This is an optimization exercise on Yosys and OpenROAD, whose aim is small area, a short achievable clock period and few clock cycles per item, not a production implementation.
RTL that was checked went through simulation tests only; none was proved equivalent to the original.
Some runs may be left out. An edit can pass the tests and still lose a function that they never use.
Function not checked in runs 4 to 12: the RTL went through the layout flow alone.

File: flow/run.sh
#!/bin/bash
# synth_recipe.tcl (not shown) runs the flow's synth.tcl, then flattens the netlist and writes it again
# the make line also repeats each setting of config.mk as NAME=value (left out here)
make -C /OpenROAD-flow-scripts/flow DESIGN_CONFIG=/design/flow/config.mk WORK_HOME=/design/flow/orfs CLKGATE_MAP_FILE= SYNTH_SCRIPT=/design/flow/synth_recipe.tcl finish
File: flow/config.mk
export PLATFORM = sky130hd
export DESIGN_NAME = tiny_encryption_algorithm
export DESIGN_NICKNAME = tiny_encryption_algorithm
export VERILOG_FILES = /design/flow/design.v
export SDC_FILE = /design/flow/constraint.sdc
export NUM_CORES = 4
export LEC_CHECK = 0
export CAP_MARGIN = 20
export CORE_MARGIN = 2
export CORE_UTILIZATION = 40
export SLEW_MARGIN = 20
File: flow/constraint.sdc
create_clock -name core_clock -period 9.5 [get_ports {clk}]
set_input_delay 1.9000 -clock core_clock [delete_from_list [all_inputs] [get_ports {clk}]]
set_output_delay 1.9000 -clock core_clock [all_outputs]
set_load 0.01 [all_outputs]
File: flow/design.v
module tiny_encryption_algorithm(
     input              clk,         
   input              rst_n,       
   input              key_valid,   
   input              ptxt_valid,  
   input      [63:0]  ptxt,        
   input      [127:0] key,         
   output reg [63:0]  ctxt,        
   output reg         ctxt_ready  
);
localparam DELTA = 32'h9e3779b9;  
reg ctxt_ready_temp;
reg [31:0] key0, key1, key2, key3;
reg [31:0] sum;
wire [63:0] round_output;
reg [63:0] in;
reg [63:0] out;
integer round;
reg [1:0] star;
localparam s0 = 2'b00;
localparam s1 = 2'b01;
localparam s2 = 2'b10;
always_ff @(posedge clk or negedge rst_n)begin
    if (!rst_n)begin
		 key0 <= 32'b0;
       key1 <= 32'b0;
		 key2 <= 32'b0;
		 key3 <= 32'b0;
		 sum <= 32'b0;
		 in <= 64'b0;
		 round <= 0;
		 ctxt_ready_temp <= 1'b0;
		 out <= 64'b0;
       star <= s0;
    end
    else begin
        case(star)
            s0: begin
                star <= (key_valid && ptxt_valid) ? s1 : s0;
            end
            s1: begin
                    round <= 0;
                    key0 <= key[127:96];
                    key1 <= key[95:64];
                    key2 <= key[63:32];
                    key3 <= key[31:0];
                    sum <= DELTA;
					ctxt_ready_temp <= 1'b0;
					out <= 64'b0;
                    in <= ptxt;
                    star <= s2;
            end
            s2: begin
                in<=round_output;
                sum <= sum+DELTA;
					if (round == 32)begin
						ctxt_ready_temp <= 1'b1;
						out <= in;
						star <= s0;
						end
                    else round <= round + 1;
            end
        default: star <= s0;
        endcase
     end
end
always @(ctxt_ready_temp or out) begin
	ctxt = out;
	ctxt_ready = ctxt_ready_temp;
end
tea_round tiny_encryption_algorithm_round_i(
.in(in),
.key0(key0),
.key1(key1),
.key2(key2),
.key3(key3),
.sum(sum),
.out(round_output)
);
endmodule
module tea_round(
    input [63:0] in,
input [31:0] key0,
input [31:0] key1,
input [31:0] key2,
input [31:0] key3,
input [31:0] sum,
output [63:0] out
);
wire [31:0] uround_temp, lround_temp;
round uround(
.v0(in[63:32]),
.v1(in[31:0]),
.key0(key0),
.key1(key1),
.sum(sum),
.out(uround_temp)
);
round lround(
    .v0(in[31:0]),
    .v1(uround_temp),
    .key0(key2),
    .key1(key3),
    .sum(sum),
    .out(lround_temp)
);
assign out = {uround_temp, lround_temp};
endmodule
module round(
    input [31:0] v0,
    input [31:0] v1,
    input [31:0] key0,
    input [31:0] key1,
    input [31:0] sum,
    output [31:0] out
);
wire [31:0] v1_shifted_sx;
wire [31:0] v1_shifted_dx;
shift_sx shift_l(
    .in(v1),
    .out(v1_shifted_sx)
);
shift_dx shift_d (
    .in(v1),
    .out(v1_shifted_dx)
);
wire [31:0] add_tmp_0;
wire [31:0] add_tmp_1;
wire [31:0] add_tmp_2;
add_op add_0(
    .op1(v1_shifted_sx),
    .op2(key0),
    .res(add_tmp_0)
);
add_op add_1(
    .op1(v1),
    .op2(sum),
    .res(add_tmp_1)
);
add_op add_2(
    .op1(v1_shifted_dx),
    .op2(key1),
    .res(add_tmp_2)
);
wire [31:0] xor_tmp;
xor_op xor_(
    .op1(add_tmp_0),
    .op2(add_tmp_1),
    .op3(add_tmp_2),
    .res(xor_tmp)
);
wire[31:0] out_tmp;
add_op add_3(
    .op1(v0),
    .op2(xor_tmp),
    .res(out_tmp)
);
assign out = out_tmp;
endmodule
module shift_sx(
    input [31:0] in,
    output [31:0] out
);
assign out = in << 4;
endmodule
module shift_dx(
    input [31:0] in,
    output [31:0] out
);
assign out = in >>5;
endmodule
module add_op(
    input [31:0] op1,
    input [31:0] op2,
    output [31:0] res
);
assign res = op1 + op2;
endmodule
module xor_op (
    input [31:0] op1,
    input [31:0] op2,
    input [31:0] op3,
    output [31:0] res
);
assign res = op1^op2^op3;
endmodule
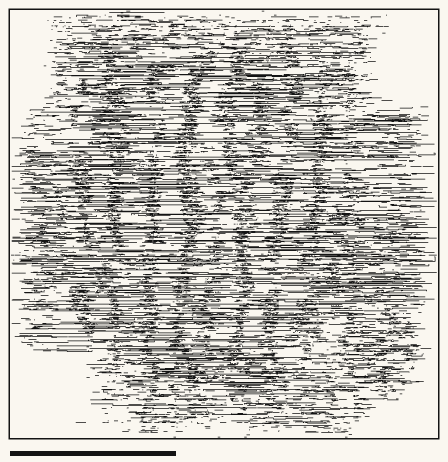
(run_1/met1.png)
The bar under the picture is 100 µm long.
The longest straight run is 70.4 µm. The layer holds 48% of the routed length. 3337 nets have wire on it. The wires run mostly horizontal. The layer carries 40.2 mm of wire.
GR met1 Demand/Resource: 0.3612
DRT Wirelength: 84.13 mm
via count: 22.68k

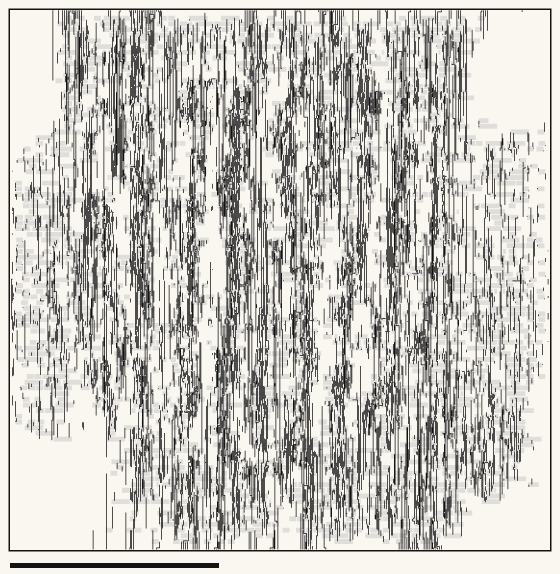
(run_1/met2.png)
The bar under the picture is 100 µm long.
The layer holds 44% of the routed length. 3069 nets have wire on it. The wires run mostly vertical. The longest straight run is 81.3 µm.
M2 GR Usage: 0.3846

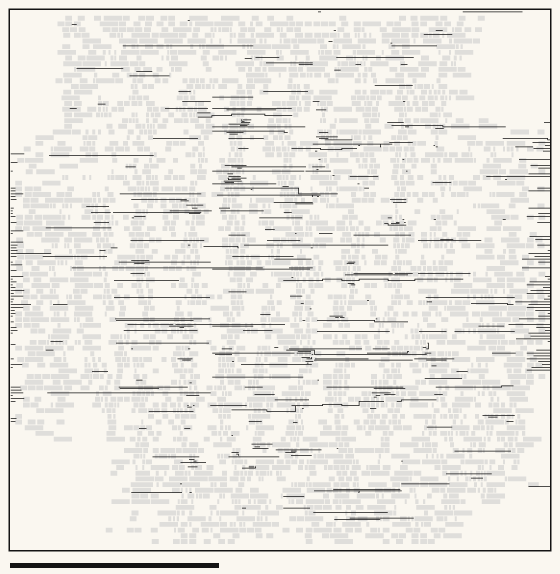
(run_1/met3.png)
The bar under the picture is 100 µm long.
310 nets have wire on it. The layer carries 4830 µm of wire. The longest straight run is 91.1 µm. The wires run mostly horizontal. The layer holds 5.7% of the routed length.
met3 capacity usage during global routing: 0.02690

==> out/qor.json, run 1 <==
{
  "status": {
    "status": "finished clean"
  },
  "cells_and_area": {
    "drive_above_1_share": 0.1090,
    "layoutNonFillerInstCount": 4029,
    "postLayoutCellArea_um2": 31340,
    "flow.area_growth_from_synthesis_pct": 21.20,
    "finalCoreUtilization": 0.4879,
    "num_antenna_cells": 0
  },
  "die": {
    "die_width_um": 258.2,
    "standard_cell_rows": 93,
    "placeableCoreArea_um2": 64230,
    "die-height_um": 258.2,
    "initial_util": 0.4025
  },
  "worst_setup_path": {
    "crit_fanout": 5,
    "cp.arrival_ns": 9.56,
    "start_kind": "register",
    "cpLargestDelayFamily": "compound AO/OA/AOI/OAI gates",
    "cp.required_ns": 9.98,
    "delay_of_the_slowest_cell_on_the_worst_path_ns": 0.44
  },
  "logic_synthesis": {
    "synth_ff_type": "sky130_fd_sc_hd__dfrtp_1",
    "yosysMostFrequentCell": "sky130_fd_sc_hd__dfrtp_1",
    "synth.cells.most_frequent": "sky130_fd_sc_hd__dfrtp_1 (323), sky130_fd_sc_hd__xnor2_1 (299), sky130_fd_sc_hd__a21oi_1 (267), sky130_fd_sc_hd__nand2_1 (266), sky130_fd_sc_hd__ha_1 (252)",
    "largest_family_of_logic_cells_by_synthesized_area": "compound AO/OA/AOI/OAI gates",
    "netlist_instances": 2842,
    "synth_largest_type_area_fraction": 0.3126,
    "synth_async_sr_flop_share": 1.000
  },
  "route": {
    "wl_on_met1_mm": 40.19,
    "top_signal_layer_used": "met4",
    "post_drt_wl_per_cell_um": 20.88,
    "firstDrtPassIters": 5
  },
  "timing": {
    "maxSlewHeadroom": 0.3137,
    "max_freq_ghz": 0.1101,
    "fin_worst_skew_ns": 0.02044
  },
  "clocking": {
    "cts-root-buf": "sky130_fd_sc_hd__clkbuf_16",
    "insertion_delay_ns": 0.57,
    "clock_sink_count": 323,
    "holdBufCountCts": 0,
    "clock_tree.htree_level_count": 2,
    "cts_tree": "done",
    "cts_made_buffers": 38
  },
  "placed_design": {
    "place_area_um2": 29860,
    "place.detailed.instances": 3950,
    "placement.io_buffers": 260
  },
  "grt": {
    "global_route.peak_usage_layer": "met2",
    "largest_net_degree_at_the_start_of_global_routing": 149
  }
}
Testbench counts for the RTL of run 1, summed over its fixed seeds: cycles 17,920, items 512.
run 1: sequential cells by signal (all words and copies together), names as in the netlist:
name / cells
ctxt_ready_temp: 1
in: 64
key0: 32
key1: 32
key2: 32
key3: 32
out: 64
round: 32
star: 2
sum: 32
run 1: cell type report:
class / count / area (µm²) / area share
clock buffers: 53 / 1077 / 0.03438
clock inverters: 13 / 113.9 / 0.003633
inverters: 68 / 255.2 / 0.008145
multi-input cells: 2367 / 17440 / 0.5566
flip-flops and latches: 323 / 8084 / 0.2580
well taps: 855 / 1070 / 0.03414
repair buffers: 350 / 3296 / 0.1052
run 1: worst paths after layout:
check / start / depth (start not counted) / to / slack, ns
setup / recovery: in[0]$_DFFE_PN0P_ / 43 / in[31]$_DFFE_PN0P_ / 0.42
setup reg to reg: in[0]$_DFFE_PN0P_ / 43 / in[31]$_DFFE_PN0P_ / 0.42
min in group asynchronous: rst_n / 1 / round[31]$_DFFE_PN0P_ / 1.39
hold reg to reg: ctxt_ready_temp$_DFFE_PN0P_ / 1 / ctxt_ready_temp$_DFFE_PN0P_ / 0.48
hold / removal: ctxt_ready_temp$_DFFE_PN0P_ / 1 / ctxt_ready_temp$_DFFE_PN0P_ / 0.48
max in group asynchronous: rst_n / 2 / key2[25]$_DFFE_PN0P_ / 6.62
run 1: layout by cell type, fill, tap and decap left out, drive strengths merged, types with 25 or more instances in the layout:
| cell | count |
|---|---|
| nand4 | 29 |
| buf | 91 |
| nand2 | 266 |
| nand3 | 59 |
| ha | 252 |
| a21oi | 268 |
| xnor2 | 299 |
| xor2 | 79 |
| and3 | 25 |
| a21o | 131 |
| o21ai | 197 |
| a211oi | 30 |
| nand2b | 30 |
| nor3 | 27 |
| mux2 | 127 |
| nor2 | 187 |
| clkdlybuf4s50 | 259 |
| dfrtp | 323 |
| mux2i | 64 |
| nor2b | 29 |
| inv | 70 |
| clkbuf | 53 |
| o21a | 33 |
run 1: kinds of logic after synthesis:
kind of cell	Yosys count
flip-flops	323
AO/OA/AOI/OAI	817
XOR/XNOR	381
multiplexers	191
buffers and inverters	152
adder cells (fa/ha/maj)	260
AND/OR/NAND/NOR	718
==> run 2: changes to the inputs <==
==> flow/design.v (replaced) <==
module tiny_encryption_algorithm(
    input              clk,         
    input              rst_n,       
    input              key_valid,   
    input              ptxt_valid,  
    input      [63:0]  ptxt,        
    input      [127:0] key,         
    output     [63:0]  ctxt,        
    output reg         ctxt_ready   
);
localparam [31:0] DELTA   = 32'h9e3779b9;
localparam [31:0] SUM_END = 32'hc6ef3720;  
reg         busy;
reg         phase;   
reg [31:0]  sum;
reg [31:0]  a, b;
reg [127:0] k;
wire start = key_valid & ptxt_valid & ~busy;
wire last  = phase & (sum == SUM_END);
wire [31:0] f = ((b << 4) + k[127:96]) ^ (b + sum) ^ ((b >> 5) + k[95:64]);
wire [31:0] b_next = a + f;
always @(posedge clk or negedge rst_n) begin
    if (!rst_n) begin
        busy       <= 1'b0;
        ctxt_ready <= 1'b0;
    end else if (busy) begin
        if (last) begin
            busy       <= 1'b0;
            ctxt_ready <= 1'b1;
        end
    end else if (start) begin
        busy       <= 1'b1;
        ctxt_ready <= 1'b0;
    end
end
always @(posedge clk) begin
    if (busy) begin
        phase <= ~phase;
        if (phase) sum <= sum + DELTA;
        k <= {k[63:0], k[127:64]};
        a <= b;
        b <= b_next;
    end else begin
        phase <= 1'b0;
        sum   <= DELTA;
        k     <= key;
        if (start) begin
            a <= ptxt[63:32];
            b <= ptxt[31:0];
        end
    end
end
assign ctxt = {a, b};
endmodule
--- a/flow/config.mk
+++ b/flow/config.mk
@@ -6,6 +6,8 @@
 export NUM_CORES = 4
 export LEC_CHECK = 0
+export ABC_AREA = 1
 export CAP_MARGIN = 20
 export CORE_MARGIN = 2
 export CORE_UTILIZATION = 40
+export SETUP_SLACK_MARGIN = 5
 export SLEW_MARGIN = 20
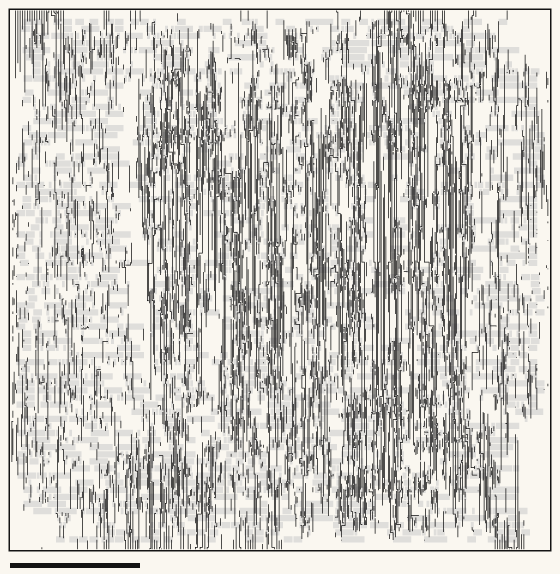
(run_2/met2.png)
The bar under the picture is 50 µm long.
The layer carries 26.2 mm of wire. 2369 nets have wire on it.
DRT Wirelength: 59.44 mm
via count: 16.61k
M2 GR Usage: 0.4209

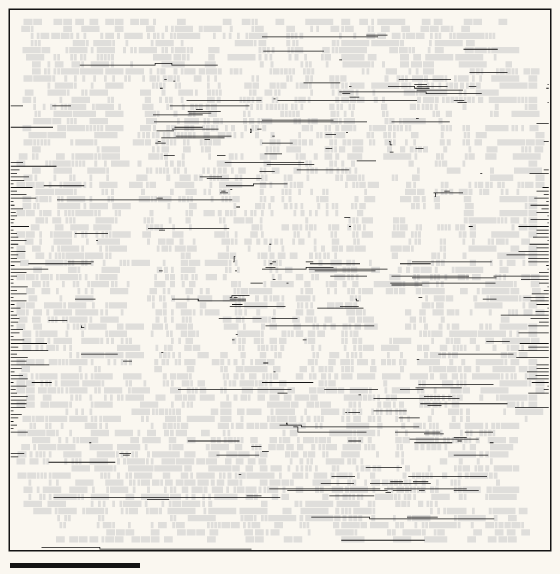
(run_2/met3.png)
The bar under the picture is 50 µm long.
The wires run mostly horizontal. The layer holds 5.6% of the routed length. The layer carries 3320 µm of wire. The longest straight run is 86.7 µm. 273 nets have wire on it.
met3 capacity usage during global routing: 0.02896

==> run 2 against run 1 <==
  * Still clean
  * Register-to-register slack better by 4.7 ns
  * Clock skew down 0.0061 ns
  * Sequential cell count fell by 96
  * Synthesized cell count decreased by 15%
  * Via count shrank 27%
  * Area after synthesis fell by 36%
  * First-iteration DRC count down 29%
  * Cell count is 20% lower
  * Critical path type unchanged
  * Critical endpoint is now b[31]$_DFFE_PP_
==> out/qor.json, run 2 <==
{
  "clocking": {
    "holdBufCountCts": 0,
    "insertion_delay_ns": 0.56,
    "cts-root-buf": "sky130_fd_sc_hd__clkbuf_16",
    "clock_sink_count": 227,
    "clock_tree.htree_level_count": 1,
    "cts_tree": "done",
    "cts_made_buffers": 26
  },
  "cells_and_area": {
    "largest_register_ffs": 128,
    "sequential_cell_area_um2": 5200,
    "layoutNonFillerInstCount": 3231,
    "max_flop_register": "k",
    "multi_input_area_share": 0.5063,
    "layout.sequential_cells": 227,
    "area_used_by_multi_input_combinational_logic_um2": 10630,
    "num_antenna_cells": 0,
    "share_of_final_layout_cell_area_taken_by_clock_buffers_and_inverters": 0.04120,
    "drive_above_1_share": 0.08040,
    "bufAreaShareNonClock": 0.1335,
    "mostFrequentLayoutCell": "sky130_fd_sc_hd__nand2_1",
    "layout.comb_gates.multi_input": 1924,
    "buffers_excl_clock": 284,
    "finalCoreUtilization": 0.5140,
    "most-common-layout-cells": "sky130_fd_sc_hd__nand2_1 (939), sky130_fd_sc_hd__clkdlybuf4s50_1 (260), sky130_fd_sc_hd__inv_1 (205), sky130_fd_sc_hd__dfxtp_1 (160), sky130_fd_sc_hd__nor2_1 (156)",
    "postLayoutCellArea_um2": 20990,
    "inv_count": 219,
    "layout.clock_buffers": 39,
    "largestClassByArea": "multi-input gates",
    "flow.area_growth_from_synthesis_pct": 27.12
  },
  "logic_synthesis": {
    "distinct_cell_type_count_of_the_synthesized_netlist": 54,
    "synth_ff_type": "sky130_fd_sc_hd__dfxtp_1",
    "synth_async_sr_flop_share": 0.008811,
    "synth-edff-count": 64,
    "yosysMostFrequentCell": "sky130_fd_sc_hd__nand2_1",
    "synth.cells.most_frequent": "sky130_fd_sc_hd__nand2_1 (944), sky130_fd_sc_hd__inv_1 (206), sky130_fd_sc_hd__dfxtp_1 (161), sky130_fd_sc_hd__nor2_1 (160), sky130_fd_sc_hd__a21oi_1 (135)",
    "netlist_instances": 2421,
    "syn-num-nets": 2744
  },
  "die": {
    "die-height_um": 207.2,
    "standard_cell_rows": 74,
    "die_width_um": 207.2,
    "initial_util": 0.4043,
    "tap_cells": 532
  },
  "grt": {
    "global_route.peak_usage_layer": "met2",
    "largest_net_degree_at_the_start_of_global_routing": 114,
    "grt_first_pass_wirelength_mm": 90.74
  },
  "worst_setup_path": {
    "start_kind": "register",
    "reg2reg_depth": 20,
    "crit_fanout": 5,
    "r2r_end": "b[31]$_DFFE_PP_",
    "setup.worst_path.end": "b[31]$_DFFE_PP_",
    "startpoint": "b[14]$_DFFE_PP_",
    "timing.reg2reg.setup_slack_ns": 5.14,
    "cp.arrival_ns": 4.67,
    "crit-reg2reg-launch": "b[14]$_DFFE_PP_",
    "cp.required_ns": 9.81
  },
  "route": {
    "top_signal_layer_used": "met4",
    "drt-initial-drc-count": 1091,
    "post_drt_wl_per_cell_um": 18.40,
    "firstDrtPassIters": 6
  },
  "hold_path": {
    "holdPathEnd": "k[83]$_DFF_P_",
    "hp-start": "k[19]$_DFF_P_"
  },
  "placed_design": {
    "placement.io_buffers": 260,
    "place.detailed.instances": 3167,
    "place_area_um2": 19630,
    "hpwl_after_detailed_placement_mm": 48.02
  },
  "timing": {
    "maxSlewHeadroom": 0.2908,
    "max_freq_ghz": 0.2295,
    "fin_worst_skew_ns": 0.01434
  },
  "status": {
    "status": "finished clean"
  }
}
Testbench counts for the RTL of run 2, summed over its fixed seeds: cycles 33,280, items 512.
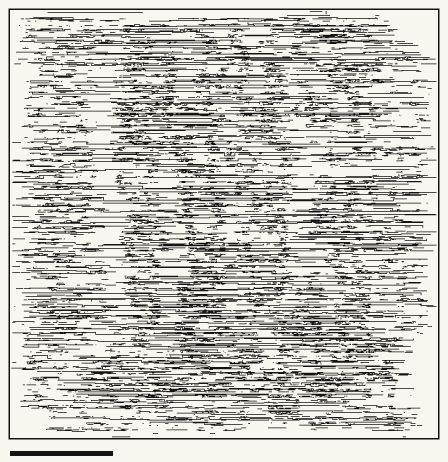
(run_2/met1.png)
The bar under the picture is 50 µm long.
The layer carries 28.5 mm of wire. The longest straight run is 82.3 µm. 2803 nets have wire on it. The wires run mostly horizontal. The layer holds 48% of the routed length.
GR met1 Demand/Resource: 0.3910

==> run 2: cell count changes after synthesis, sizes merged, moves of 64 or more <==
| cell | previous run | this run |
|---|---|---|
| nand2 | 266 | 964 |
| dfrtp | 323 | 2 |
| xnor2 | 299 | 60 |
| dfxtp | 0 | 161 |
| inv | 68 | 218 |
| ha | 252 | 123 |
| mux2 | 127 | 0 |
| a21oi | 268 | 150 |
| a21o | 131 | 23 |
| o21ai | 197 | 105 |
| edfxtp | 0 | 64 |
| mux2i | 64 | 0 |
==> run 2: metrics by stage <==
step	hold WS (ns)	setup slack [ns]
after floorplan	0.4030	5.739
after global placement	0.4071	4.768
after detailed placement	0.4103	4.745
after CTS	0.4237	4.985
after global routing	0.4313	4.898
final	0.4205	5.142
==> run 2: timing repair <==
action,CTS,global route
setup endpoints to repair,9,15
pin swaps,1,19
buffers inserted,3,15
resized for setup,10,57
==> run 2: critical path, stage by stage, from the launching register on <==
cell and delay (ns):
sky130_fd_sc_hd__edfxtp_1 0.59, sky130_fd_sc_hd__ha_4 0.39, sky130_fd_sc_hd__nand2_1 0.09, sky130_fd_sc_hd__nor2_2 0.18
sky130_fd_sc_hd__inv_2 0.09, sky130_fd_sc_hd__o21ai_0 0.30, sky130_fd_sc_hd__nand2_1 0.16, sky130_fd_sc_hd__nand3_2 0.15
sky130_fd_sc_hd__xor2_2 0.20, sky130_fd_sc_hd__xor2_2 0.26, sky130_fd_sc_hd__xor2_1 0.13, sky130_fd_sc_hd__ha_1 0.38
sky130_fd_sc_hd__nand2_1 0.14, sky130_fd_sc_hd__nor3_1 0.22, sky130_fd_sc_hd__inv_1 0.11, sky130_fd_sc_hd__nor2_1 0.13
sky130_fd_sc_hd__nand4_1 0.14, sky130_fd_sc_hd__nand3_1 0.18, sky130_fd_sc_hd__nand3_1 0.11, sky130_fd_sc_hd__nand3_1 0.09
sky130_fd_sc_hd__nand2_1 0.06
==> run 2: cell families after synthesis <==
group,share of synthesized area
compound gates,0.1212
xor+xnor,0.06881
fa+ha+maj,0.09807
buf+inv,0.06154
flops,0.3147
simple gates,0.3357
==> run 3: changes to the inputs <==
--- a/flow/config.mk
+++ b/flow/config.mk
@@ -10,4 +10,3 @@
 export CORE_MARGIN = 2
 export CORE_UTILIZATION = 40
-export SETUP_SLACK_MARGIN = 5
 export SLEW_MARGIN = 20
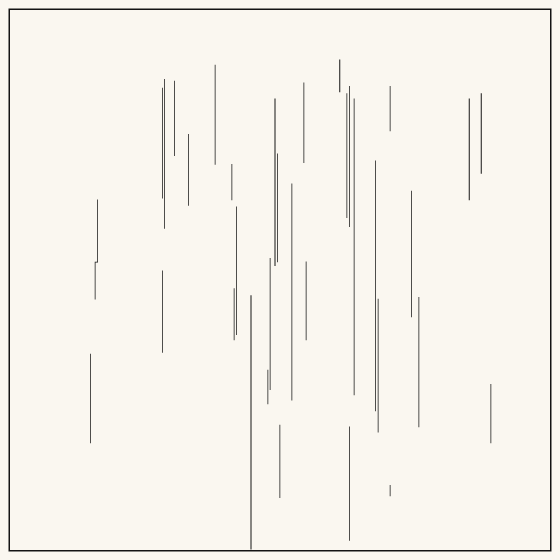
(run_3/met4.png)
25 nets have wire on it. The layer carries 1450 µm of wire. The layer holds 2.5% of the routed length. The longest straight run is 114 µm.
DRT Wirelength: 58.96 mm
via count: 16.52k

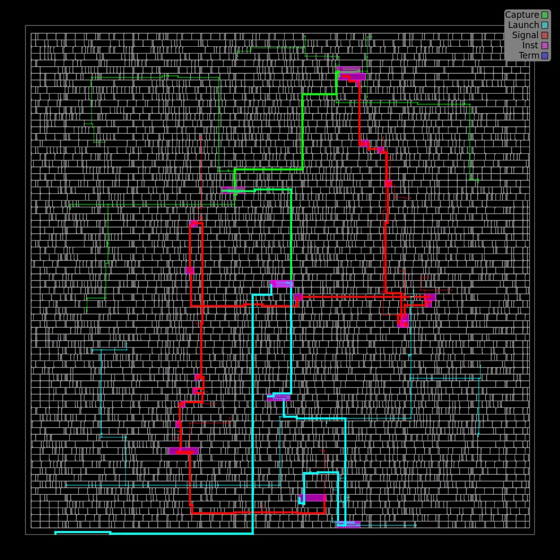
(run_3/final_worst_path.png)
minimum setup slack in the final design: 4.680 ns
post-route core utilization: 0.5027
setup_tns: 0 ns

==> run 3 against run 2 <==
  * Worst setup slack got worse by 0.46 ns
  * Via count fell by 0.55%
  * Still clean on timing, DRC and antenna
  * Largest cell class unchanged
  * Fmax fell by 9.6%
  * Clock-buffer cell count did not move
  * Worst hold slack barely moved
  * Sequential cell count did not move
  * Critical endpoint is now b[23]$_DFFE_PP_
  * Non-clock buffer count fell by 18
==> out/qor.json, run 3 <==
{
  "hold_path": {
    "worst_hold_path_type": "reg2reg",
    "hp-start": "k[40]$_DFF_P_"
  },
  "die": {
    "pin_count": 261,
    "standard_cell_rows": 74,
    "initial_util": 0.4043,
    "floorplan.die_area_um2": 42920,
    "placeableCoreArea_um2": 40830,
    "die_width_um": 207.2,
    "die-height_um": 207.2
  },
  "run": {
    "cap_violations": 0
  },
  "clocking": {
    "cts_tree": "done",
    "holdBufCountCts": 0,
    "clk_transition_reported_paths_ns": 0.06,
    "cts-root-buf": "sky130_fd_sc_hd__clkbuf_16",
    "cts_made_buffers": 26,
    "clock_tree.htree_level_count": 1,
    "clock_sink_count": 227,
    "post_cts_setup_inserts": 0,
    "insertion_delay_ns": 0.57,
    "postCtsResizedCells": 0
  },
  "logic_synthesis": {
    "synth_ff_type": "sky130_fd_sc_hd__dfxtp_1",
    "yosysMostFrequentCell": "sky130_fd_sc_hd__nand2_1",
    "synth_compound_gate_area_share": 0.1212,
    "postSynthAreaPerCell_um2": 6.819,
    "synth.yosys.seq_area_share": 0.3147,
    "post_synth_and_or_nand_nor_area_fraction": 0.3357,
    "synth-edff-count": 64,
    "yosys-top-cells-area": "sky130_fd_sc_hd__nand2_1 (21%), sky130_fd_sc_hd__dfxtp_1 (20%), sky130_fd_sc_hd__edfxtp_1 (12%)",
    "synth-warning-count": 1,
    "post_synthesis_mux_area_share": 0,
    "synth.cells.most_frequent": "sky130_fd_sc_hd__nand2_1 (944), sky130_fd_sc_hd__inv_1 (206), sky130_fd_sc_hd__dfxtp_1 (161), sky130_fd_sc_hd__nor2_1 (160), sky130_fd_sc_hd__a21oi_1 (135)",
    "largest_family_of_logic_cells_by_synthesized_area": "simple AND/OR/NAND/NOR gates",
    "netlist_instances": 2421,
    "synth_async_sr_flop_share": 0.008811,
    "post_synthesis_xor_xnor_area_fraction": 0.06881,
    "distinct_cell_type_count_of_the_synthesized_netlist": 54,
    "yosys_register_bits": 227,
    "syn-cell-area_um2": 16510,
    "synth-adder-area-share": 0.09807,
    "syn-num-nets": 2744,
    "synth_largest_type_area_fraction": 0.2146
  },
  "cells_and_area": {
    "num_antenna_cells": 0,
    "postLayoutCellArea_um2": 20530,
    "mostFrequentLayoutCell": "sky130_fd_sc_hd__nand2_1",
    "final_net_count": 2987,
    "drive_above_1_share": 0.05446,
    "most-common-layout-cells": "sky130_fd_sc_hd__nand2_1 (943), sky130_fd_sc_hd__clkdlybuf4s50_1 (260), sky130_fd_sc_hd__inv_1 (205), sky130_fd_sc_hd__nor2_1 (160), sky130_fd_sc_hd__dfxtp_1 (160)",
    "largest_register_ffs": 128,
    "sequential_cell_area_um2": 5200,
    "layoutNonFillerInstCount": 3213,
    "area_used_by_multi_input_combinational_logic_um2": 10300,
    "flow.area_growth_from_synthesis_pct": 24.33,
    "max_flop_register": "k",
    "fillers": 4112
  },
  "worst_setup_path": {
    "cp.required_ns": 9.81,
    "timing.reg2reg.setup_slack_ns": 4.68,
    "crit-reg2reg-launch": "b[5]$_DFFE_PP_",
    "crit_fanout": 5,
    "cp.arrival_ns": 5.13,
    "start_kind": "register",
    "startpoint": "b[5]$_DFFE_PP_",
    "startpoint_to_endpoint_class_of_the_critical_path": "reg2reg"
  },
  "status": {
    "status": "finished clean"
  },
  "timing": {
    "fin_worst_skew_ns": 0.01240,
    "finalSetupViolations": 0,
    "final_min_period_over_clock_period": 0.5074,
    "timing.final.max_slew_violations": 0,
    "hold-worst-slack_ns": 0.4207,
    "final-hold-violation-count": 0,
    "max_freq_ghz": 0.2075,
    "maxSlewHeadroom": 0.2889,
    "final.min_clock_period_ns": 4.820,
    "max_slew.worst_pin.slew_ns": 1.067
  },
  "placed_design": {
    "placement.io_buffers": 260,
    "finalWeightedCongestion": 0.9873,
    "hpwl_after_detailed_placement_mm": 48.02,
    "place_area_um2": 19630,
    "place.detailed.instances": 3167
  },
  "grt": {
    "largest_net_degree_at_the_start_of_global_routing": 114,
    "grt_first_pass_wirelength_mm": 90.55,
    "grt_antenna_before_repair": 0
  },
  "route": {
    "firstDrtPassIters": 5,
    "avgViaCountPerCell": 5.140,
    "drc": 0,
    "post_drt_wl_per_cell_um": 18.35,
    "ant_nets": 0,
    "drt-initial-drc-count": 1054
  }
}
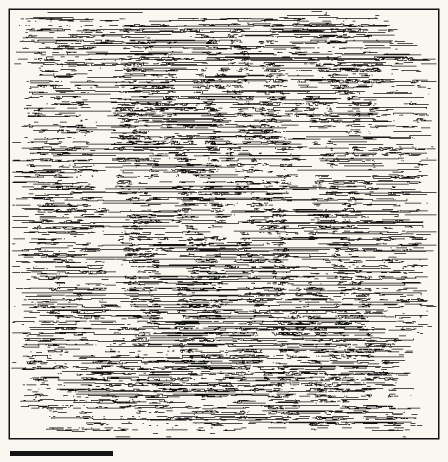
(run_3/met1.png)
The bar under the picture is 50 µm long.
The longest straight run is 75.0 µm. 2788 nets have wire on it.
GR met1 Demand/Resource: 0.3895

==> run 3: changes by cell type in the layout (fill, tap and decap cells not counted), sizes merged <==
| cell | before | now |
|---|---|---|
| buf | 24 | 6 |
==> run 3: per-layer routing <==
metal  share of wire  vias up  track usage
met2            0.44      488       0.4215
li1                -     8356            -
met3           0.055       77      0.02941
met4           0.025        0      0.07217
met1            0.48     7594       0.3895
met5               0        -            0
==> run 3: stage by stage <==
step	util	setup slack (ns)
floorplan	-	5.739
global placement	0.4808	4.768
detailed placement	0.4808	4.745
CTS	0.5020	4.714
global route	0.5027	4.375
finish	0.5027	4.680
==> run 3: layout make-up <==
cell class	count	share of cell area
clock buffers	39	0.03974
clock inverters	6	0.002377
inverters	219	0.04029
multi-input cells	1924	0.5019
flip-flops and latches	227	0.2533
well taps	532	0.03243
repair buffers	266	0.1300
==> run 3: critical path: stages, from the launching register on <==
cell	delay, ns
sky130_fd_sc_hd__edfxtp_1	0.55
sky130_fd_sc_hd__ha_1	0.30
sky130_fd_sc_hd__fa_1	0.41
sky130_fd_sc_hd__nand3_1	0.09
sky130_fd_sc_hd__nand2_1	0.12
sky130_fd_sc_hd__a21oi_1	0.24
sky130_fd_sc_hd__inv_1	0.14
sky130_fd_sc_hd__nand2_1	0.08
sky130_fd_sc_hd__nand2_1	0.12
sky130_fd_sc_hd__xnor2_1	0.39
sky130_fd_sc_hd__xor2_1	0.30
sky130_fd_sc_hd__ha_1	0.34
sky130_fd_sc_hd__a21oi_1	0.24
sky130_fd_sc_hd__o21a_1	0.25
sky130_fd_sc_hd__a21boi_0	0.19
sky130_fd_sc_hd__nand2_1	0.18
sky130_fd_sc_hd__nand2_1	0.10
sky130_fd_sc_hd__nand2_1	0.10
sky130_fd_sc_hd__a21oi_1	0.19
sky130_fd_sc_hd__nand2_1	0.07
sky130_fd_sc_hd__nand3_1	0.10
sky130_fd_sc_hd__nand2_1	0.07
==> run 3: worst paths after layout <==
kind	endpoint	cells after the start
worst min register to register	k[104]$_DFF_P_	2
worst max-delay path	b[23]$_DFFE_PP_	21
worst max register to register	b[23]$_DFFE_PP_	21
max in group asynchronous	busy$_DFF_PN0_	1
min in group asynchronous	busy$_DFF_PN0_	1
worst min-delay path	k[104]$_DFF_P_	2
==> run 4: changes to the inputs <==
--- a/flow/design.v
+++ b/flow/design.v
@@ -18,6 +18,7 @@
 wire start = key_valid & ptxt_valid & ~busy;
 wire last  = phase & (sum == SUM_END);
-wire [31:0] f = ((b << 4) + k[127:96]) ^ (b + sum) ^ ((b >> 5) + k[95:64]);
-wire [31:0] b_next = a + f;
+wire [31:0] f  = ((b << 4) + k[127:96]) ^ (b + sum) ^ ((b >> 5) + k[95:64]);
+wire [31:0] op = busy ? a : ptxt[31:0];
+wire [31:0] b_next = op + (f & {32{busy}});
 always @(posedge clk or negedge rst_n) begin
     if (!rst_n) begin
@@ -35,4 +36,5 @@
 end
 always @(posedge clk) begin
+    if (busy | start) b <= b_next;
     if (busy) begin
         phase <= ~phase;
@@ -40,13 +42,9 @@
         k <= {k[63:0], k[127:64]};
         a <= b;
-        b <= b_next;
     end else begin
         phase <= 1'b0;
         sum   <= DELTA;
         k     <= key;
-        if (start) begin
-            a <= ptxt[63:32];
-            b <= ptxt[31:0];
-        end
+        if (start) a <= ptxt[63:32];
     end
 end
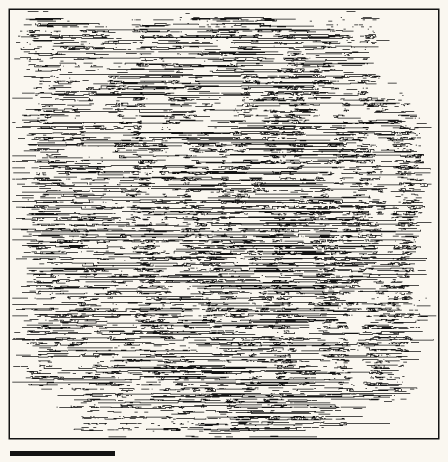
(run_4/met1.png)
The bar under the picture is 50 µm long.
The longest straight run is 65.8 µm. The wires run mostly horizontal. The layer holds 48% of the routed length. 2730 nets have wire on it.
GR met1 Demand/Resource: 0.4005
DRT Wirelength: 57.69 mm
via count: 16.19k

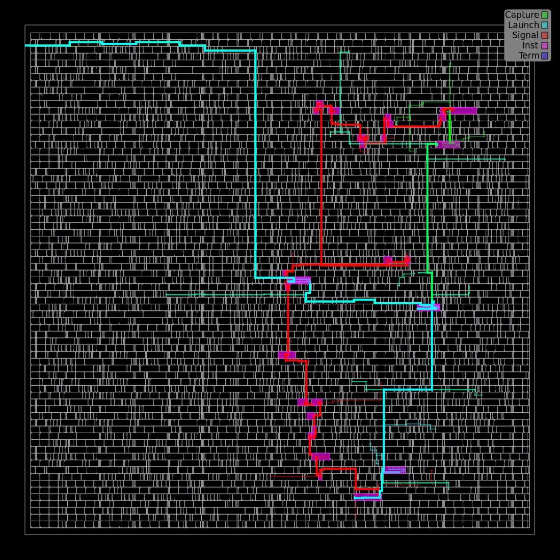
(run_4/final_worst_path.png)
filler-free cell count of the finished design: 3133
minimum setup slack in the final design: 4.883 ns
final worst path period need: 4.617 ns

==> run 4 against run 3 <==
  * First-iteration DRC count rose by 30%
  * Worst setup slack improved by 0.20 ns
  * Via count fell by 2.0%
  * Area after synthesis fell by 2.7%
  * Cell count fell by 2.5%
  * Register-to-register slack improved by 0.20 ns
  * Still clean on timing, DRC and antenna
  * Fmax rose by 4.4%
  * Critical endpoint is now b[31]$_DFFE_PP_
  * Global-route usage rose by 0.63 points
  * Routed wire length fell by 2.2%
  * Clock skew rose by 0.0059 ns
==> out/qor.json, run 4 <==
{
  "route": {
    "avgViaCountPerCell": 5.167,
    "drt-initial-drc-count": 1367,
    "post_drt_wl_per_cell_um": 18.41,
    "drc": 0,
    "ant_nets": 0
  },
  "worst_setup_path": {
    "timing.critical_path.slowest_stage_cell": "sky130_fd_sc_hd__edfxtp_1",
    "delay_of_the_slowest_cell_on_the_worst_path_ns": 0.50,
    "timing.reg2reg.setup_slack_ns": 4.88,
    "cpLargestDelayFamily": "simple AND/OR/NAND/NOR gates",
    "startpoint": "b[1]$_DFFE_PP_",
    "crit-reg2reg-launch": "b[1]$_DFFE_PP_",
    "cp.required_ns": 9.82,
    "crit_fanout": 5,
    "timing.critical_path.depth": 25
  },
  "die": {
    "floorplan.die_area_um2": 41790,
    "standard_cell_rows": 73,
    "initial_util": 0.4044,
    "die_width_um": 204.4,
    "die-height_um": 204.4
  },
  "timing": {
    "final_min_period_over_clock_period": 0.4860,
    "totalNegativeSetupSlack_ns": 0,
    "final-hold-violation-count": 0,
    "fin_worst_skew_ns": 0.01831
  },
  "logic_synthesis": {
    "postSynthAreaPerCell_um2": 6.841,
    "netlist_instances": 2349,
    "synth_async_sr_flop_share": 0.008811,
    "synth_largest_type_area_fraction": 0.2184,
    "yosys-top-cells-area": "sky130_fd_sc_hd__nand2_1 (22%), sky130_fd_sc_hd__dfxtp_1 (20%), sky130_fd_sc_hd__edfxtp_1 (12%)",
    "yosysMostFrequentCell": "sky130_fd_sc_hd__nand2_1"
  },
  "status": {
    "status": "finished clean"
  },
  "cells_and_area": {
    "fillers": 4007,
    "area_used_by_multi_input_combinational_logic_um2": 9995,
    "mostFrequentLayoutCell": "sky130_fd_sc_hd__nand2_1",
    "drive_above_1_share": 0.05445,
    "largest_register_ffs": 128,
    "num_antenna_cells": 0,
    "max_flop_register": "k",
    "postLayoutCellArea_um2": 20070,
    "flow.area_growth_from_synthesis_pct": 24.90
  },
  "placed_design": {
    "finalWeightedCongestion": 0.9561,
    "hpwl_after_detailed_placement_mm": 46.65,
    "placement.io_buffers": 260,
    "place.detailed.instances": 3084
  },
  "clocking": {
    "clk_transition_reported_paths_ns": 0.06,
    "post_cts_setup_inserts": 0,
    "cts_tree": "done",
    "cts_made_buffers": 27,
    "clock_sink_count": 227,
    "cts-root-buf": "sky130_fd_sc_hd__clkbuf_16"
  },
  "hold_path": {
    "holdPathEnd": "k[84]$_DFF_P_",
    "worst_hold_path_type": "reg2reg",
    "hp-start": "k[20]$_DFF_P_"
  },
  "grt": {
    "largest_net_degree_at_the_start_of_global_routing": 91
  }
}
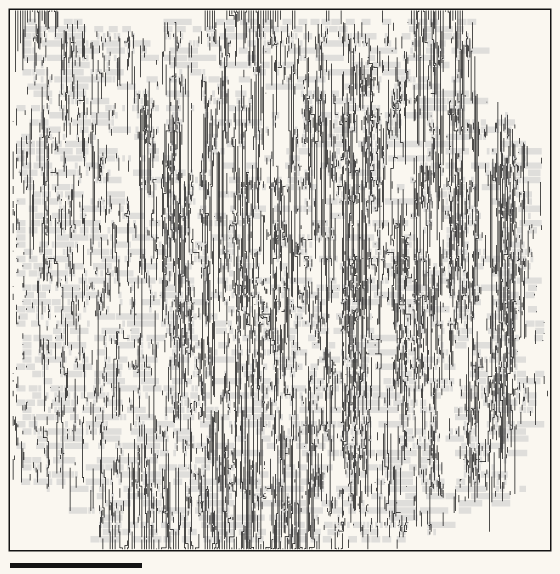
(run_4/met2.png)
The bar under the picture is 50 µm long.
The layer carries 24.4 mm of wire. 2326 nets have wire on it. The layer holds 42% of the routed length.
M2 GR Usage: 0.4183

==> run 4: cell families after synthesis <==
logic type / count (synthesis) / synth area share
AND/OR/NAND/NOR: 1285 / 0.3259
AO/OA/AOI/OAI: 356 / 0.1296
buffers and inverters: 233 / 0.05474
flip-flops: 227 / 0.3233
XOR/XNOR: 126 / 0.06961
adder cells (fa/ha/maj): 122 / 0.09686
==> run 4: layer usage <==
layer	vias up	track usage	part of all wire
met5	-	0	0
met4	0	0.06988	0.024
met3	82	0.04528	0.069
met2	515	0.4183	0.42
met1	7440	0.4005	0.48
li1	8150	-	-
==> run 4: worst register-to-register path, cell delays in order (launching register included) <==
cell and delay [ns]:
sky130_fd_sc_hd__edfxtp_1 0.50, sky130_fd_sc_hd__inv_1 0.14, sky130_fd_sc_hd__fa_1 0.47, sky130_fd_sc_hd__inv_1 0.07
sky130_fd_sc_hd__nand2_1 0.04, sky130_fd_sc_hd__nand2_1 0.07, sky130_fd_sc_hd__o21ai_2 0.09, sky130_fd_sc_hd__nor2_4 0.11
sky130_fd_sc_hd__nor2_4 0.06, sky130_fd_sc_hd__o21bai_4 0.16, sky130_fd_sc_hd__nand3_1 0.10, sky130_fd_sc_hd__nand2_1 0.16
sky130_fd_sc_hd__xor2_1 0.22, sky130_fd_sc_hd__nand3_1 0.24, sky130_fd_sc_hd__nand3_1 0.16, sky130_fd_sc_hd__nand2_1 0.05
sky130_fd_sc_hd__nor2_1 0.13, sky130_fd_sc_hd__ha_1 0.30, sky130_fd_sc_hd__a21oi_1 0.21, sky130_fd_sc_hd__inv_1 0.06
sky130_fd_sc_hd__a31oi_1 0.22, sky130_fd_sc_hd__o21ai_0 0.14, sky130_fd_sc_hd__a31oi_1 0.17, sky130_fd_sc_hd__a21boi_0 0.30
sky130_fd_sc_hd__nand3b_1 0.15, sky130_fd_sc_hd__nand2_1 0.05
==> run 4: layout make-up <==
class / instances / area share
Clock inverter: 9 / 0.003179
Multi-Input combinational cell: 1889 / 0.4980
Timing Repair Buffer: 266 / 0.1319
Inverter: 177 / 0.03335
Clock buffer: 40 / 0.04177
Tap cell: 525 / 0.03273
Sequential cell: 227 / 0.2591
==> run 5: changes to the inputs <==
--- a/flow/design.v
+++ b/flow/design.v
@@ -18,7 +18,10 @@
 wire start = key_valid & ptxt_valid & ~busy;
 wire last  = phase & (sum == SUM_END);
-wire [31:0] f  = ((b << 4) + k[127:96]) ^ (b + sum) ^ ((b >> 5) + k[95:64]);
+function automatic [31:0] add32(input [31:0] x, input [31:0] y);
+    add32 = x + y;
+endfunction
+wire [31:0] f  = add32(b << 4, k[127:96]) ^ add32(b, sum) ^ add32(b >> 5, k[95:64]);
 wire [31:0] op = busy ? a : ptxt[31:0];
-wire [31:0] b_next = op + (f & {32{busy}});
+wire [31:0] b_next = add32(op, f & {32{busy}});
 always @(posedge clk or negedge rst_n) begin
     if (!rst_n) begin
==> flow/flow/run.sh (new file) <==
#!/bin/bash
set -euo pipefail
bash standard.sh "BUFFER_PORTS_ARGS=-buffer_cell sky130_fd_sc_hd__buf_1" finish > standard_flow.log 2>&1
==> flow/standard.sh (new file) <==
#!/bin/bash
# synth_recipe.tcl (not shown) runs the flow's synth.tcl, then flattens the netlist and writes it again
# the make line also repeats each setting of config.mk as NAME=value (left out here)
make -C /OpenROAD-flow-scripts/flow DESIGN_CONFIG=/design/flow/config.mk WORK_HOME=/design/flow/orfs CLKGATE_MAP_FILE= SYNTH_SCRIPT=/design/flow/synth_recipe.tcl "${@:-finish}"
--- a/flow/config.mk
+++ b/flow/config.mk
@@ -10,3 +10,4 @@
 export CORE_MARGIN = 2
 export CORE_UTILIZATION = 40
+export SETUP_SLACK_MARGIN = 5
 export SLEW_MARGIN = 20
removed: flow/run.sh
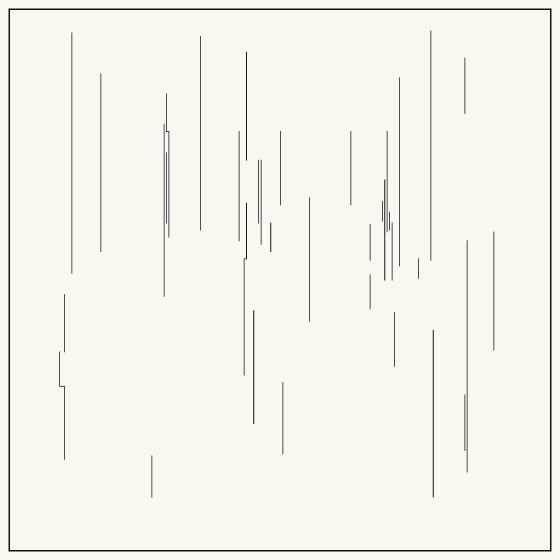
(run_5/met4.png)
The layer carries 1410 µm of wire. The longest straight run is 91.1 µm. The wires run mostly vertical. 26 nets have wire on it.
DRT Wirelength: 57.84 mm
via count: 16.70k

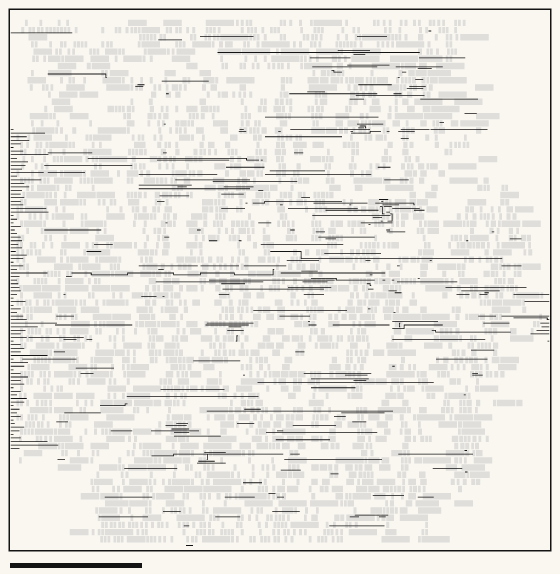
(run_5/met3.png)
The bar under the picture is 50 µm long.
The layer holds 6.4% of the routed length. The wires run mostly horizontal. The layer carries 3700 µm of wire. 273 nets have wire on it.
met3 capacity usage during global routing: 0.03293

==> run 5 against run 4 <==
  * Still clean on timing, DRC and antenna
  * Worst hold slack about the same
  * Die area is 0.38% higher
  * Sequential cell count did not move
  * Routed wire length is 0.26% higher
  * Utilization shrank 2.8 points
  * Global-route usage is 0.23 points lower
  * Cell count up 2.8%
  * Via count up 3.2%
  * First-iteration DRC count is 0.37% lower
  * Critical path type unchanged
  * Largest cell class unchanged
==> out/qor.json, run 5 <==
{
  "logic_synthesis": {
    "post_synthesis_mux_area_share": 0,
    "syn-num-nets": 2720,
    "post_synthesis_xor_xnor_area_fraction": 0.06569,
    "synth-warning-count": 1,
    "synth_compound_gate_area_share": 0.1298,
    "post_synth_and_or_nand_nor_area_fraction": 0.3291,
    "largest_family_of_logic_cells_by_synthesized_area": "simple AND/OR/NAND/NOR gates",
    "synth-edff-count": 64,
    "syn-cell-area_um2": 16130,
    "synth-adder-area-share": 0.09649,
    "netlist_instances": 2402,
    "yosys-top-cells-area": "sky130_fd_sc_hd__nand2_1 (22%), sky130_fd_sc_hd__dfxtp_1 (20%), sky130_fd_sc_hd__edfxtp_1 (12%)",
    "distinct_cell_type_count_of_the_synthesized_netlist": 48,
    "postSynthAreaPerCell_um2": 6.716,
    "synth.yosys.seq_area_share": 0.3220,
    "synth_ff_type": "sky130_fd_sc_hd__dfxtp_1",
    "yosys_register_bits": 227,
    "synth_async_sr_flop_share": 0.008811,
    "yosysMostFrequentCell": "sky130_fd_sc_hd__nand2_1",
    "synth.cells.most_frequent": "sky130_fd_sc_hd__nand2_1 (963), sky130_fd_sc_hd__inv_1 (189), sky130_fd_sc_hd__nor2_1 (180), sky130_fd_sc_hd__a21oi_1 (173), sky130_fd_sc_hd__dfxtp_1 (161)",
    "synth_largest_type_area_fraction": 0.2241
  },
  "timing": {
    "totalNegativeSetupSlack_ns": 0,
    "max_slew.worst_pin.slew_ns": 1.015,
    "maxSlewHeadroom": 0.3236,
    "finalSetupViolations": 0,
    "final_min_period_over_clock_period": 0.4586,
    "final-hold-violation-count": 0,
    "timing.final.max_slew_violations": 0,
    "fin_worst_skew_ns": 0.02412
  },
  "cells_and_area": {
    "flow.area_growth_from_synthesis_pct": 17.54,
    "max_flop_register": "k",
    "drive_above_1_share": 0.06269,
    "final_net_count": 2993,
    "largest_register_ffs": 128,
    "fillers": 4230,
    "mostFrequentLayoutCell": "sky130_fd_sc_hd__nand2_1",
    "area_used_by_multi_input_combinational_logic_um2": 10160,
    "most-common-layout-cells": "sky130_fd_sc_hd__nand2_1 (962), sky130_fd_sc_hd__buf_1 (260), sky130_fd_sc_hd__inv_1 (188), sky130_fd_sc_hd__nor2_1 (176), sky130_fd_sc_hd__a21oi_1 (167)",
    "sequential_cell_area_um2": 5200
  },
  "die": {
    "placeableCoreArea_um2": 39730,
    "pin_count": 261,
    "die-height_um": 204.8,
    "standard_cell_rows": 73,
    "die_width_um": 204.8,
    "floorplan.die_area_um2": 41950,
    "initial_util": 0.4060
  },
  "grt": {
    "grt_first_pass_wirelength_mm": 87.62,
    "largest_net_degree_at_the_start_of_global_routing": 95,
    "grt_antenna_before_repair": 0
  },
  "clocking": {
    "post_cts_setup_inserts": 3,
    "cts_made_buffers": 27,
    "postCtsResizedCells": 1,
    "holdBufCountCts": 0,
    "clock_tree.htree_level_count": 1,
    "insertion_delay_ns": 0.57,
    "cts-root-buf": "sky130_fd_sc_hd__clkbuf_16",
    "clk_transition_reported_paths_ns": 0.07,
    "cts_tree": "done",
    "clock_sink_count": 227
  },
  "worst_setup_path": {
    "cpLargestDelayFamily": "compound AO/OA/AOI/OAI gates",
    "delay_of_the_slowest_cell_on_the_worst_path_ns": 0.54,
    "startpoint_to_endpoint_class_of_the_critical_path": "reg2reg",
    "worst-path-buf-inv": 1,
    "timing.critical_path.slowest_stage_cell": "sky130_fd_sc_hd__edfxtp_1",
    "cp_common_cell": "sky130_fd_sc_hd__a21oi_1",
    "cp.arrival_ns": 4.67,
    "start_kind": "register",
    "cp.required_ns": 9.81,
    "cp_cell_instances": "inv_1 -> fa_1 -> o21ai_2 -> nand2_1 -> nand3_1 -> nand3_1 -> nand2_1 -> xor2_1 -> xor2_1 -> nor2_1 -> ha_1 -> a21oi_1 -> o21ai_2 -> a21oi_1 -> o21bai_1 -> a21oi_1 -> xnor2_1",
    "crit_fanout": 4
  },
  "placed_design": {
    "place.detailed.instances": 3139,
    "placement.io_buffers": 260,
    "hpwl_after_detailed_placement_mm": 46.15,
    "finalWeightedCongestion": 1.004
  },
  "run": {
    "cap_violations": 0
  },
  "hold_path": {
    "worst_hold_path_type": "reg2reg"
  },
  "route": {
    "post_drt_wl_per_cell_um": 17.96,
    "avgViaCountPerCell": 5.184,
    "ant_nets": 0,
    "drt-initial-drc-count": 1362,
    "drc": 0,
    "firstDrtPassIters": 6
  },
  "status": {
    "status": "finished clean"
  }
}
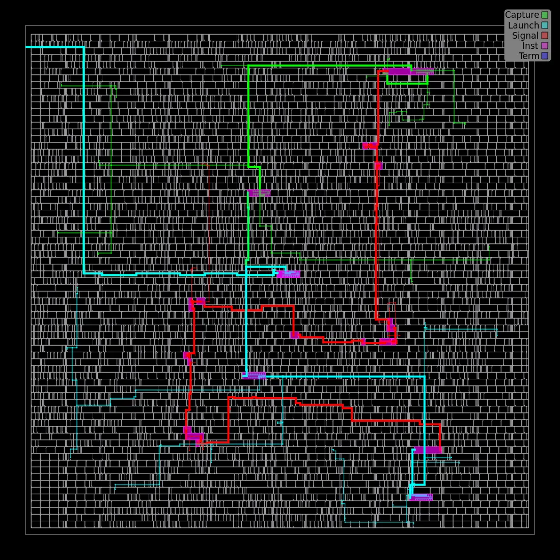
(run_5/final_worst_path.png)
final worst path period need: 4.357 ns
post-route core utilization: 0.4772
minimum setup slack in the final design: 5.143 ns
filler-free cell count of the finished design: 3221

-- run 5: cell count changes in the layout (fill, tap and decap cells not counted), sizes merged, moves of 8 or more --
cell           delta
buf             +292
clkdlybuf4s50   -260
nor2             +21
inv              +16
o21ai            +13
nand2            +12
xor2              -8
-- run 5: layout make-up --
type	count	area share
Multi-Input combinational cell	1931	0.5358
Tap cell	525	0.03464
Inverter	190	0.03788
Clock inverter	14	0.006269
Clock buffer	36	0.04342
Timing Repair Buffer	298	0.06777
Sequential cell	227	0.2743
-- run 5: cell families (layout without fill, tap and decap cells) --
family | after synthesis | in the layout
AOI/OAI and AO/OA | 368 | 368
xor gates and xnor gates | 121 | 121
adders and majority gates | 122 | 122
buffers and inverters | 244 | 538
DFF | 227 | 227
and+or+nand+nor | 1320 | 1320
-- run 5: metrics by stage --
| stage | cell area (µm²) | setup WS [ns] | hold slack (ns) |
|---|---|---|---|
| global placement | 17620 | 4.775 | 0.4081 |
| finish | 18960 | 5.143 | 0.4218 |
| floorplan | 16130 | 5.580 | 0.4030 |
| detailed placement | 17620 | 4.705 | 0.4093 |
| global route | 18960 | 4.837 | 0.4322 |
| CTS | 18590 | 5.008 | 0.4236 |
-- run 5: path summary, 6_finish.rpt --
check                                   to  slack, ns  depth (start not counted)      startpoint
hold / removal               k[95]$_DFF_P_       0.42                          2   k[31]$_DFF_P_
hold reg to reg              k[95]$_DFF_P_       0.42                          2   k[31]$_DFF_P_
max in group asynchronous   busy$_DFF_PN0_       8.19                          1           rst_n
setup reg to reg           b[21]$_DFFE_PP_       5.14                         17  b[6]$_DFFE_PP_
setup / recovery           b[21]$_DFFE_PP_       5.14                         17  b[6]$_DFFE_PP_
min in group asynchronous   busy$_DFF_PN0_       1.14                          1           rst_n
-- run 5: layer usage --
layer	routed length (µm)	track usage	vias up
met1	27700	0.3969	7695
met2	25030	0.4224	558
met4	1409	0.07298	0
li1	-	-	8360
met5	0	0	-
met3	3699	0.03293	84
==> run 6: changes to the inputs <==
--- a/flow/design.v
+++ b/flow/design.v
@@ -19,5 +19,17 @@
 wire last  = phase & (sum == SUM_END);
 function automatic [31:0] add32(input [31:0] x, input [31:0] y);
-    add32 = x + y;
+    reg [31:0] p, gg, pp;
+    integer l, i, j;
+    begin
+        p = x ^ y; gg = x & y; pp = p;
+        for (l = 0; l < 5; l = l + 1)
+            for (i = 31; i >= 0; i = i - 1)
+                if ((i >> l) & 1) begin
+                    j = ((i >> l) << l) - 1;
+                    gg[i] = gg[i] | (pp[i] & gg[j]);
+                    pp[i] = pp[i] & pp[j];
+                end
+        add32 = p ^ {gg[30:0], 1'b0};
+    end
 endfunction
 wire [31:0] f  = add32(b << 4, k[127:96]) ^ add32(b, sum) ^ add32(b >> 5, k[95:64]);
==> flow/run.sh (new file) <==
#!/bin/bash
# synth_recipe.tcl (not shown) runs the flow's synth.tcl, then flattens the netlist and writes it again
# the make line also repeats each setting of config.mk as NAME=value (left out here)
make -C /OpenROAD-flow-scripts/flow DESIGN_CONFIG=/design/flow/config.mk WORK_HOME=/design/flow/orfs CLKGATE_MAP_FILE= SYNTH_SCRIPT=/design/flow/synth_recipe.tcl finish
removed: flow/flow/run.sh
removed: flow/standard.sh
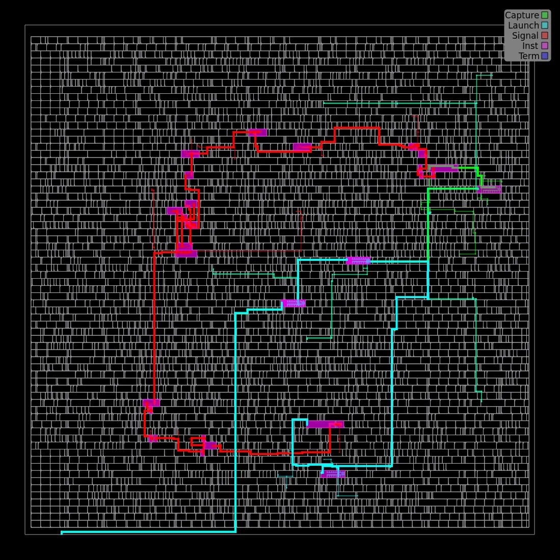
(run_6/final_worst_path.png)
final worst path period need: 4.400 ns
minimum setup slack in the final design: 5.100 ns
post-route core utilization: 0.5333
filler-free cell count of the finished design: 2783

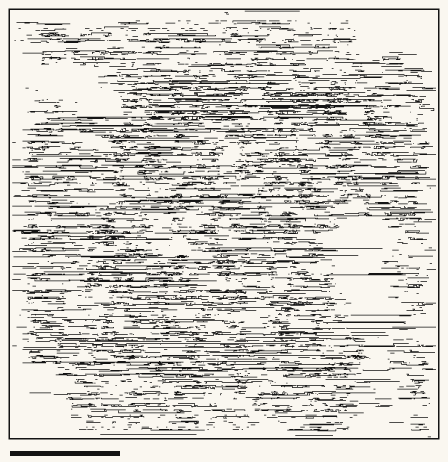
(run_6/met1.png)
The bar under the picture is 50 µm long.
2429 nets have wire on it. The longest straight run is 76.8 µm. The wires run mostly horizontal. The layer holds 48% of the routed length. The layer carries 19500 µm of wire.
via count: 13.46k
GR met1 Demand/Resource: 0.2961

==> run 6 against run 5 <==
  * Worst hold slack got worse by 0.0015 ns
  * Register-to-register slack got worse by 0.04 ns
  * Critical path depth increased by 8
  * First-iteration DRC count decreased by 41%
  * Final area increased by 0.52%
  * Synthesized cell count decreased by 16%
  * Clock skew decreased by 0.0048 ns
  * Non-clock buffer count unchanged
  * Global-route usage decreased by 6.2 points
==> out/qor.json, run 6 <==
{
  "status": {
    "status": "finished clean"
  },
  "cells_and_area": {
    "num_antenna_cells": 0,
    "bufAreaShareNonClock": 0.1534,
    "layout.clock_buffers": 38,
    "layout.sequential_cells": 227,
    "area_used_by_multi_input_combinational_logic_um2": 8678,
    "area.share.sequential": 0.2728,
    "largestClassByArea": "multi-input gates",
    "sequential_cell_area_um2": 5199,
    "drive_above_1_share": 0.07278,
    "most-common-layout-cells": "sky130_fd_sc_hd__nand2_1 (825), sky130_fd_sc_hd__clkdlybuf4s50_1 (260), sky130_fd_sc_hd__inv_1 (193), sky130_fd_sc_hd__dfxtp_1 (161), sky130_fd_sc_hd__ha_1 (109)",
    "flow.area_growth_from_synthesis_pct": 30.81
  },
  "grt": {
    "grt_first_pass_wirelength_mm": 64.78
  },
  "logic_synthesis": {
    "synth-edff-count": 64,
    "syn-cell-area_um2": 14570,
    "synth.yosys.seq_area_share": 0.3565,
    "distinct_cell_type_count_of_the_synthesized_netlist": 52,
    "yosys-top-cells-area": "sky130_fd_sc_hd__dfxtp_1 (22%), sky130_fd_sc_hd__nand2_1 (21%), sky130_fd_sc_hd__edfxtp_1 (13%)",
    "yosysMostFrequentCell": "sky130_fd_sc_hd__nand2_1",
    "synth_largest_type_area_fraction": 0.2212,
    "yosys_register_bits": 227
  },
  "timing": {
    "max_freq_ghz": 0.2272,
    "hold-worst-slack_ns": 0.4203,
    "max_slew.worst_pin.slew_ns": 0.6713,
    "timing.final.max_slew_violations": 0,
    "fin_worst_skew_ns": 0.01929,
    "final-hold-violation-count": 0
  },
  "die": {
    "die_width_um": 194.9,
    "placeableCoreArea_um2": 35740,
    "tap_cells": 461,
    "initial_util": 0.4077,
    "die-height_um": 194.9
  },
  "route": {
    "firstDrtPassIters": 5,
    "top_signal_layer_used": "met4",
    "avgViaCountPerCell": 4.836,
    "detailroute.wirelength.met2_mm": 18.78
  },
  "clocking": {
    "post_cts_setup_inserts": 4,
    "clock_sink_count": 227
  },
  "worst_setup_path": {
    "cp.arrival_ns": 4.71,
    "startpoint_to_endpoint_class_of_the_critical_path": "reg2reg",
    "cp.required_ns": 9.80,
    "start_kind": "register"
  },
  "placed_design": {
    "place_area_um2": 17590,
    "place.detailed.instances": 2698,
    "dp_slack_ns": 4.636
  }
}
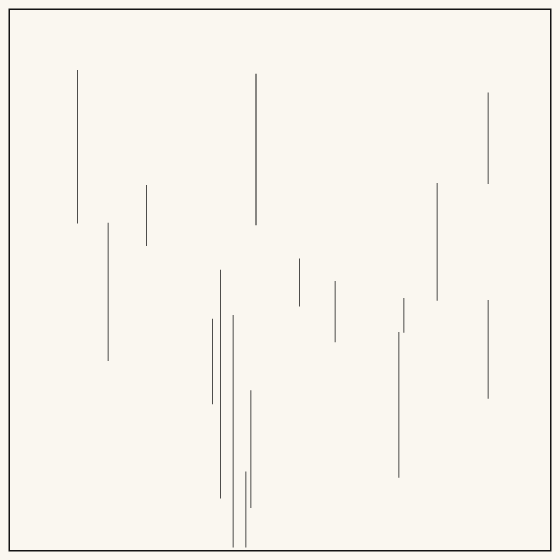
(run_6/met4.png)
8 nets have wire on it. The wires run mostly vertical. The layer carries 660 µm of wire.
DRT Wirelength: 40.96 mm

## run 6: final timing paths
| kind | start | end | slack [ns] | depth (start not counted) |
|---|---|---|---|---|
| setup / recovery | b[5]$_DFFE_PP_ | b[31]$_DFFE_PP_ | 5.10 | 25 |
| hold / removal | k[17]$_DFF_P_ | k[81]$_DFF_P_ | 0.42 | 2 |
| setup reg to reg | b[5]$_DFFE_PP_ | b[31]$_DFFE_PP_ | 5.10 | 25 |
| hold reg to reg | k[17]$_DFF_P_ | k[81]$_DFF_P_ | 0.42 | 2 |
| max in group asynchronous | rst_n | busy$_DFF_PN0_ | 7.84 | 1 |
| min in group asynchronous | rst_n | busy$_DFF_PN0_ | 1.53 | 1 |
## run 6: worst max-delay path, stage by stage (launching register included)
cell,delay (ns)
sky130_fd_sc_hd__edfxtp_1,0.41
sky130_fd_sc_hd__buf_4,0.18
sky130_fd_sc_hd__ha_1,0.35
sky130_fd_sc_hd__nand2_1,0.08
sky130_fd_sc_hd__nand2_1,0.07
sky130_fd_sc_hd__nand2_1,0.08
sky130_fd_sc_hd__nand2_1,0.07
sky130_fd_sc_hd__nand2_1,0.11
sky130_fd_sc_hd__nand3_4,0.17
sky130_fd_sc_hd__fa_2,0.41
sky130_fd_sc_hd__xnor2_2,0.21
sky130_fd_sc_hd__xnor2_2,0.14
sky130_fd_sc_hd__o21ai_1,0.08
sky130_fd_sc_hd__a21oi_1,0.18
sky130_fd_sc_hd__ha_1,0.29
sky130_fd_sc_hd__a21o_1,0.21
sky130_fd_sc_hd__a21oi_2,0.22
sky130_fd_sc_hd__o21bai_4,0.11
sky130_fd_sc_hd__a21boi_4,0.20
sky130_fd_sc_hd__o21bai_4,0.15
sky130_fd_sc_hd__nand3_1,0.09
sky130_fd_sc_hd__nand2_1,0.06
sky130_fd_sc_hd__a21oi_2,0.12
sky130_fd_sc_hd__inv_1,0.05
sky130_fd_sc_hd__nand2_1,0.06
sky130_fd_sc_hd__nand2_1,0.04
## run 6: kinds of logic (layout without fill, tap and decap cells)
logic type,Yosys count,after routing,share of synthesized area
xor+xnor,100,100,0.06063
flops,227,227,0.3565
simple gates,1104,1104,0.3097
compound gates,213,213,0.08270
buf+inv,250,544,0.06578
mux,1,1,0.0006870
fa+ha+maj,133,133,0.1240
## run 6: metal layers
layer,vias up,track usage
met5,-,0
met4,0,0.04043
met3,40,0.02967
met2,310,0.3465
met1,6090,0.2961
li1,7019,-
==> run 7: changes to the inputs <==
==> flow/flow/run.sh (new file) <==
#!/bin/bash
set -euo pipefail
bash standard.sh "BUFFER_PORTS_ARGS=-buffer_cell sky130_fd_sc_hd__buf_1" finish > standard_flow.log 2>&1
==> flow/standard.sh (new file) <==
#!/bin/bash
# synth_recipe.tcl (not shown) runs the flow's synth.tcl, then flattens the netlist and writes it again
# the make line also repeats each setting of config.mk as NAME=value (left out here)
make -C /OpenROAD-flow-scripts/flow DESIGN_CONFIG=/design/flow/config.mk WORK_HOME=/design/flow/orfs CLKGATE_MAP_FILE= SYNTH_SCRIPT=/design/flow/synth_recipe.tcl "${@:-finish}"
--- a/flow/config.mk
+++ b/flow/config.mk
@@ -10,4 +10,5 @@
 export CORE_MARGIN = 2
 export CORE_UTILIZATION = 40
+export CTS_BUF_LIST = sky130_fd_sc_hd__clkbuf_4 sky130_fd_sc_hd__clkbuf_8
 export SETUP_SLACK_MARGIN = 5
 export SLEW_MARGIN = 20
removed: flow/run.sh
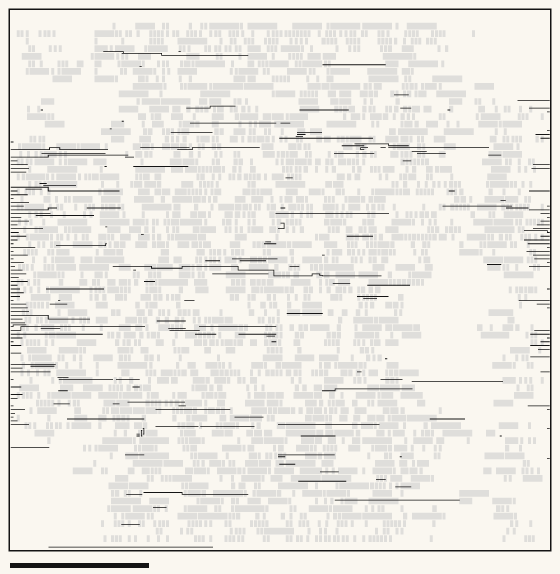
(run_7/met3.png)
The bar under the picture is 50 µm long.
The longest straight run is 59.1 µm. The wires run mostly horizontal. The layer carries 2160 µm of wire.
DRT Wirelength: 40.85 mm
met3 capacity usage during global routing: 0.03297
via count: 13.54k

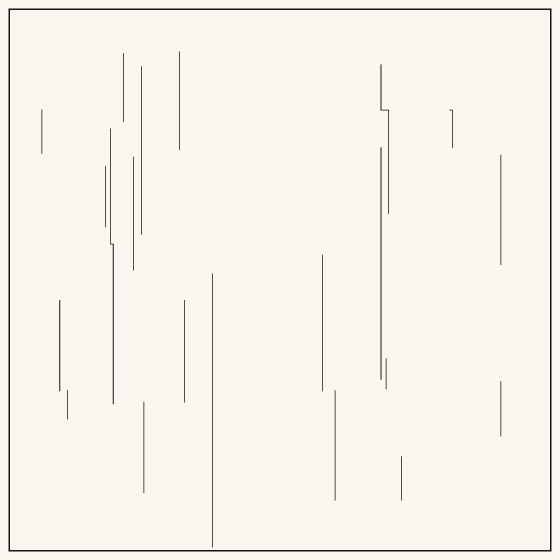
(run_7/met4.png)
The wires run mostly vertical. The longest straight run is 98.6 µm. 9 nets have wire on it. The layer holds 2.1% of the routed length. The layer carries 838 µm of wire.

==> run 7 against run 6 <==
  * Still clean
  * Clock-buffer cell count rose by 27
  * First-iteration DRC count decreased by 6.9%
  * Die area unchanged
  * Routed wire length is 0.27% lower
  * Highest routed layer unchanged
==> out/qor.json, run 7 <==
{
  "status": {
    "status": "finished clean"
  },
  "clocking": {
    "cts-root-buf": "sky130_fd_sc_hd__clkbuf_8",
    "clock_tree.htree_level_count": 2,
    "clock_sink_count": 227,
    "clk_transition_reported_paths_ns": 0.06,
    "cts_tree": "done"
  },
  "logic_synthesis": {
    "distinct_cell_type_count_of_the_synthesized_netlist": 52,
    "post_synthesis_mux_area_share": 0.0006870,
    "synth-adder-area-share": 0.1240,
    "synth-warning-count": 1,
    "synth.yosys.seq_area_share": 0.3565,
    "synth.cells.most_frequent": "sky130_fd_sc_hd__nand2_1 (831), sky130_fd_sc_hd__inv_1 (193), sky130_fd_sc_hd__dfxtp_1 (161), sky130_fd_sc_hd__ha_1 (114), sky130_fd_sc_hd__a21oi_1 (102)",
    "synth_async_sr_flop_share": 0.008811,
    "netlist_instances": 2028,
    "yosys-top-cells-area": "sky130_fd_sc_hd__dfxtp_1 (22%), sky130_fd_sc_hd__nand2_1 (21%), sky130_fd_sc_hd__edfxtp_1 (13%)",
    "post_synthesis_xor_xnor_area_fraction": 0.06063,
    "postSynthAreaPerCell_um2": 7.185,
    "yosys_register_bits": 227,
    "post_synth_and_or_nand_nor_area_fraction": 0.3097,
    "syn-cell-area_um2": 14570
  },
  "die": {
    "initial_util": 0.4077,
    "placeableCoreArea_um2": 35740,
    "floorplan.die_area_um2": 37970,
    "standard_cell_rows": 69
  },
  "placed_design": {
    "finalWeightedCongestion": 0.8774,
    "place.detailed.instances": 2698,
    "placement.io_buffers": 260,
    "dp_slack_ns": 4.828
  },
  "worst_setup_path": {
    "setup.worst_path.end": "b[31]$_DFFE_PP_",
    "cpLargestDelayFamily": "compound AO/OA/AOI/OAI gates",
    "r2r_end": "b[31]$_DFFE_PP_",
    "cp.required_ns": 9.84,
    "timing.reg2reg.setup_slack_ns": 5.20,
    "crit-reg2reg-launch": "b[12]$_DFFE_PP_",
    "reg2reg_depth": 22,
    "start_kind": "register",
    "delay_of_the_slowest_cell_on_the_worst_path_ns": 0.55,
    "cp_cell_instances": "ha_1 -> a21oi_1 -> a21boi_1 -> nand2_1 -> nand2_1 -> nand2_4 -> fa_1 -> xnor2_1 -> o21ai_1 -> a21oi_1 -> ha_1 -> a21o_1 -> a21oi_2 -> o21bai_4 -> a21boi_4 -> o21bai_4 -> nand3_1 -> nand2_1 -> a21oi_2 -> inv_1 -> nand2_1 -> nand2_1",
    "cp.arrival_ns": 4.64,
    "startpoint": "b[12]$_DFFE_PP_",
    "cp_common_cell": "sky130_fd_sc_hd__nand2_1",
    "startpoint_to_endpoint_class_of_the_critical_path": "reg2reg",
    "crit_fanout": 8,
    "worst-path-buf-inv": 1
  },
  "route": {
    "firstDrtPassIters": 5,
    "ant_nets": 0,
    "met3RoutedLength_mm": 2.157,
    "detailroute.wirelength.met2_mm": 18.42,
    "top_signal_layer_used": "met4",
    "wl_on_met1_mm": 19.44,
    "drc": 0,
    "post_drt_wl_per_cell_um": 14.59
  },
  "cells_and_area": {
    "fillers": 3670,
    "largest_register_ffs": 128,
    "finalCoreUtilization": 0.4813,
    "layoutNonFillerInstCount": 2800,
    "drive_above_1_share": 0.07653,
    "num_antenna_cells": 0,
    "max_flop_register": "k",
    "final_net_count": 2634
  },
  "hold_path": {
    "worst_hold_path_type": "reg2reg"
  },
  "timing": {
    "max_slew.worst_pin.slew_ns": 1.030,
    "finalSetupViolations": 0,
    "max_freq_ghz": 0.2326,
    "final-hold-violation-count": 0,
    "totalNegativeSetupSlack_ns": 0
  },
  "grt": {
    "global_route.peak_usage_layer": "met2",
    "largest_net_degree_at_the_start_of_global_routing": 177
  }
}
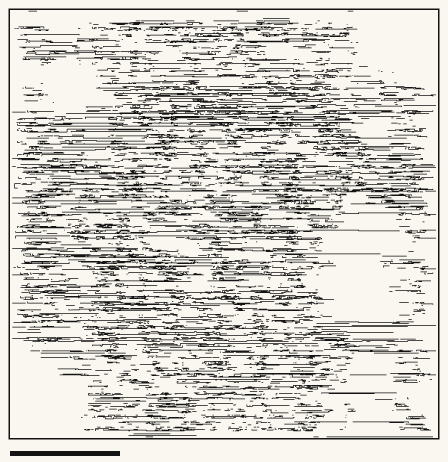
(run_7/met1.png)
The bar under the picture is 50 µm long.
The layer carries 19400 µm of wire. The wires run mostly horizontal. 2425 nets have wire on it. The longest straight run is 48.8 µm. The layer holds 48% of the routed length.
GR met1 Demand/Resource: 0.2969

[run 7: cell count changes in the layout (fill, tap and decap cells not counted), sizes merged]
cell,before,now
clkdlybuf4s50,260,0
buf,38,288
clkbuf,38,65
bufinv,1,3
clkinvlp,2,0
clkinv,10,11
inv,195,194
[run 7: worst register-to-register path: stages, from the launching register on]
cell and delay [ns]:
sky130_fd_sc_hd__edfxtp_1 0.55, sky130_fd_sc_hd__ha_1 0.40, sky130_fd_sc_hd__a21oi_1 0.15, sky130_fd_sc_hd__a21boi_1 0.17, sky130_fd_sc_hd__nand2_1 0.12, sky130_fd_sc_hd__nand2_1 0.13
sky130_fd_sc_hd__nand2_4 0.11, sky130_fd_sc_hd__fa_1 0.40, sky130_fd_sc_hd__xnor2_1 0.21, sky130_fd_sc_hd__o21ai_1 0.11, sky130_fd_sc_hd__a21oi_1 0.16, sky130_fd_sc_hd__ha_1 0.26
sky130_fd_sc_hd__a21o_1 0.19, sky130_fd_sc_hd__a21oi_2 0.22, sky130_fd_sc_hd__o21bai_4 0.12, sky130_fd_sc_hd__a21boi_4 0.21, sky130_fd_sc_hd__o21bai_4 0.14, sky130_fd_sc_hd__nand3_1 0.09
sky130_fd_sc_hd__nand2_1 0.06, sky130_fd_sc_hd__a21oi_2 0.12, sky130_fd_sc_hd__inv_1 0.05, sky130_fd_sc_hd__nand2_1 0.06, sky130_fd_sc_hd__nand2_1 0.04
[run 7: repair_timing]
action                     CTS  global route
setup endpoints to repair    9            16
hold endpoints to repair     0             0
pin swaps                    0            12
gates resized for setup      5            28
setup buffers                2            21
[run 7: layout make-up]
class	instances	area [µm²]	share of cell area
Multi-Input combinational cell	1551	8558	0.4975
Tap cell	461	576.8	0.03353
Inverter	194	733.2	0.04262
Timing Repair Buffer	288	1199	0.06968
Sequential cell	227	5199	0.3022
Clock buffer	65	794.5	0.04619
Clock inverter	14	141.4	0.008219
[run 7: logic make-up after synthesis]
family / count (synthesis)
AOI/OAI and AO/OA: 213
xor gates and xnor gates: 100
adders and majority gates: 133
buffers and inverters: 250
DFF: 227
muxes: 1
and+or+nand+nor: 1104
==> run 8: changes to the inputs <==
--- a/flow/config.mk
+++ b/flow/config.mk
@@ -9,6 +9,6 @@
 export CAP_MARGIN = 20
 export CORE_MARGIN = 2
-export CORE_UTILIZATION = 40
-export CTS_BUF_LIST = sky130_fd_sc_hd__clkbuf_4 sky130_fd_sc_hd__clkbuf_8
+export CORE_UTILIZATION = 60
+export PLACE_DENSITY = 0.75
 export SETUP_SLACK_MARGIN = 5
 export SLEW_MARGIN = 20
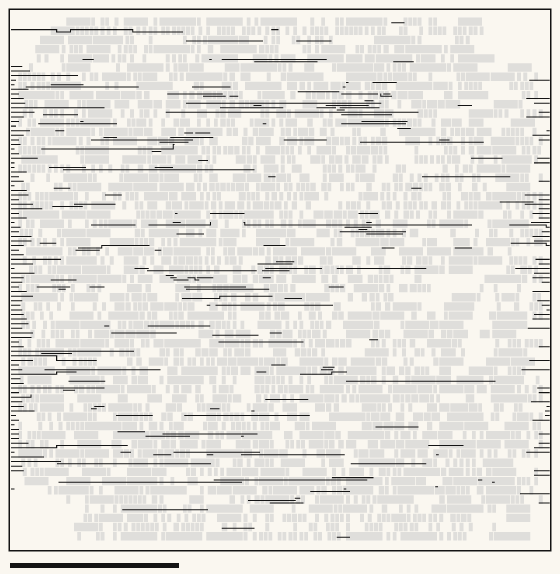
(run_8/met3.png)
The bar under the picture is 50 µm long.
The layer carries 2730 µm of wire. The wires run mostly horizontal. The layer holds 7.3% of the routed length.
DRT Wirelength: 37.20 mm
via count: 13.52k

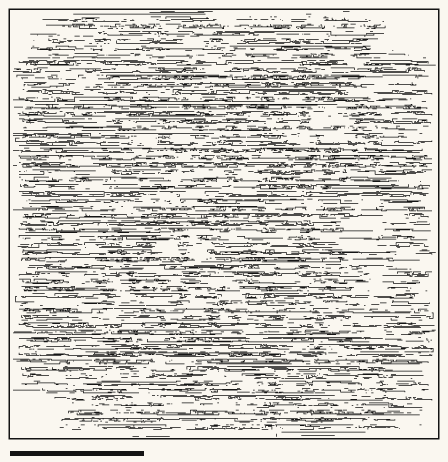
(run_8/met1.png)
The bar under the picture is 50 µm long.
2375 nets have wire on it. The longest straight run is 77.3 µm. The wires run mostly horizontal.
GR met1 Demand/Resource: 0.4074

==> run 8 against run 7 <==
  * Critical path depth is 3 higher
  * Final area is 2.2% lower
  * Cell count is 6.3% lower
  * Register-to-register slack worse by 0.097 ns
  * Synthesized cell count stayed put
  * Sequential cell count stayed put
  * Utilization is 22 points higher
  * Clock skew is 0.015 ns lower
  * Non-clock buffer count is 5 lower
==> out/qor.json, run 8 <==
{
  "placed_design": {
    "place_area_um2": 15780,
    "hpwl_after_detailed_placement_mm": 27.28,
    "placement.io_buffers": 260
  },
  "timing": {
    "final.min_clock_period_ns": 4.396,
    "fin_worst_skew_ns": 0.01470,
    "max_slew.worst_pin.slew_ns": 1.037,
    "finalSetupViolations": 0,
    "timing.final.max_slew_violations": 0,
    "final_min_period_over_clock_period": 0.4627,
    "max_freq_ghz": 0.2275,
    "totalNegativeSetupSlack_ns": 0
  },
  "logic_synthesis": {
    "syn-cell-area_um2": 14570,
    "synth-edff-count": 64,
    "synth_largest_type_area_fraction": 0.2212,
    "synth.cells.most_frequent": "sky130_fd_sc_hd__nand2_1 (831), sky130_fd_sc_hd__inv_1 (193), sky130_fd_sc_hd__dfxtp_1 (161), sky130_fd_sc_hd__ha_1 (114), sky130_fd_sc_hd__a21oi_1 (102)",
    "yosysMostFrequentCell": "sky130_fd_sc_hd__nand2_1",
    "synth_ff_type": "sky130_fd_sc_hd__dfxtp_1",
    "syn-num-nets": 2357,
    "yosys_register_bits": 227,
    "distinct_cell_type_count_of_the_synthesized_netlist": 52,
    "synth.yosys.seq_area_share": 0.3565,
    "yosys-top-cells-area": "sky130_fd_sc_hd__dfxtp_1 (22%), sky130_fd_sc_hd__nand2_1 (21%), sky130_fd_sc_hd__edfxtp_1 (13%)",
    "synth_async_sr_flop_share": 0.008811,
    "synth-warning-count": 1,
    "netlist_instances": 2028
  },
  "route": {
    "avgViaCountPerCell": 5.152,
    "post_drt_wl_per_cell_um": 14.18,
    "firstDrtPassIters": 5,
    "drc": 0
  },
  "die": {
    "die_width_um": 159.8,
    "floorplan.die_area_um2": 25550,
    "standard_cell_rows": 57,
    "initial_util": 0.6044,
    "die-height_um": 159.8,
    "placeableCoreArea_um2": 24110
  },
  "worst_setup_path": {
    "startpoint_to_endpoint_class_of_the_critical_path": "reg2reg",
    "timing.critical_path.slowest_stage_cell": "sky130_fd_sc_hd__edfxtp_1",
    "cpLargestDelayFamily": "compound AO/OA/AOI/OAI gates",
    "crit_fanout": 8,
    "cp_common_cell": "sky130_fd_sc_hd__nand2_1",
    "worst-path-buf-inv": 2,
    "start_kind": "register"
  },
  "hold_path": {
    "worst_hold_path_type": "reg2reg"
  },
  "grt": {
    "grt_first_pass_wirelength_mm": 59.65,
    "largest_net_degree_at_the_start_of_global_routing": 175
  },
  "clocking": {
    "holdBufCountCts": 0,
    "cts_made_buffers": 25,
    "cts_tree": "done",
    "clock_tree.htree_level_count": 1,
    "clock_sink_count": 227,
    "clk_transition_reported_paths_ns": 0.06,
    "insertion_delay_ns": 0.53,
    "cts-root-buf": "sky130_fd_sc_hd__clkbuf_16"
  },
  "cells_and_area": {
    "largest_register_ffs": 128,
    "most-common-layout-cells": "sky130_fd_sc_hd__nand2_1 (829), sky130_fd_sc_hd__buf_1 (260), sky130_fd_sc_hd__inv_1 (193), sky130_fd_sc_hd__dfxtp_1 (161), sky130_fd_sc_hd__ha_1 (112)",
    "max_flop_register": "k",
    "postLayoutCellArea_um2": 16830,
    "flow.area_growth_from_synthesis_pct": 15.51,
    "final_net_count": 2611,
    "num_antenna_cells": 0,
    "drive_above_1_share": 0.05565
  },
  "status": {
    "status": "finished clean"
  },
  "run": {
    "cap_violations": 0
  }
}
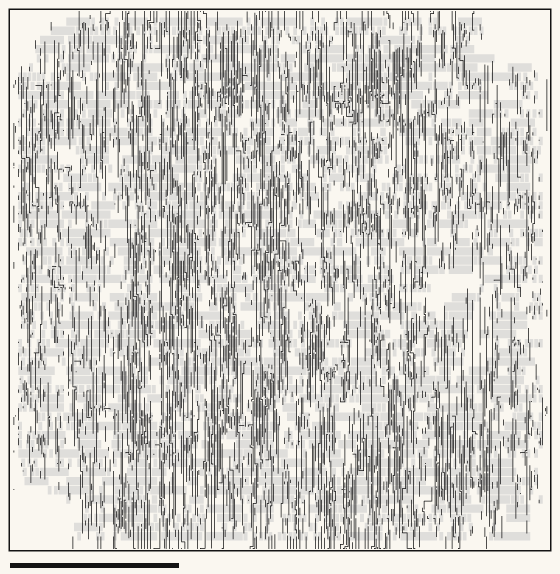
(run_8/met2.png)
The bar under the picture is 50 µm long.
The layer holds 44% of the routed length. The longest straight run is 56.8 µm.
M2 GR Usage: 0.4465

==> run 8: cell count changes in the layout (fill, tap and decap cells not counted), sizes merged <==
cell	previous run	this run
buf	288	283
bufinv	3	0
clkbuf	65	40
clkinv	11	5
==> run 8: repair_timing <==
| item | CTS | global route |
|---|---|---|
| pin swaps | 3 | 11 |
| endpoints found under the setup margin | 7 | 14 |
| buffers inserted | 0 | 19 |
| resized for setup | 5 | 15 |
==> run 8: final timing paths <==
kind	start	to	slack, ns	cells past startpoint
worst max-delay path	b[5]$_DFFE_PP_	b[31]$_DFFE_PP_	5.10	25
worst min-delay path	k[15]$_DFF_P_	k[79]$_DFF_P_	0.42	2
worst max register to register	b[5]$_DFFE_PP_	b[31]$_DFFE_PP_	5.10	25
worst min register to register	k[15]$_DFF_P_	k[79]$_DFF_P_	0.42	2
max in group asynchronous	rst_n	busy$_DFF_PN0_	8.21	1
min in group asynchronous	rst_n	busy$_DFF_PN0_	1.15	1
==> run 8: per-stage QoR <==
| step | cells | hold slack [ns] | worst slack (ns) | util |
|---|---|---|---|---|
| final | 2624 | 0.4198 | 5.104 | 0.6982 |
| after global routing | 2624 | 0.4349 | 4.874 | 0.6982 |
| after CTS | 2605 | 0.4215 | 5.024 | 0.6895 |
| after detailed placement | 2560 | 0.4098 | 4.896 | 0.6546 |
| after global placement | 2560 | 0.4049 | 5.000 | 0.6546 |
| after floorplan | 2028 | 0.4030 | 5.346 | - |
==> run 8: final cells by class <==
type	count	area [µm²]	area share
multi-input combinational	1551	8514	0.5059
clock inverter	5	32.53	0.001933
inverter	194	733.2	0.04357
clock buffer	40	784.5	0.04661
sequential	227	5199	0.3089
tap	324	405.4	0.02409
timing repair buffer	283	1161	0.06899
==> run 8: cells by family after synthesis <==
group                    Yosys count  synth area share
AO/OA/AOI/OAI                    213           0.08270
XOR/XNOR                         100           0.06063
adder cells (fa/ha/maj)          133            0.1240
buffers and inverters            250           0.06578
flip-flops                       227            0.3565
multiplexers                       1         0.0006870
AND/OR/NAND/NOR                 1104            0.3097
==> run 8: metal layers <==
metal	GRT usage	vias up	wire length [µm]
met2	0.4465	435	16280
li1	-	6965	-
met5	0	-	0
met4	0.07494	0	799
met1	0.4074	6057	17390
met3	0.04701	62	2729
==> run 9: changes to the inputs <==
==> flow/flow/run.sh (replaced) <==
#!/bin/bash
set -euo pipefail
args=()
while IFS= read -r line; do
  [[ -z "$line" || "$line" == \#* ]] && continue
  args+=("$line")
done < flow/make_vars.txt
bash standard.sh "${args[@]}" finish > standard_flow.log 2>&1
==> flow/flow/make_vars.txt (new file) <==
BUFFER_PORTS_ARGS=-buffer_cell sky130_fd_sc_hd__buf_1
SETUP_SLACK_MARGIN=6
--- a/flow/config.mk
+++ b/flow/config.mk
@@ -9,6 +9,6 @@
 export CAP_MARGIN = 20
 export CORE_MARGIN = 2
-export CORE_UTILIZATION = 60
-export PLACE_DENSITY = 0.75
+export CORE_UTILIZATION = 40
+export CTS_BUF_LIST = sky130_fd_sc_hd__clkbuf_4 sky130_fd_sc_hd__clkbuf_8
 export SETUP_SLACK_MARGIN = 5
 export SLEW_MARGIN = 20
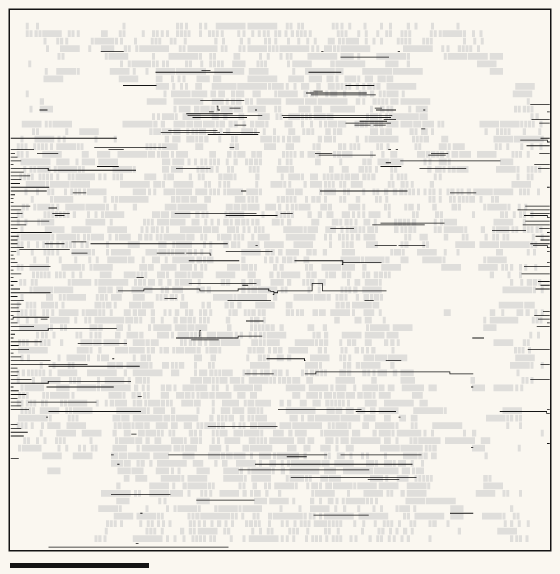
(run_9/met3.png)
The bar under the picture is 50 µm long.
The wires run mostly horizontal. The layer carries 2560 µm of wire. The longest straight run is 64.6 µm. 195 nets have wire on it.
DRT Wirelength: 41.98 mm
via count: 13.58k
met3 capacity usage during global routing: 0.04234

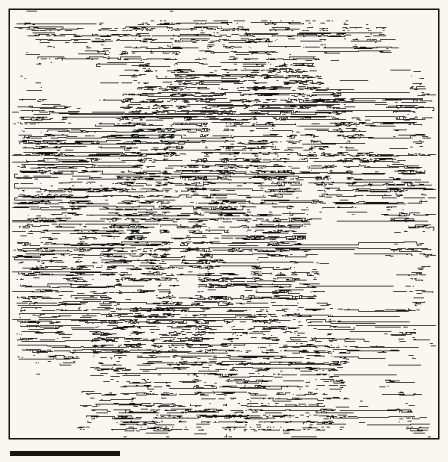
(run_9/met1.png)
The bar under the picture is 50 µm long.
2463 nets have wire on it. The layer carries 19900 µm of wire. The wires run mostly horizontal. The layer holds 47% of the routed length.
GR met1 Demand/Resource: 0.2946

==> run 9 against run 8 <==
  * Still clean
  * Sequential share of layout area down 1.9 points
  * Global-route usage shrank 6.8 points
  * Critical path type unchanged
  * Critical endpoint is now b[30]$_DFFE_PP_
  * Worst hold slack lost 0.016 ns
  * Clock skew is 0.026 ns higher
  * Highest routed layer unchanged
  * Non-clock buffer count up 41
==> out/qor.json, run 9 <==
{
  "status": {
    "status": "finished clean"
  },
  "timing": {
    "finalSetupViolations": 0,
    "timing.final.max_slew_violations": 0,
    "max_freq_ghz": 0.2312,
    "final-hold-violation-count": 0,
    "maxSlewHeadroom": 0.2748,
    "hold-worst-slack_ns": 0.4040,
    "final.min_clock_period_ns": 4.325,
    "max_slew.worst_pin.slew_ns": 1.088,
    "minimum_setup_slack_in_the_final_design_ns": 5.175,
    "final_min_period_over_clock_period": 0.4553,
    "fin_worst_skew_ns": 0.04101,
    "totalNegativeSetupSlack_ns": 0
  },
  "die": {
    "standard_cell_rows": 69,
    "floorplan.die_area_um2": 37970,
    "initial_util": 0.4077,
    "die-height_um": 194.9,
    "die_width_um": 194.9,
    "pin_count": 261
  },
  "worst_setup_path": {
    "r2r_end": "b[30]$_DFFE_PP_",
    "startpoint": "b[10]$_DFFE_PP_",
    "cp_cell_instances": "ha_1 -> a21o_1 -> a21boi_1 -> nand2_2 -> nand2_1 -> nand2_4 -> fa_1 -> xnor2_1 -> o21ai_1 -> a21oi_1 -> ha_1 -> a21o_1 -> a21oi_2 -> o21bai_4 -> a21boi_4 -> o21bai_4 -> buf_4 -> a21oi_1 -> nand2_1 -> xor2_1",
    "setup.worst_path.end": "b[30]$_DFFE_PP_",
    "crit-reg2reg-launch": "b[10]$_DFFE_PP_",
    "timing.reg2reg.setup_slack_ns": 5.17,
    "cp.required_ns": 9.86,
    "timing.critical_path.depth": 20,
    "cp.arrival_ns": 4.69,
    "delay_of_the_slowest_cell_on_the_worst_path_ns": 0.49,
    "worst-path-buf-inv": 1,
    "startpoint_to_endpoint_class_of_the_critical_path": "reg2reg",
    "cpLargestDelayFamily": "compound AO/OA/AOI/OAI gates",
    "timing.critical_path.slowest_stage_cell": "sky130_fd_sc_hd__edfxtp_1",
    "reg2reg_depth": 20,
    "start_kind": "register"
  },
  "grt": {
    "grt_first_pass_wirelength_mm": 65.63,
    "largest_net_degree_at_the_start_of_global_routing": 88,
    "first_global_vias": 12909,
    "grt_antenna_before_repair": 0
  },
  "placed_design": {
    "place_area_um2": 16040,
    "dp_slack_ns": 4.913,
    "hpwl_after_detailed_placement_mm": 30.42,
    "finalWeightedCongestion": 0.9092,
    "placement.io_buffers": 260
  },
  "logic_synthesis": {
    "synth.yosys.seq_area_share": 0.3565,
    "postSynthAreaPerCell_um2": 7.185,
    "netlist_instances": 2028,
    "yosys_register_bits": 227,
    "synth_ff_type": "sky130_fd_sc_hd__dfxtp_1",
    "synth-warning-count": 1,
    "distinct_cell_type_count_of_the_synthesized_netlist": 52,
    "synth_largest_type_area_fraction": 0.2212,
    "syn-num-nets": 2357,
    "syn-cell-area_um2": 14570,
    "synth_async_sr_flop_share": 0.008811,
    "synth.cells.most_frequent": "sky130_fd_sc_hd__nand2_1 (831), sky130_fd_sc_hd__inv_1 (193), sky130_fd_sc_hd__dfxtp_1 (161), sky130_fd_sc_hd__ha_1 (114), sky130_fd_sc_hd__a21oi_1 (102)",
    "yosys-top-cells-area": "sky130_fd_sc_hd__dfxtp_1 (22%), sky130_fd_sc_hd__nand2_1 (21%), sky130_fd_sc_hd__edfxtp_1 (13%)",
    "synth-edff-count": 64
  },
  "clocking": {
    "clock_sink_count": 227,
    "clock_tree.htree_level_count": 2,
    "insertion_delay_ns": 0.61,
    "holdBufCountCts": 0,
    "clk_transition_reported_paths_ns": 0.07,
    "cts-root-buf": "sky130_fd_sc_hd__clkbuf_8",
    "cts_tree": "done"
  },
  "cells_and_area": {
    "flow.area_growth_from_synthesis_pct": 23.20,
    "drive_above_1_share": 0.1216,
    "fillers": 3587,
    "postLayoutCellArea_um2": 17950,
    "most-common-layout-cells": "sky130_fd_sc_hd__nand2_1 (817), sky130_fd_sc_hd__buf_1 (260), sky130_fd_sc_hd__inv_1 (184), sky130_fd_sc_hd__dfxtp_1 (161), sky130_fd_sc_hd__ha_1 (104)",
    "layoutNonFillerInstCount": 2837,
    "finalCoreUtilization": 0.5022,
    "largest_register_ffs": 128,
    "mostFrequentLayoutCell": "sky130_fd_sc_hd__nand2_1",
    "max_flop_register": "k",
    "final_net_count": 2670,
    "num_antenna_cells": 0
  },
  "route": {
    "post_drt_wl_per_cell_um": 14.80,
    "firstDrtPassIters": 6,
    "ant_nets": 0,
    "drt-initial-drc-count": 646,
    "avgViaCountPerCell": 4.786,
    "drc": 0
  },
  "run": {
    "cap_violations": 0
  },
  "hold_path": {
    "worst_hold_path_type": "reg2reg"
  }
}
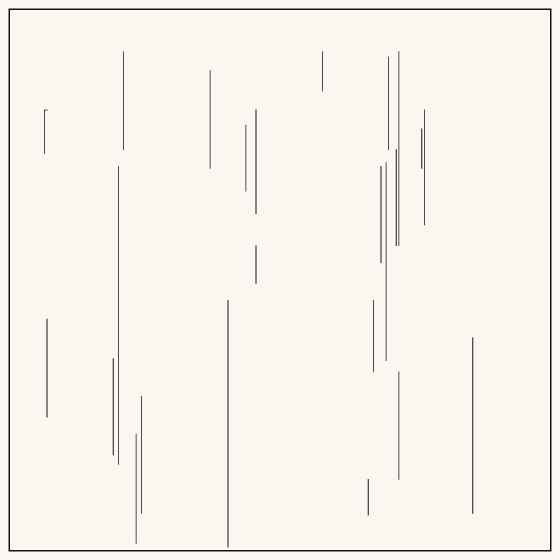
(run_9/met4.png)
The wires run mostly vertical. The longest straight run is 107 µm. 17 nets have wire on it. The layer carries 965 µm of wire.

-- run 9: kinds of logic (layout without fill, tap and decap cells) --
| family | Yosys count | count (layout) | share of synthesized area |
|---|---|---|---|
| AND/OR/NAND/NOR | 1104 | 1104 | 0.3097 |
| buffers and inverters | 250 | 598 | 0.06578 |
| flip-flops | 227 | 227 | 0.3565 |
| AO/OA/AOI/OAI | 213 | 213 | 0.08270 |
| adder cells (fa/ha/maj) | 133 | 133 | 0.1240 |
| XOR/XNOR | 100 | 100 | 0.06063 |
| multiplexers | 1 | 1 | 0.0006870 |
-- run 9: worst min-delay path by stage --
stage	from	endpoint	slack, ns	depth (start not counted)
after global placement	k[16]$_DFF_P_	k[80]$_DFF_P_	0.41	2
after floorplan	k[36]$_DFF_P_	k[100]$_DFF_P_	0.40	2
after global routing	k[41]$_DFF_P_	k[105]$_DFF_P_	0.42	2
after detailed placement	k[50]$_DFF_P_	k[114]$_DFF_P_	0.41	2
after CTS	k[41]$_DFF_P_	k[105]$_DFF_P_	0.40	2
final	k[41]$_DFF_P_	k[105]$_DFF_P_	0.40	2
-- run 9: layer usage --
| layer | part of all wire | up-vias | GRT usage |
|---|---|---|---|
| met2 | 0.44 | 335 | 0.3388 |
| li1 | - | 7097 | - |
| met3 | 0.061 | 58 | 0.04234 |
| met1 | 0.47 | 6088 | 0.2946 |
| met4 | 0.023 | 0 | 0.07492 |
| met5 | 0 | - | 0 |
-- run 9: area by class of cell --
class	instances	area, µm²	share of cell area
multi-input cells	1551	8961	0.4992
clock buffers	62	790.8	0.04405
clock inverters	18	172.7	0.009619
well taps	461	576.8	0.03213
repair buffers	324	1513	0.08427
flip-flops and latches	227	5199	0.2896
inverters	194	738.2	0.04112
-- run 9: repair_timing --
action / CTS / global route
pin swaps: 26 / 39
setup buffers: 27 / 29
setup endpoints to repair: 24 / 25
gates cloned: 0 / 1
gates resized for setup: 37 / 73
==> run 10: changes to the inputs <==
==> flow/flow/make_vars.txt (replaced) <==
BUFFER_PORTS_ARGS=-buffer_cell sky130_fd_sc_hd__buf_1
--- a/flow/config.mk
+++ b/flow/config.mk
@@ -6,5 +6,5 @@
 export NUM_CORES = 4
 export LEC_CHECK = 0
-export ABC_AREA = 1
+export ABC_AREA = 0
 export CAP_MARGIN = 20
 export CORE_MARGIN = 2
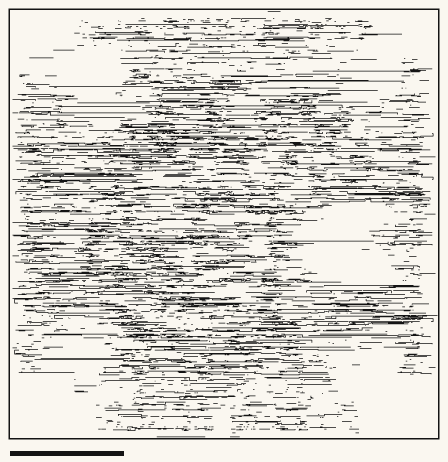
(run_10/met1.png)
The bar under the picture is 50 µm long.
1712 nets have wire on it. The layer carries 17000 µm of wire. The longest straight run is 62.8 µm. The layer holds 47% of the routed length. The wires run mostly horizontal.
DRT Wirelength: 35.85 mm
GR met1 Demand/Resource: 0.2741

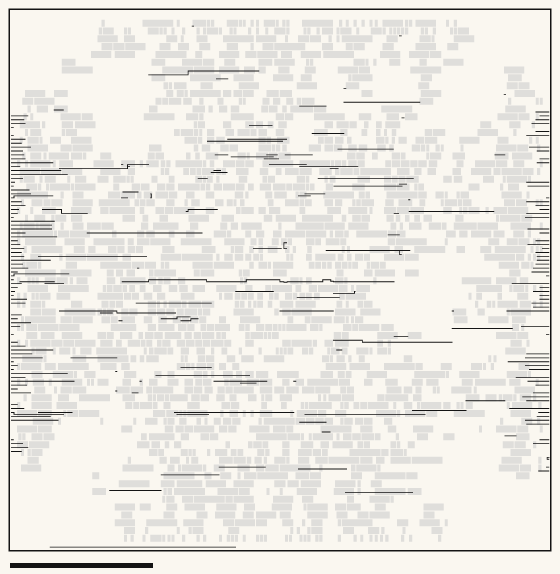
(run_10/met3.png)
The bar under the picture is 50 µm long.
182 nets have wire on it. The layer carries 2120 µm of wire.
met3 capacity usage during global routing: 0.03986
via count: 10.28k

==> run 10 against run 9 <==
  * Via count is 24% lower
  * Sequential cell count is the same
  * Synthesized cell count shrank 39%
  * Final area is 7.2% lower
  * Register-to-register slack got worse by 1.1 ns
  * Non-clock buffer count is 19 lower
  * Highest routed layer unchanged
  * Area after synthesis fell by 6.8%
  * Routed wire length fell by 15%
  * Utilization decreased by 0.42 points
  * Clock-buffer cell count is 8 higher
  * Still clean on timing, DRC and antenna
==> out/qor.json, run 10 <==
{
  "hold_path": {
    "holdPathEnd": "k[119]$_DFF_P_",
    "worst_hold_path_type": "reg2reg"
  },
  "cells_and_area": {
    "max_flop_register": "k",
    "most-common-layout-cells": "sky130_fd_sc_hd__buf_1 (260), sky130_fd_sc_hd__mux2_2 (190), sky130_fd_sc_hd__dfxtp_1 (161), sky130_fd_sc_hd__xnor2_1 (145), sky130_fd_sc_hd__ha_1 (105)",
    "final_net_count": 1877,
    "mostFrequentLayoutCell": "sky130_fd_sc_hd__buf_1",
    "num_antenna_cells": 0,
    "flow.area_growth_from_synthesis_pct": 22.72
  },
  "clocking": {
    "cts_made_buffers": 42,
    "clk_transition_reported_paths_ns": 0.06,
    "clock_tree.htree_level_count": 2,
    "postCtsResizedCells": 27,
    "holdBufCountCts": 0,
    "post_cts_setup_inserts": 35,
    "clock_sink_count": 227,
    "cts-root-buf": "sky130_fd_sc_hd__clkbuf_8"
  },
  "timing": {
    "final_min_period_over_clock_period": 0.5696,
    "max_slew.worst_pin.slew_ns": 1.035,
    "totalNegativeSetupSlack_ns": 0,
    "final-hold-violation-count": 0,
    "hold-worst-slack_ns": 0.4520,
    "minimum_setup_slack_in_the_final_design_ns": 4.088,
    "max_freq_ghz": 0.1848,
    "timing.final.max_slew_violations": 0
  },
  "logic_synthesis": {
    "distinct_cell_type_count_of_the_synthesized_netlist": 59,
    "yosysMostFrequentCell": "sky130_fd_sc_hd__mux2_2",
    "synth_largest_type_area_fraction": 0.2375,
    "syn-cell-area_um2": 13570,
    "yosys-top-cells-area": "sky130_fd_sc_hd__dfxtp_1 (24%), sky130_fd_sc_hd__mux2_2 (16%), sky130_fd_sc_hd__edfxtp_1 (14%)",
    "synth.cells.most_frequent": "sky130_fd_sc_hd__mux2_2 (190), sky130_fd_sc_hd__dfxtp_1 (161), sky130_fd_sc_hd__xnor2_1 (147), sky130_fd_sc_hd__ha_1 (114), sky130_fd_sc_hd__edfxtp_1 (64)",
    "syn-num-nets": 1560,
    "netlist_instances": 1231,
    "postSynthAreaPerCell_um2": 11.03,
    "yosys_register_bits": 227
  },
  "grt": {
    "grt_antenna_before_repair": 0,
    "grt_first_pass_wirelength_mm": 55.31,
    "first_global_vias": 10338
  },
  "status": {
    "status": "finished clean"
  },
  "placed_design": {
    "placement.io_buffers": 260,
    "place.detailed.instances": 1910,
    "place_area_um2": 15110,
    "hpwl_after_detailed_placement_mm": 26.17,
    "finalWeightedCongestion": 0.8531
  },
  "route": {
    "post_drt_wl_per_cell_um": 17.66,
    "drc": 0,
    "avgViaCountPerCell": 5.062,
    "drt-initial-drc-count": 425,
    "firstDrtPassIters": 4,
    "ant_nets": 0
  },
  "worst_setup_path": {
    "startpoint_to_endpoint_class_of_the_critical_path": "reg2reg",
    "cp.required_ns": 9.81,
    "cp_cell_instances": "ha_2 -> fa_2 -> a21o_1 -> a2111o_1 -> nand3_2 -> o211ai_1 -> a21o_1 -> a21o_1 -> a21o_1 -> xnor2_2 -> xnor2_1 -> and2_4 -> ha_4 -> a21o_1 -> a21o_1 -> a21oi_2 -> o21ai_2 -> o31ai_4 -> a21boi_2 -> o41ai_4 -> buf_4 -> o21bai_4 -> buf_4 -> xor2_1",
    "crit-reg2reg-launch": "b[0]$_DFFE_PP_",
    "timing.reg2reg.setup_slack_ns": 4.09,
    "timing.critical_path.depth": 24,
    "cp.arrival_ns": 5.72,
    "cp_common_cell": "sky130_fd_sc_hd__a21o_1",
    "crit_fanout": 4
  },
  "run": {
    "cap_violations": 0
  },
  "die": {
    "die-height_um": 188.2,
    "floorplan.die_area_um2": 35420,
    "pin_count": 261
  }
}
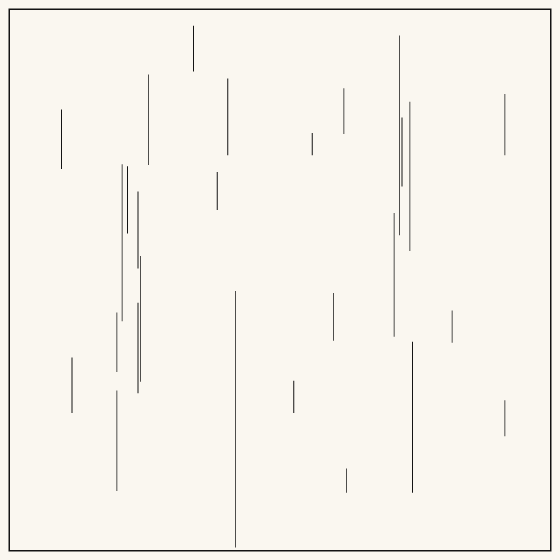
(run_10/met4.png)
The longest straight run is 89.1 µm. The layer carries 792 µm of wire. The wires run mostly vertical. 13 nets have wire on it.

run 10: cell types whose count changed in the layout (fill, tap and decap cells not counted), moves of 16 or more:
cell                      previous run  this run
sky130_fd_sc_hd__a21o_1             12        36
sky130_fd_sc_hd__and2_1              1        36
sky130_fd_sc_hd__mux2_2              0       190
sky130_fd_sc_hd__o21ai_0            54        18
sky130_fd_sc_hd__nand2_2            28         2
sky130_fd_sc_hd__inv_1             184        38
sky130_fd_sc_hd__xnor2_1            37       145
sky130_fd_sc_hd__a21oi_1            84        53
sky130_fd_sc_hd__xor2_1             49        31
sky130_fd_sc_hd__nor2_1             94        31
sky130_fd_sc_hd__nand2_1           817        60
sky130_fd_sc_hd__and3_1              2        18
sky130_fd_sc_hd__nand3_1            88        15
run 10: layer usage:
layer	GRT usage	vias up	share of wire
met4	0.05724	0	0.022
met5	0	-	0
met1	0.2741	4869	0.47
li1	-	5057	-
met3	0.03986	65	0.059
met2	0.3151	285	0.45
run 10: worst max-delay path by stage:
| stage | endpoint | startpoint | slack, ns |
|---|---|---|---|
| 3_3_place_gp | b[31]$_DFFE_PP_ | b[5]$_DFFE_PP_ | 3.64 |
| 6_report | b[27]$_DFFE_PP_ | b[0]$_DFFE_PP_ | 4.09 |
| 2_1_floorplan | b[31]$_DFFE_PP_ | b[0]$_DFFE_PP_ | 4.31 |
| 3_5_place_dp | b[31]$_DFFE_PP_ | b[0]$_DFFE_PP_ | 3.56 |
| 5_1_grt | b[31]$_DFFE_PP_ | b[0]$_DFFE_PP_ | 3.83 |
| 4_1_cts | b[28]$_DFFE_PP_ | b[0]$_DFFE_PP_ | 4.27 |
run 10: kinds of logic (layout without fill, tap and decap cells):
family / count (synthesis) / in the layout / share of synthesized area
AO/OA/AOI/OAI: 187 / 187 / 0.09320
XOR/XNOR: 181 / 181 / 0.1198
adder cells (fa/ha/maj): 133 / 133 / 0.1331
buffers and inverters: 72 / 423 / 0.01991
flip-flops: 227 / 227 / 0.3827
multiplexers: 193 / 193 / 0.1598
AND/OR/NAND/NOR: 238 / 238 / 0.09135
run 10: cell type report:
type                    instances  area, µm²  share of cell area
clock buffers                  70      882.1             0.05296
clock inverters                 8      120.1            0.007211
inverters                      40      150.1            0.009014
multi-input cells             932       8412              0.5050
flip-flops and latches        227       5199              0.3121
well taps                     448      560.5             0.03365
repair buffers                305       1334             0.08007
==> run 11: changes to the inputs <==
--- a/flow/design.v
+++ b/flow/design.v
@@ -11,4 +11,5 @@
 localparam [31:0] DELTA   = 32'h9e3779b9;
 localparam [31:0] SUM_END = 32'hc6ef3720;  
+reg         load;    
 reg         busy;
 reg         phase;   
@@ -16,5 +17,5 @@
 reg [31:0]  a, b;
 reg [127:0] k;
-wire start = key_valid & ptxt_valid & ~busy;
+wire start = key_valid & ptxt_valid & ~busy & ~load;
 wire last  = phase & (sum == SUM_END);
 function automatic [31:0] add32(input [31:0] x, input [31:0] y);
@@ -34,22 +35,21 @@
 endfunction
 wire [31:0] f  = add32(b << 4, k[127:96]) ^ add32(b, sum) ^ add32(b >> 5, k[95:64]);
-wire [31:0] op = busy ? a : ptxt[31:0];
+wire [31:0] op = load ? ptxt[31:0] : (busy ? a : b);
 wire [31:0] b_next = add32(op, f & {32{busy}});
 always @(posedge clk or negedge rst_n) begin
     if (!rst_n) begin
+        load       <= 1'b0;
         busy       <= 1'b0;
         ctxt_ready <= 1'b0;
-    end else if (busy) begin
-        if (last) begin
-            busy       <= 1'b0;
-            ctxt_ready <= 1'b1;
-        end
-    end else if (start) begin
-        busy       <= 1'b1;
-        ctxt_ready <= 1'b0;
+    end else begin
+        load <= start;
+        if (load) busy <= 1'b1;
+        else if (busy & last) busy <= 1'b0;
+        if (start) ctxt_ready <= 1'b0;
+        else if (busy & last) ctxt_ready <= 1'b1;
     end
 end
 always @(posedge clk) begin
-    if (busy | start) b <= b_next;
+    b <= b_next;
     if (busy) begin
         phase <= ~phase;
@@ -61,5 +61,5 @@
         sum   <= DELTA;
         k     <= key;
-        if (start) a <= ptxt[63:32];
+        if (load) a <= ptxt[63:32];
     end
 end
--- a/flow/config.mk
+++ b/flow/config.mk
@@ -6,5 +6,5 @@
 export NUM_CORES = 4
 export LEC_CHECK = 0
-export ABC_AREA = 0
+export ABC_AREA = 1
 export CAP_MARGIN = 20
 export CORE_MARGIN = 2
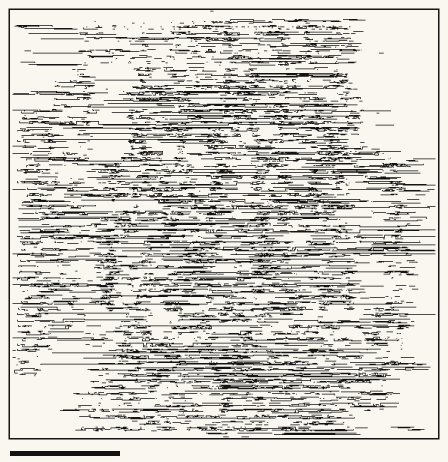
(run_11/met1.png)
The bar under the picture is 50 µm long.
The wires run mostly horizontal. The layer holds 48% of the routed length. The layer carries 21.3 mm of wire. 2465 nets have wire on it.
via count: 13.97k
DRT Wirelength: 44.60 mm
GR met1 Demand/Resource: 0.3317

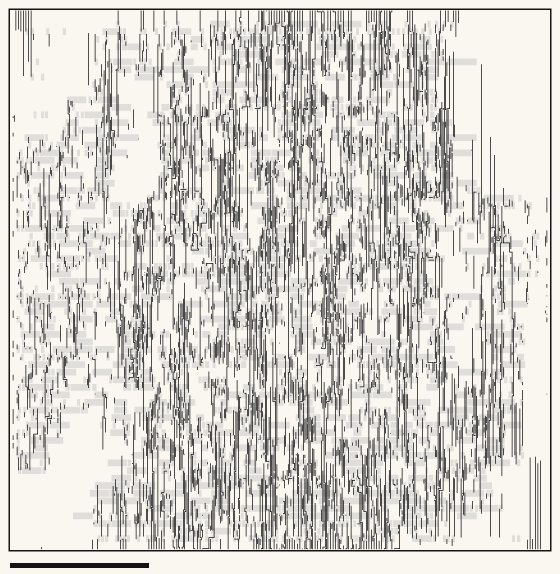
(run_11/met2.png)
The bar under the picture is 50 µm long.
The layer carries 18900 µm of wire. The wires run mostly vertical. The layer holds 42% of the routed length. 2049 nets have wire on it. The longest straight run is 58.0 µm.
M2 GR Usage: 0.3491

==> run 11 against run 10 <==
  * Cell count increased by 39%
  * Die area increased by 6.4%
  * Clock-buffer cell count decreased by 6
  * Critical path type unchanged
  * Highest routed layer unchanged
  * Via count increased by 36%
  * Non-clock buffer count decreased by 31
  * Utilization decreased by 2.2 points
  * Synthesized cell count increased by 68%
  * Sequential cell count increased by 1
==> out/qor.json, run 11 <==
{
  "route": {
    "avgViaCountPerCell": 4.968,
    "drt-initial-drc-count": 1021,
    "drc": 0,
    "post_drt_wl_per_cell_um": 15.86
  },
  "die": {
    "placeableCoreArea_um2": 35570,
    "die_width_um": 194.1,
    "die-height_um": 194.1,
    "floorplan.die_area_um2": 37690,
    "initial_util": 0.4065
  },
  "logic_synthesis": {
    "syn-num-nets": 2392,
    "synth_async_sr_flop_share": 0.01316,
    "synth_largest_type_area_fraction": 0.2672,
    "synth-warning-count": 1,
    "yosys-top-cells-area": "sky130_fd_sc_hd__dfxtp_1 (27%), sky130_fd_sc_hd__nand2_1 (20%), sky130_fd_sc_hd__ha_1 (9.9%)",
    "postSynthAreaPerCell_um2": 7.009,
    "yosysMostFrequentCell": "sky130_fd_sc_hd__nand2_1",
    "largest_family_of_logic_cells_by_synthesized_area": "simple AND/OR/NAND/NOR gates",
    "syn-cell-area_um2": 14460,
    "synth.cells.most_frequent": "sky130_fd_sc_hd__nand2_1 (767), sky130_fd_sc_hd__dfxtp_1 (193), sky130_fd_sc_hd__inv_1 (186), sky130_fd_sc_hd__a21oi_1 (163), sky130_fd_sc_hd__nor2_1 (133)",
    "synth-adder-area-share": 0.1249
  },
  "timing": {
    "max_freq_ghz": 0.2344,
    "finalSetupViolations": 0,
    "minimum_setup_slack_in_the_final_design_ns": 5.234,
    "final_min_period_over_clock_period": 0.4491,
    "final-hold-violation-count": 0,
    "timing.final.max_slew_violations": 0
  },
  "cells_and_area": {
    "drive_above_1_share": 0.07018,
    "layoutNonFillerInstCount": 2812,
    "final_net_count": 2649,
    "mostFrequentLayoutCell": "sky130_fd_sc_hd__nand2_1",
    "area_used_by_multi_input_combinational_logic_um2": 8701,
    "largest_register_ffs": 128,
    "num_antenna_cells": 0,
    "flow.area_growth_from_synthesis_pct": 17.11,
    "fillers": 3683
  },
  "worst_setup_path": {
    "cp.arrival_ns": 4.75,
    "crit-reg2reg-launch": "b[5]$_DFF_P_",
    "crit_fanout": 15,
    "startpoint_to_endpoint_class_of_the_critical_path": "reg2reg",
    "start_kind": "register",
    "timing.critical_path.slowest_stage_cell": "sky130_fd_sc_hd__fa_1",
    "delay_of_the_slowest_cell_on_the_worst_path_ns": 0.41,
    "cp_cell_instances": "ha_1 -> inv_1 -> fa_1 -> nand3b_1 -> nand2_1 -> inv_1 -> fa_1 -> xor2_1 -> xor2_1 -> nor2_1 -> ha_1 -> a21oi_1 -> nand2_2 -> nand3_1 -> nand2_1 -> a21oi_2 -> inv_2 -> nand2_2 -> nand2_4 -> fa_1 -> xor2_1",
    "cp.required_ns": 9.98
  },
  "clocking": {
    "holdBufCountCts": 0,
    "clock_tree.htree_level_count": 2,
    "cts-root-buf": "sky130_fd_sc_hd__clkbuf_8"
  },
  "grt": {
    "largest_net_degree_at_the_start_of_global_routing": 98,
    "grt_first_pass_wirelength_mm": 69.90
  },
  "hold_path": {
    "hp-start": "k[49]$_DFF_P_"
  },
  "placed_design": {
    "dp_slack_ns": 5.002
  },
  "status": {
    "status": "finished clean"
  }
}
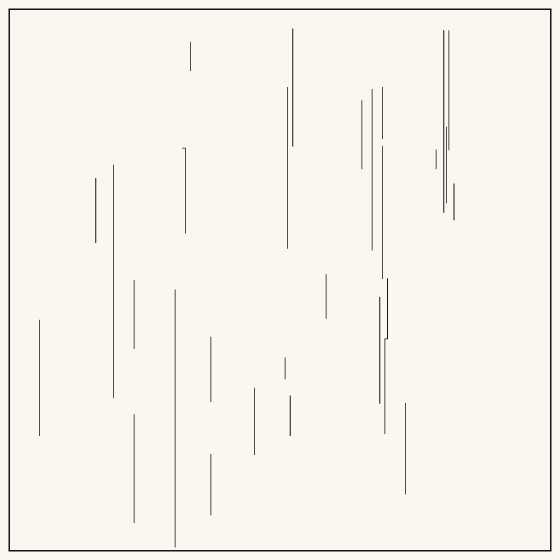
(run_11/met4.png)
The layer holds 2.2% of the routed length. The layer carries 982 µm of wire. The longest straight run is 92.5 µm.

[run 11: cell count changes in the layout (fill, tap and decap cells not counted), sizes merged, moves of 32 or more]
cell | previous run | this run
a21oi | 64 | 170
inv | 41 | 189
edfxtp | 64 | 32
and2 | 38 | 0
o21ai | 29 | 69
nor2 | 36 | 133
xnor2 | 147 | 45
dfxtp | 161 | 193
nand3 | 17 | 87
nand2 | 62 | 787
mux2 | 190 | 0
[run 11: metrics by stage]
stage               utilization  cell area (µm²)
floorplan                     -            14460
global placement         0.4453            15840
detailed placement       0.4453            15840
CTS                      0.4714            16770
global route             0.4761            16930
finish                   0.4761            16930
[run 11: routing by layer]
metal / vias up / GRT usage / part of all wire
met5: - / 0 / 0
met4: 0 / 0.06874 / 0.022
met3: 67 / 0.05149 / 0.077
met2: 439 / 0.3491 / 0.42
met1: 6324 / 0.3317 / 0.48
li1: 7139 / - / -
[run 11: layout make-up]
cell class / instances / share of cell area
clock buffer: 64 / 0.04758
inverter: 190 / 0.04256
sequential: 228 / 0.2910
clock inverter: 12 / 0.006872
timing repair buffer: 274 / 0.06406
tap: 461 / 0.03406
multi-input combinational: 1583 / 0.5138
[run 11: final timing paths]
check,to,slack [ns],cells after the start
setup / recovery,b[17]$_DFF_P_,5.23,21
hold / removal,k[113]$_DFF_P_,0.39,2
setup reg to reg,b[17]$_DFF_P_,5.23,21
hold reg to reg,k[113]$_DFF_P_,0.39,2
max in group asynchronous,busy$_DFFE_PN0P_,8.23,1
min in group asynchronous,busy$_DFFE_PN0P_,1.10,1
[run 11: timing repair]
action | CTS | global route
gates resized for setup | 3 | 38
pin swaps | 0 | 9
setup endpoints to repair | 2 | 15
buffers inserted | 0 | 6
[run 11: cells by family (layout without fill, tap and decap cells)]
family / count (synthesis) / after routing
fa+ha+maj: 133 / 133
buf+inv: 252 / 540
simple gates: 1063 / 1063
flops: 228 / 228
xor+xnor: 103 / 103
compound gates: 284 / 284
==> run 12: changes to the inputs <==
--- a/flow/design.v
+++ b/flow/design.v
@@ -20,15 +20,16 @@
 wire last  = phase & (sum == SUM_END);
 function automatic [31:0] add32(input [31:0] x, input [31:0] y);
-    reg [31:0] p, gg, pp;
-    integer l, i, j;
+    reg [31:0] p, gg, pp, g2, p2;
+    integer l, i;
     begin
         p = x ^ y; gg = x & y; pp = p;
-        for (l = 0; l < 5; l = l + 1)
-            for (i = 31; i >= 0; i = i - 1)
-                if ((i >> l) & 1) begin
-                    j = ((i >> l) << l) - 1;
-                    gg[i] = gg[i] | (pp[i] & gg[j]);
-                    pp[i] = pp[i] & pp[j];
-                end
+        for (l = 0; l < 5; l = l + 1) begin
+            g2 = gg; p2 = pp;
+            for (i = (1 << l); i < 32; i = i + 1) begin
+                g2[i] = gg[i] | (pp[i] & gg[i - (1 << l)]);
+                p2[i] = pp[i] & pp[i - (1 << l)];
+            end
+            gg = g2; pp = p2;
+        end
         add32 = p ^ {gg[30:0], 1'b0};
     end
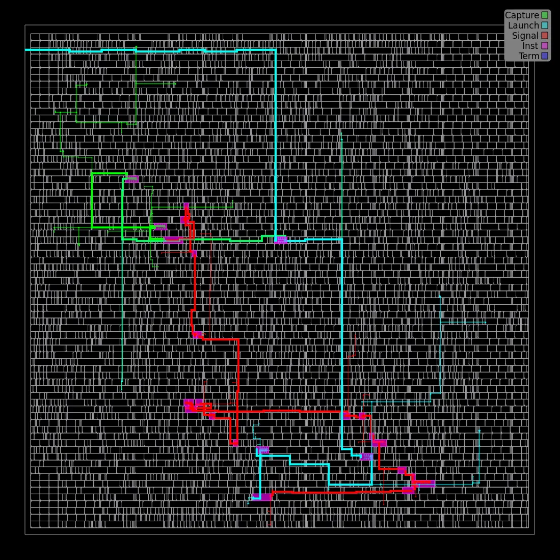
(run_12/final_worst_path.png)
minimum setup slack in the final design: 5.248 ns
final worst path period need: 4.252 ns
post-route core utilization: 0.4698
filler-free cell count of the finished design: 3254

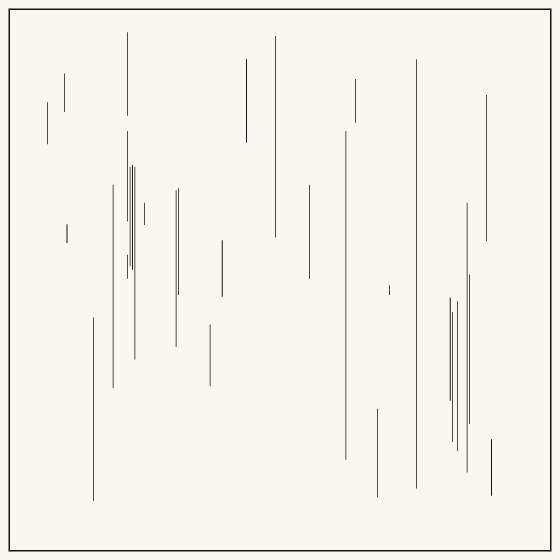
(run_12/met4.png)
The wires run mostly vertical. The layer holds 2.5% of the routed length. The layer carries 1420 µm of wire. 22 nets have wire on it. The longest straight run is 163 µm.
DRT Wirelength: 57.86 mm
via count: 16.84k

==> run 12 against run 11 <==
  * Via count up 21%
  * Critical path type unchanged
  * Global-route usage rose by 4.3 points
  * Clock skew shrank 0.0054 ns
==> out/qor.json, run 12 <==
{
  "logic_synthesis": {
    "netlist_instances": 2439,
    "synth_async_sr_flop_share": 0.01316,
    "largest_family_of_logic_cells_by_synthesized_area": "simple AND/OR/NAND/NOR gates",
    "yosysMostFrequentCell": "sky130_fd_sc_hd__nand2_1",
    "syn-cell-area_um2": 16130,
    "synth_ff_type": "sky130_fd_sc_hd__dfxtp_1",
    "postSynthAreaPerCell_um2": 6.614,
    "syn-num-nets": 2757,
    "synth_largest_type_area_fraction": 0.2395,
    "yosys-top-cells-area": "sky130_fd_sc_hd__dfxtp_1 (24%), sky130_fd_sc_hd__nand2_1 (21%), sky130_fd_sc_hd__ha_1 (9.2%)",
    "synth-edff-count": 32,
    "yosys_register_bits": 228,
    "post_synthesis_mux_area_share": 0
  },
  "cells_and_area": {
    "num_antenna_cells": 0,
    "max_flop_register": "k",
    "largest_register_ffs": 128,
    "mostFrequentLayoutCell": "sky130_fd_sc_hd__nand2_1",
    "drive_above_1_share": 0.06083,
    "most-common-layout-cells": "sky130_fd_sc_hd__nand2_1 (891), sky130_fd_sc_hd__buf_1 (260), sky130_fd_sc_hd__a21oi_1 (221), sky130_fd_sc_hd__nor2_1 (209), sky130_fd_sc_hd__dfxtp_1 (192)",
    "final_net_count": 3011,
    "flow.area_growth_from_synthesis_pct": 15.72
  },
  "placed_design": {
    "placement.io_buffers": 260,
    "place.detailed.instances": 3170,
    "finalWeightedCongestion": 0.9630
  },
  "timing": {
    "final-hold-violation-count": 0,
    "fin_worst_skew_ns": 0.03162,
    "totalNegativeSetupSlack_ns": 0,
    "finalSetupViolations": 0,
    "max_slew.worst_pin.slew_ns": 0.7791,
    "maxSlewHeadroom": 0.4806,
    "max_freq_ghz": 0.2352,
    "final_min_period_over_clock_period": 0.4476,
    "timing.final.max_slew_violations": 0
  },
  "die": {
    "initial_util": 0.4060,
    "standard_cell_rows": 73,
    "floorplan.die_area_um2": 41950,
    "die_width_um": 204.8,
    "die-height_um": 204.8,
    "pin_count": 261,
    "placeableCoreArea_um2": 39730
  },
  "route": {
    "ant_nets": 0,
    "drc": 0,
    "drt-initial-drc-count": 1235,
    "wl_on_met1_mm": 27.22,
    "detailroute.wirelength.met2_mm": 25.70,
    "top_signal_layer_used": "met4",
    "firstDrtPassIters": 5,
    "avgViaCountPerCell": 5.174,
    "met3RoutedLength_mm": 3.522,
    "post_drt_wl_per_cell_um": 17.78
  },
  "worst_setup_path": {
    "cp.required_ns": 9.99,
    "delay_of_the_slowest_cell_on_the_worst_path_ns": 0.40,
    "cp_common_cell": "sky130_fd_sc_hd__a21oi_1",
    "worst-path-buf-inv": 1,
    "cp.arrival_ns": 4.74,
    "crit_fanout": 5,
    "cp_cell_instances": "ha_1 -> fa_1 -> nand2_1 -> nand2_1 -> o21ai_2 -> o21ai_4 -> nand3_1 -> nand2_2 -> xnor2_1 -> o21ai_0 -> a21oi_1 -> ha_1 -> a21o_1 -> a31oi_1 -> nand3_1 -> a21oi_1 -> inv_1 -> a21oi_1 -> o21ai_1 -> xor2_1",
    "timing.critical_path.slowest_stage_cell": "sky130_fd_sc_hd__fa_1",
    "start_kind": "register"
  },
  "grt": {
    "grt.met1_usage": 0.3892,
    "global_route.peak_usage_layer": "met2",
    "grt_first_pass_wirelength_mm": 89.04,
    "first_global_vias": 16136,
    "grt_util_met2": 0.4350,
    "grt_antenna_before_repair": 0,
    "largest_net_degree_at_the_start_of_global_routing": 93
  },
  "clocking": {
    "holdBufCountCts": 0,
    "clock_sink_count": 228,
    "clk_transition_reported_paths_ns": 0.06,
    "cts_made_buffers": 44,
    "cts-root-buf": "sky130_fd_sc_hd__clkbuf_8",
    "clock_tree.htree_level_count": 2
  },
  "run": {
    "cap_violations": 0
  },
  "status": {
    "status": "finished clean"
  },
  "hold_path": {
    "worst_hold_path_type": "reg2reg"
  }
}
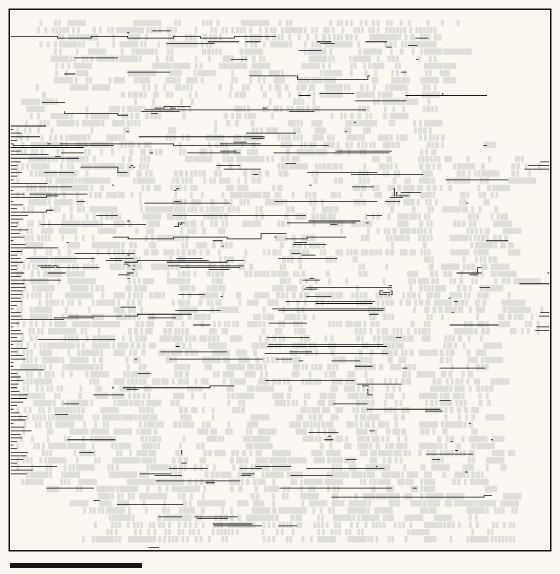
(run_12/met3.png)
The bar under the picture is 50 µm long.
The layer holds 6.1% of the routed length. The wires run mostly horizontal. 254 nets have wire on it. The layer carries 3520 µm of wire. The longest straight run is 83.7 µm.
met3 capacity usage during global routing: 0.03659

==> run 12: changes by cell type after synthesis, sizes merged, moves of 6 or more <==
| cell | previous run | this run |
|---|---|---|
| a21oi | 170 | 235 |
| a31oi | 5 | 11 |
| buf | 18 | 11 |
| clkbuf | 44 | 52 |
| fa | 19 | 4 |
| nand2 | 787 | 907 |
| nand3 | 87 | 107 |
| nor2 | 133 | 217 |
| o21ai | 69 | 110 |
| o21bai | 7 | 13 |
| xnor2 | 45 | 52 |
| xor2 | 58 | 71 |
==> run 12: final timing paths <==
kind                                from                     end  slack (ns)  depth (start not counted)
min in group asynchronous          rst_n  ctxt_ready$_DFFE_PN0P_        1.09                          1
max                         b[0]$_DFF_P_           b[21]$_DFF_P_        5.25                         20
max in group asynchronous          rst_n        busy$_DFFE_PN0P_        8.22                          1
min                        k[20]$_DFF_P_           k[84]$_DFF_P_        0.42                          2
min reg2reg                k[20]$_DFF_P_           k[84]$_DFF_P_        0.42                          2
max reg2reg                 b[0]$_DFF_P_           b[21]$_DFF_P_        5.25                         20
==> run 12: kinds of logic after synthesis <==
kind of cell / after synthesis
flip-flops: 228
AND/OR/NAND/NOR: 1294
buffers and inverters: 256
adder cells (fa/ha/maj): 122
AO/OA/AOI/OAI: 416
XOR/XNOR: 123
==> run 12: cell type report <==
class                           instances  area, µm²
Clock buffer                           69      868.3
Clock inverter                         13      168.9
Fill cell                            4259      21070
Inverter                              193      729.5
Multi-Input combinational cell       1955      10280
Sequential cell                       228       4905
Tap cell                              525      656.9
Timing Repair Buffer                  271       1062
==> run 12: what timing repair did <==
| action | CTS | global route |
|---|---|---|
| buffers inserted | 0 | 2 |
| resized for setup | 0 | 6 |
| endpoints found under the setup margin | 0 | 5 |
==> run 12: per-stage QoR <==
stage	hold slack (ns)	cell area (µm²)	setup WS, ns
floorplan	0.4030	16130	5.583
global placement	0.4061	17590	5.172
detailed placement	0.4114	17590	5.141
CTS	0.4172	18630	5.264
global route	0.4348	18670	4.980
finish	0.4190	18670	5.248

[separate check: timing with driven ports]
In the flow no input, the clock included, has a driving cell. The finished layouts below were timed again as built, in two steps.
Step 1: set_driving_cell puts a clkbuf_16 on clk and a buf_2 on each other input, an assumption about the parent block.
Step 2, shift: input delay + t, output delay - t, t = (earliest + latest rising clock arrival at the registers) / 2. This alone moves slack from input paths to output paths.
Three values: ideal, step 1, step 2; two values: the first two.
| run | shift t [ns] | setup slack, ns | clock arrival spread, ns | worst data-port slew with drivers (ns) |
|---|---|---|---|---|
| run 1 | 0.626 | 0.419 / 0.419 / 0.419 | 0.021 / 0.020 | 0.05 |
| run 2 | 0.607 | 5.142 / 5.142 / 5.142 | 0.015 / 0.015 | 0.06 |
| run 3 | 0.609 | 4.680 / 4.680 / 4.680 | 0.012 / 0.013 | 0.06 |
| run 4 | 0.621 | 4.883 / 4.883 / 4.776 | 0.019 / 0.018 | 0.06 |
| run 5 | 0.619 | 5.143 / 5.143 / 4.911 | 0.025 / 0.024 | 0.05 |
| run 6 | 0.594 | 5.100 / 5.100 / 4.642 | 0.020 / 0.020 | 0.05 |
| run 7 | 0.628 | 5.201 / 5.201 / 4.993 | 0.029 / 0.030 | 0.05 |
| run 8 | 0.571 | 5.104 / 5.104 / 5.092 | 0.015 / 0.015 | 0.05 |
| run 9 | 0.635 | 5.175 / 5.175 / 5.141 | 0.041 / 0.041 | 0.05 |
| run 10 | 0.602 | 4.088 / 4.088 / 4.088 | 0.018 / 0.018 | 0.06 |
| run 11 | 0.629 | 5.234 / 5.234 / 5.122 | 0.041 / 0.040 | 0.09 |
| run 12 | 0.644 | 5.248 / 5.248 / 5.167 | 0.031 / 0.032 | 0.05 |
After both steps setup and hold are still met in every run listed. For run 6, which loses most, drivers alone change the setup slack by 0.000 ns; drivers and shift together by -0.458 ns.
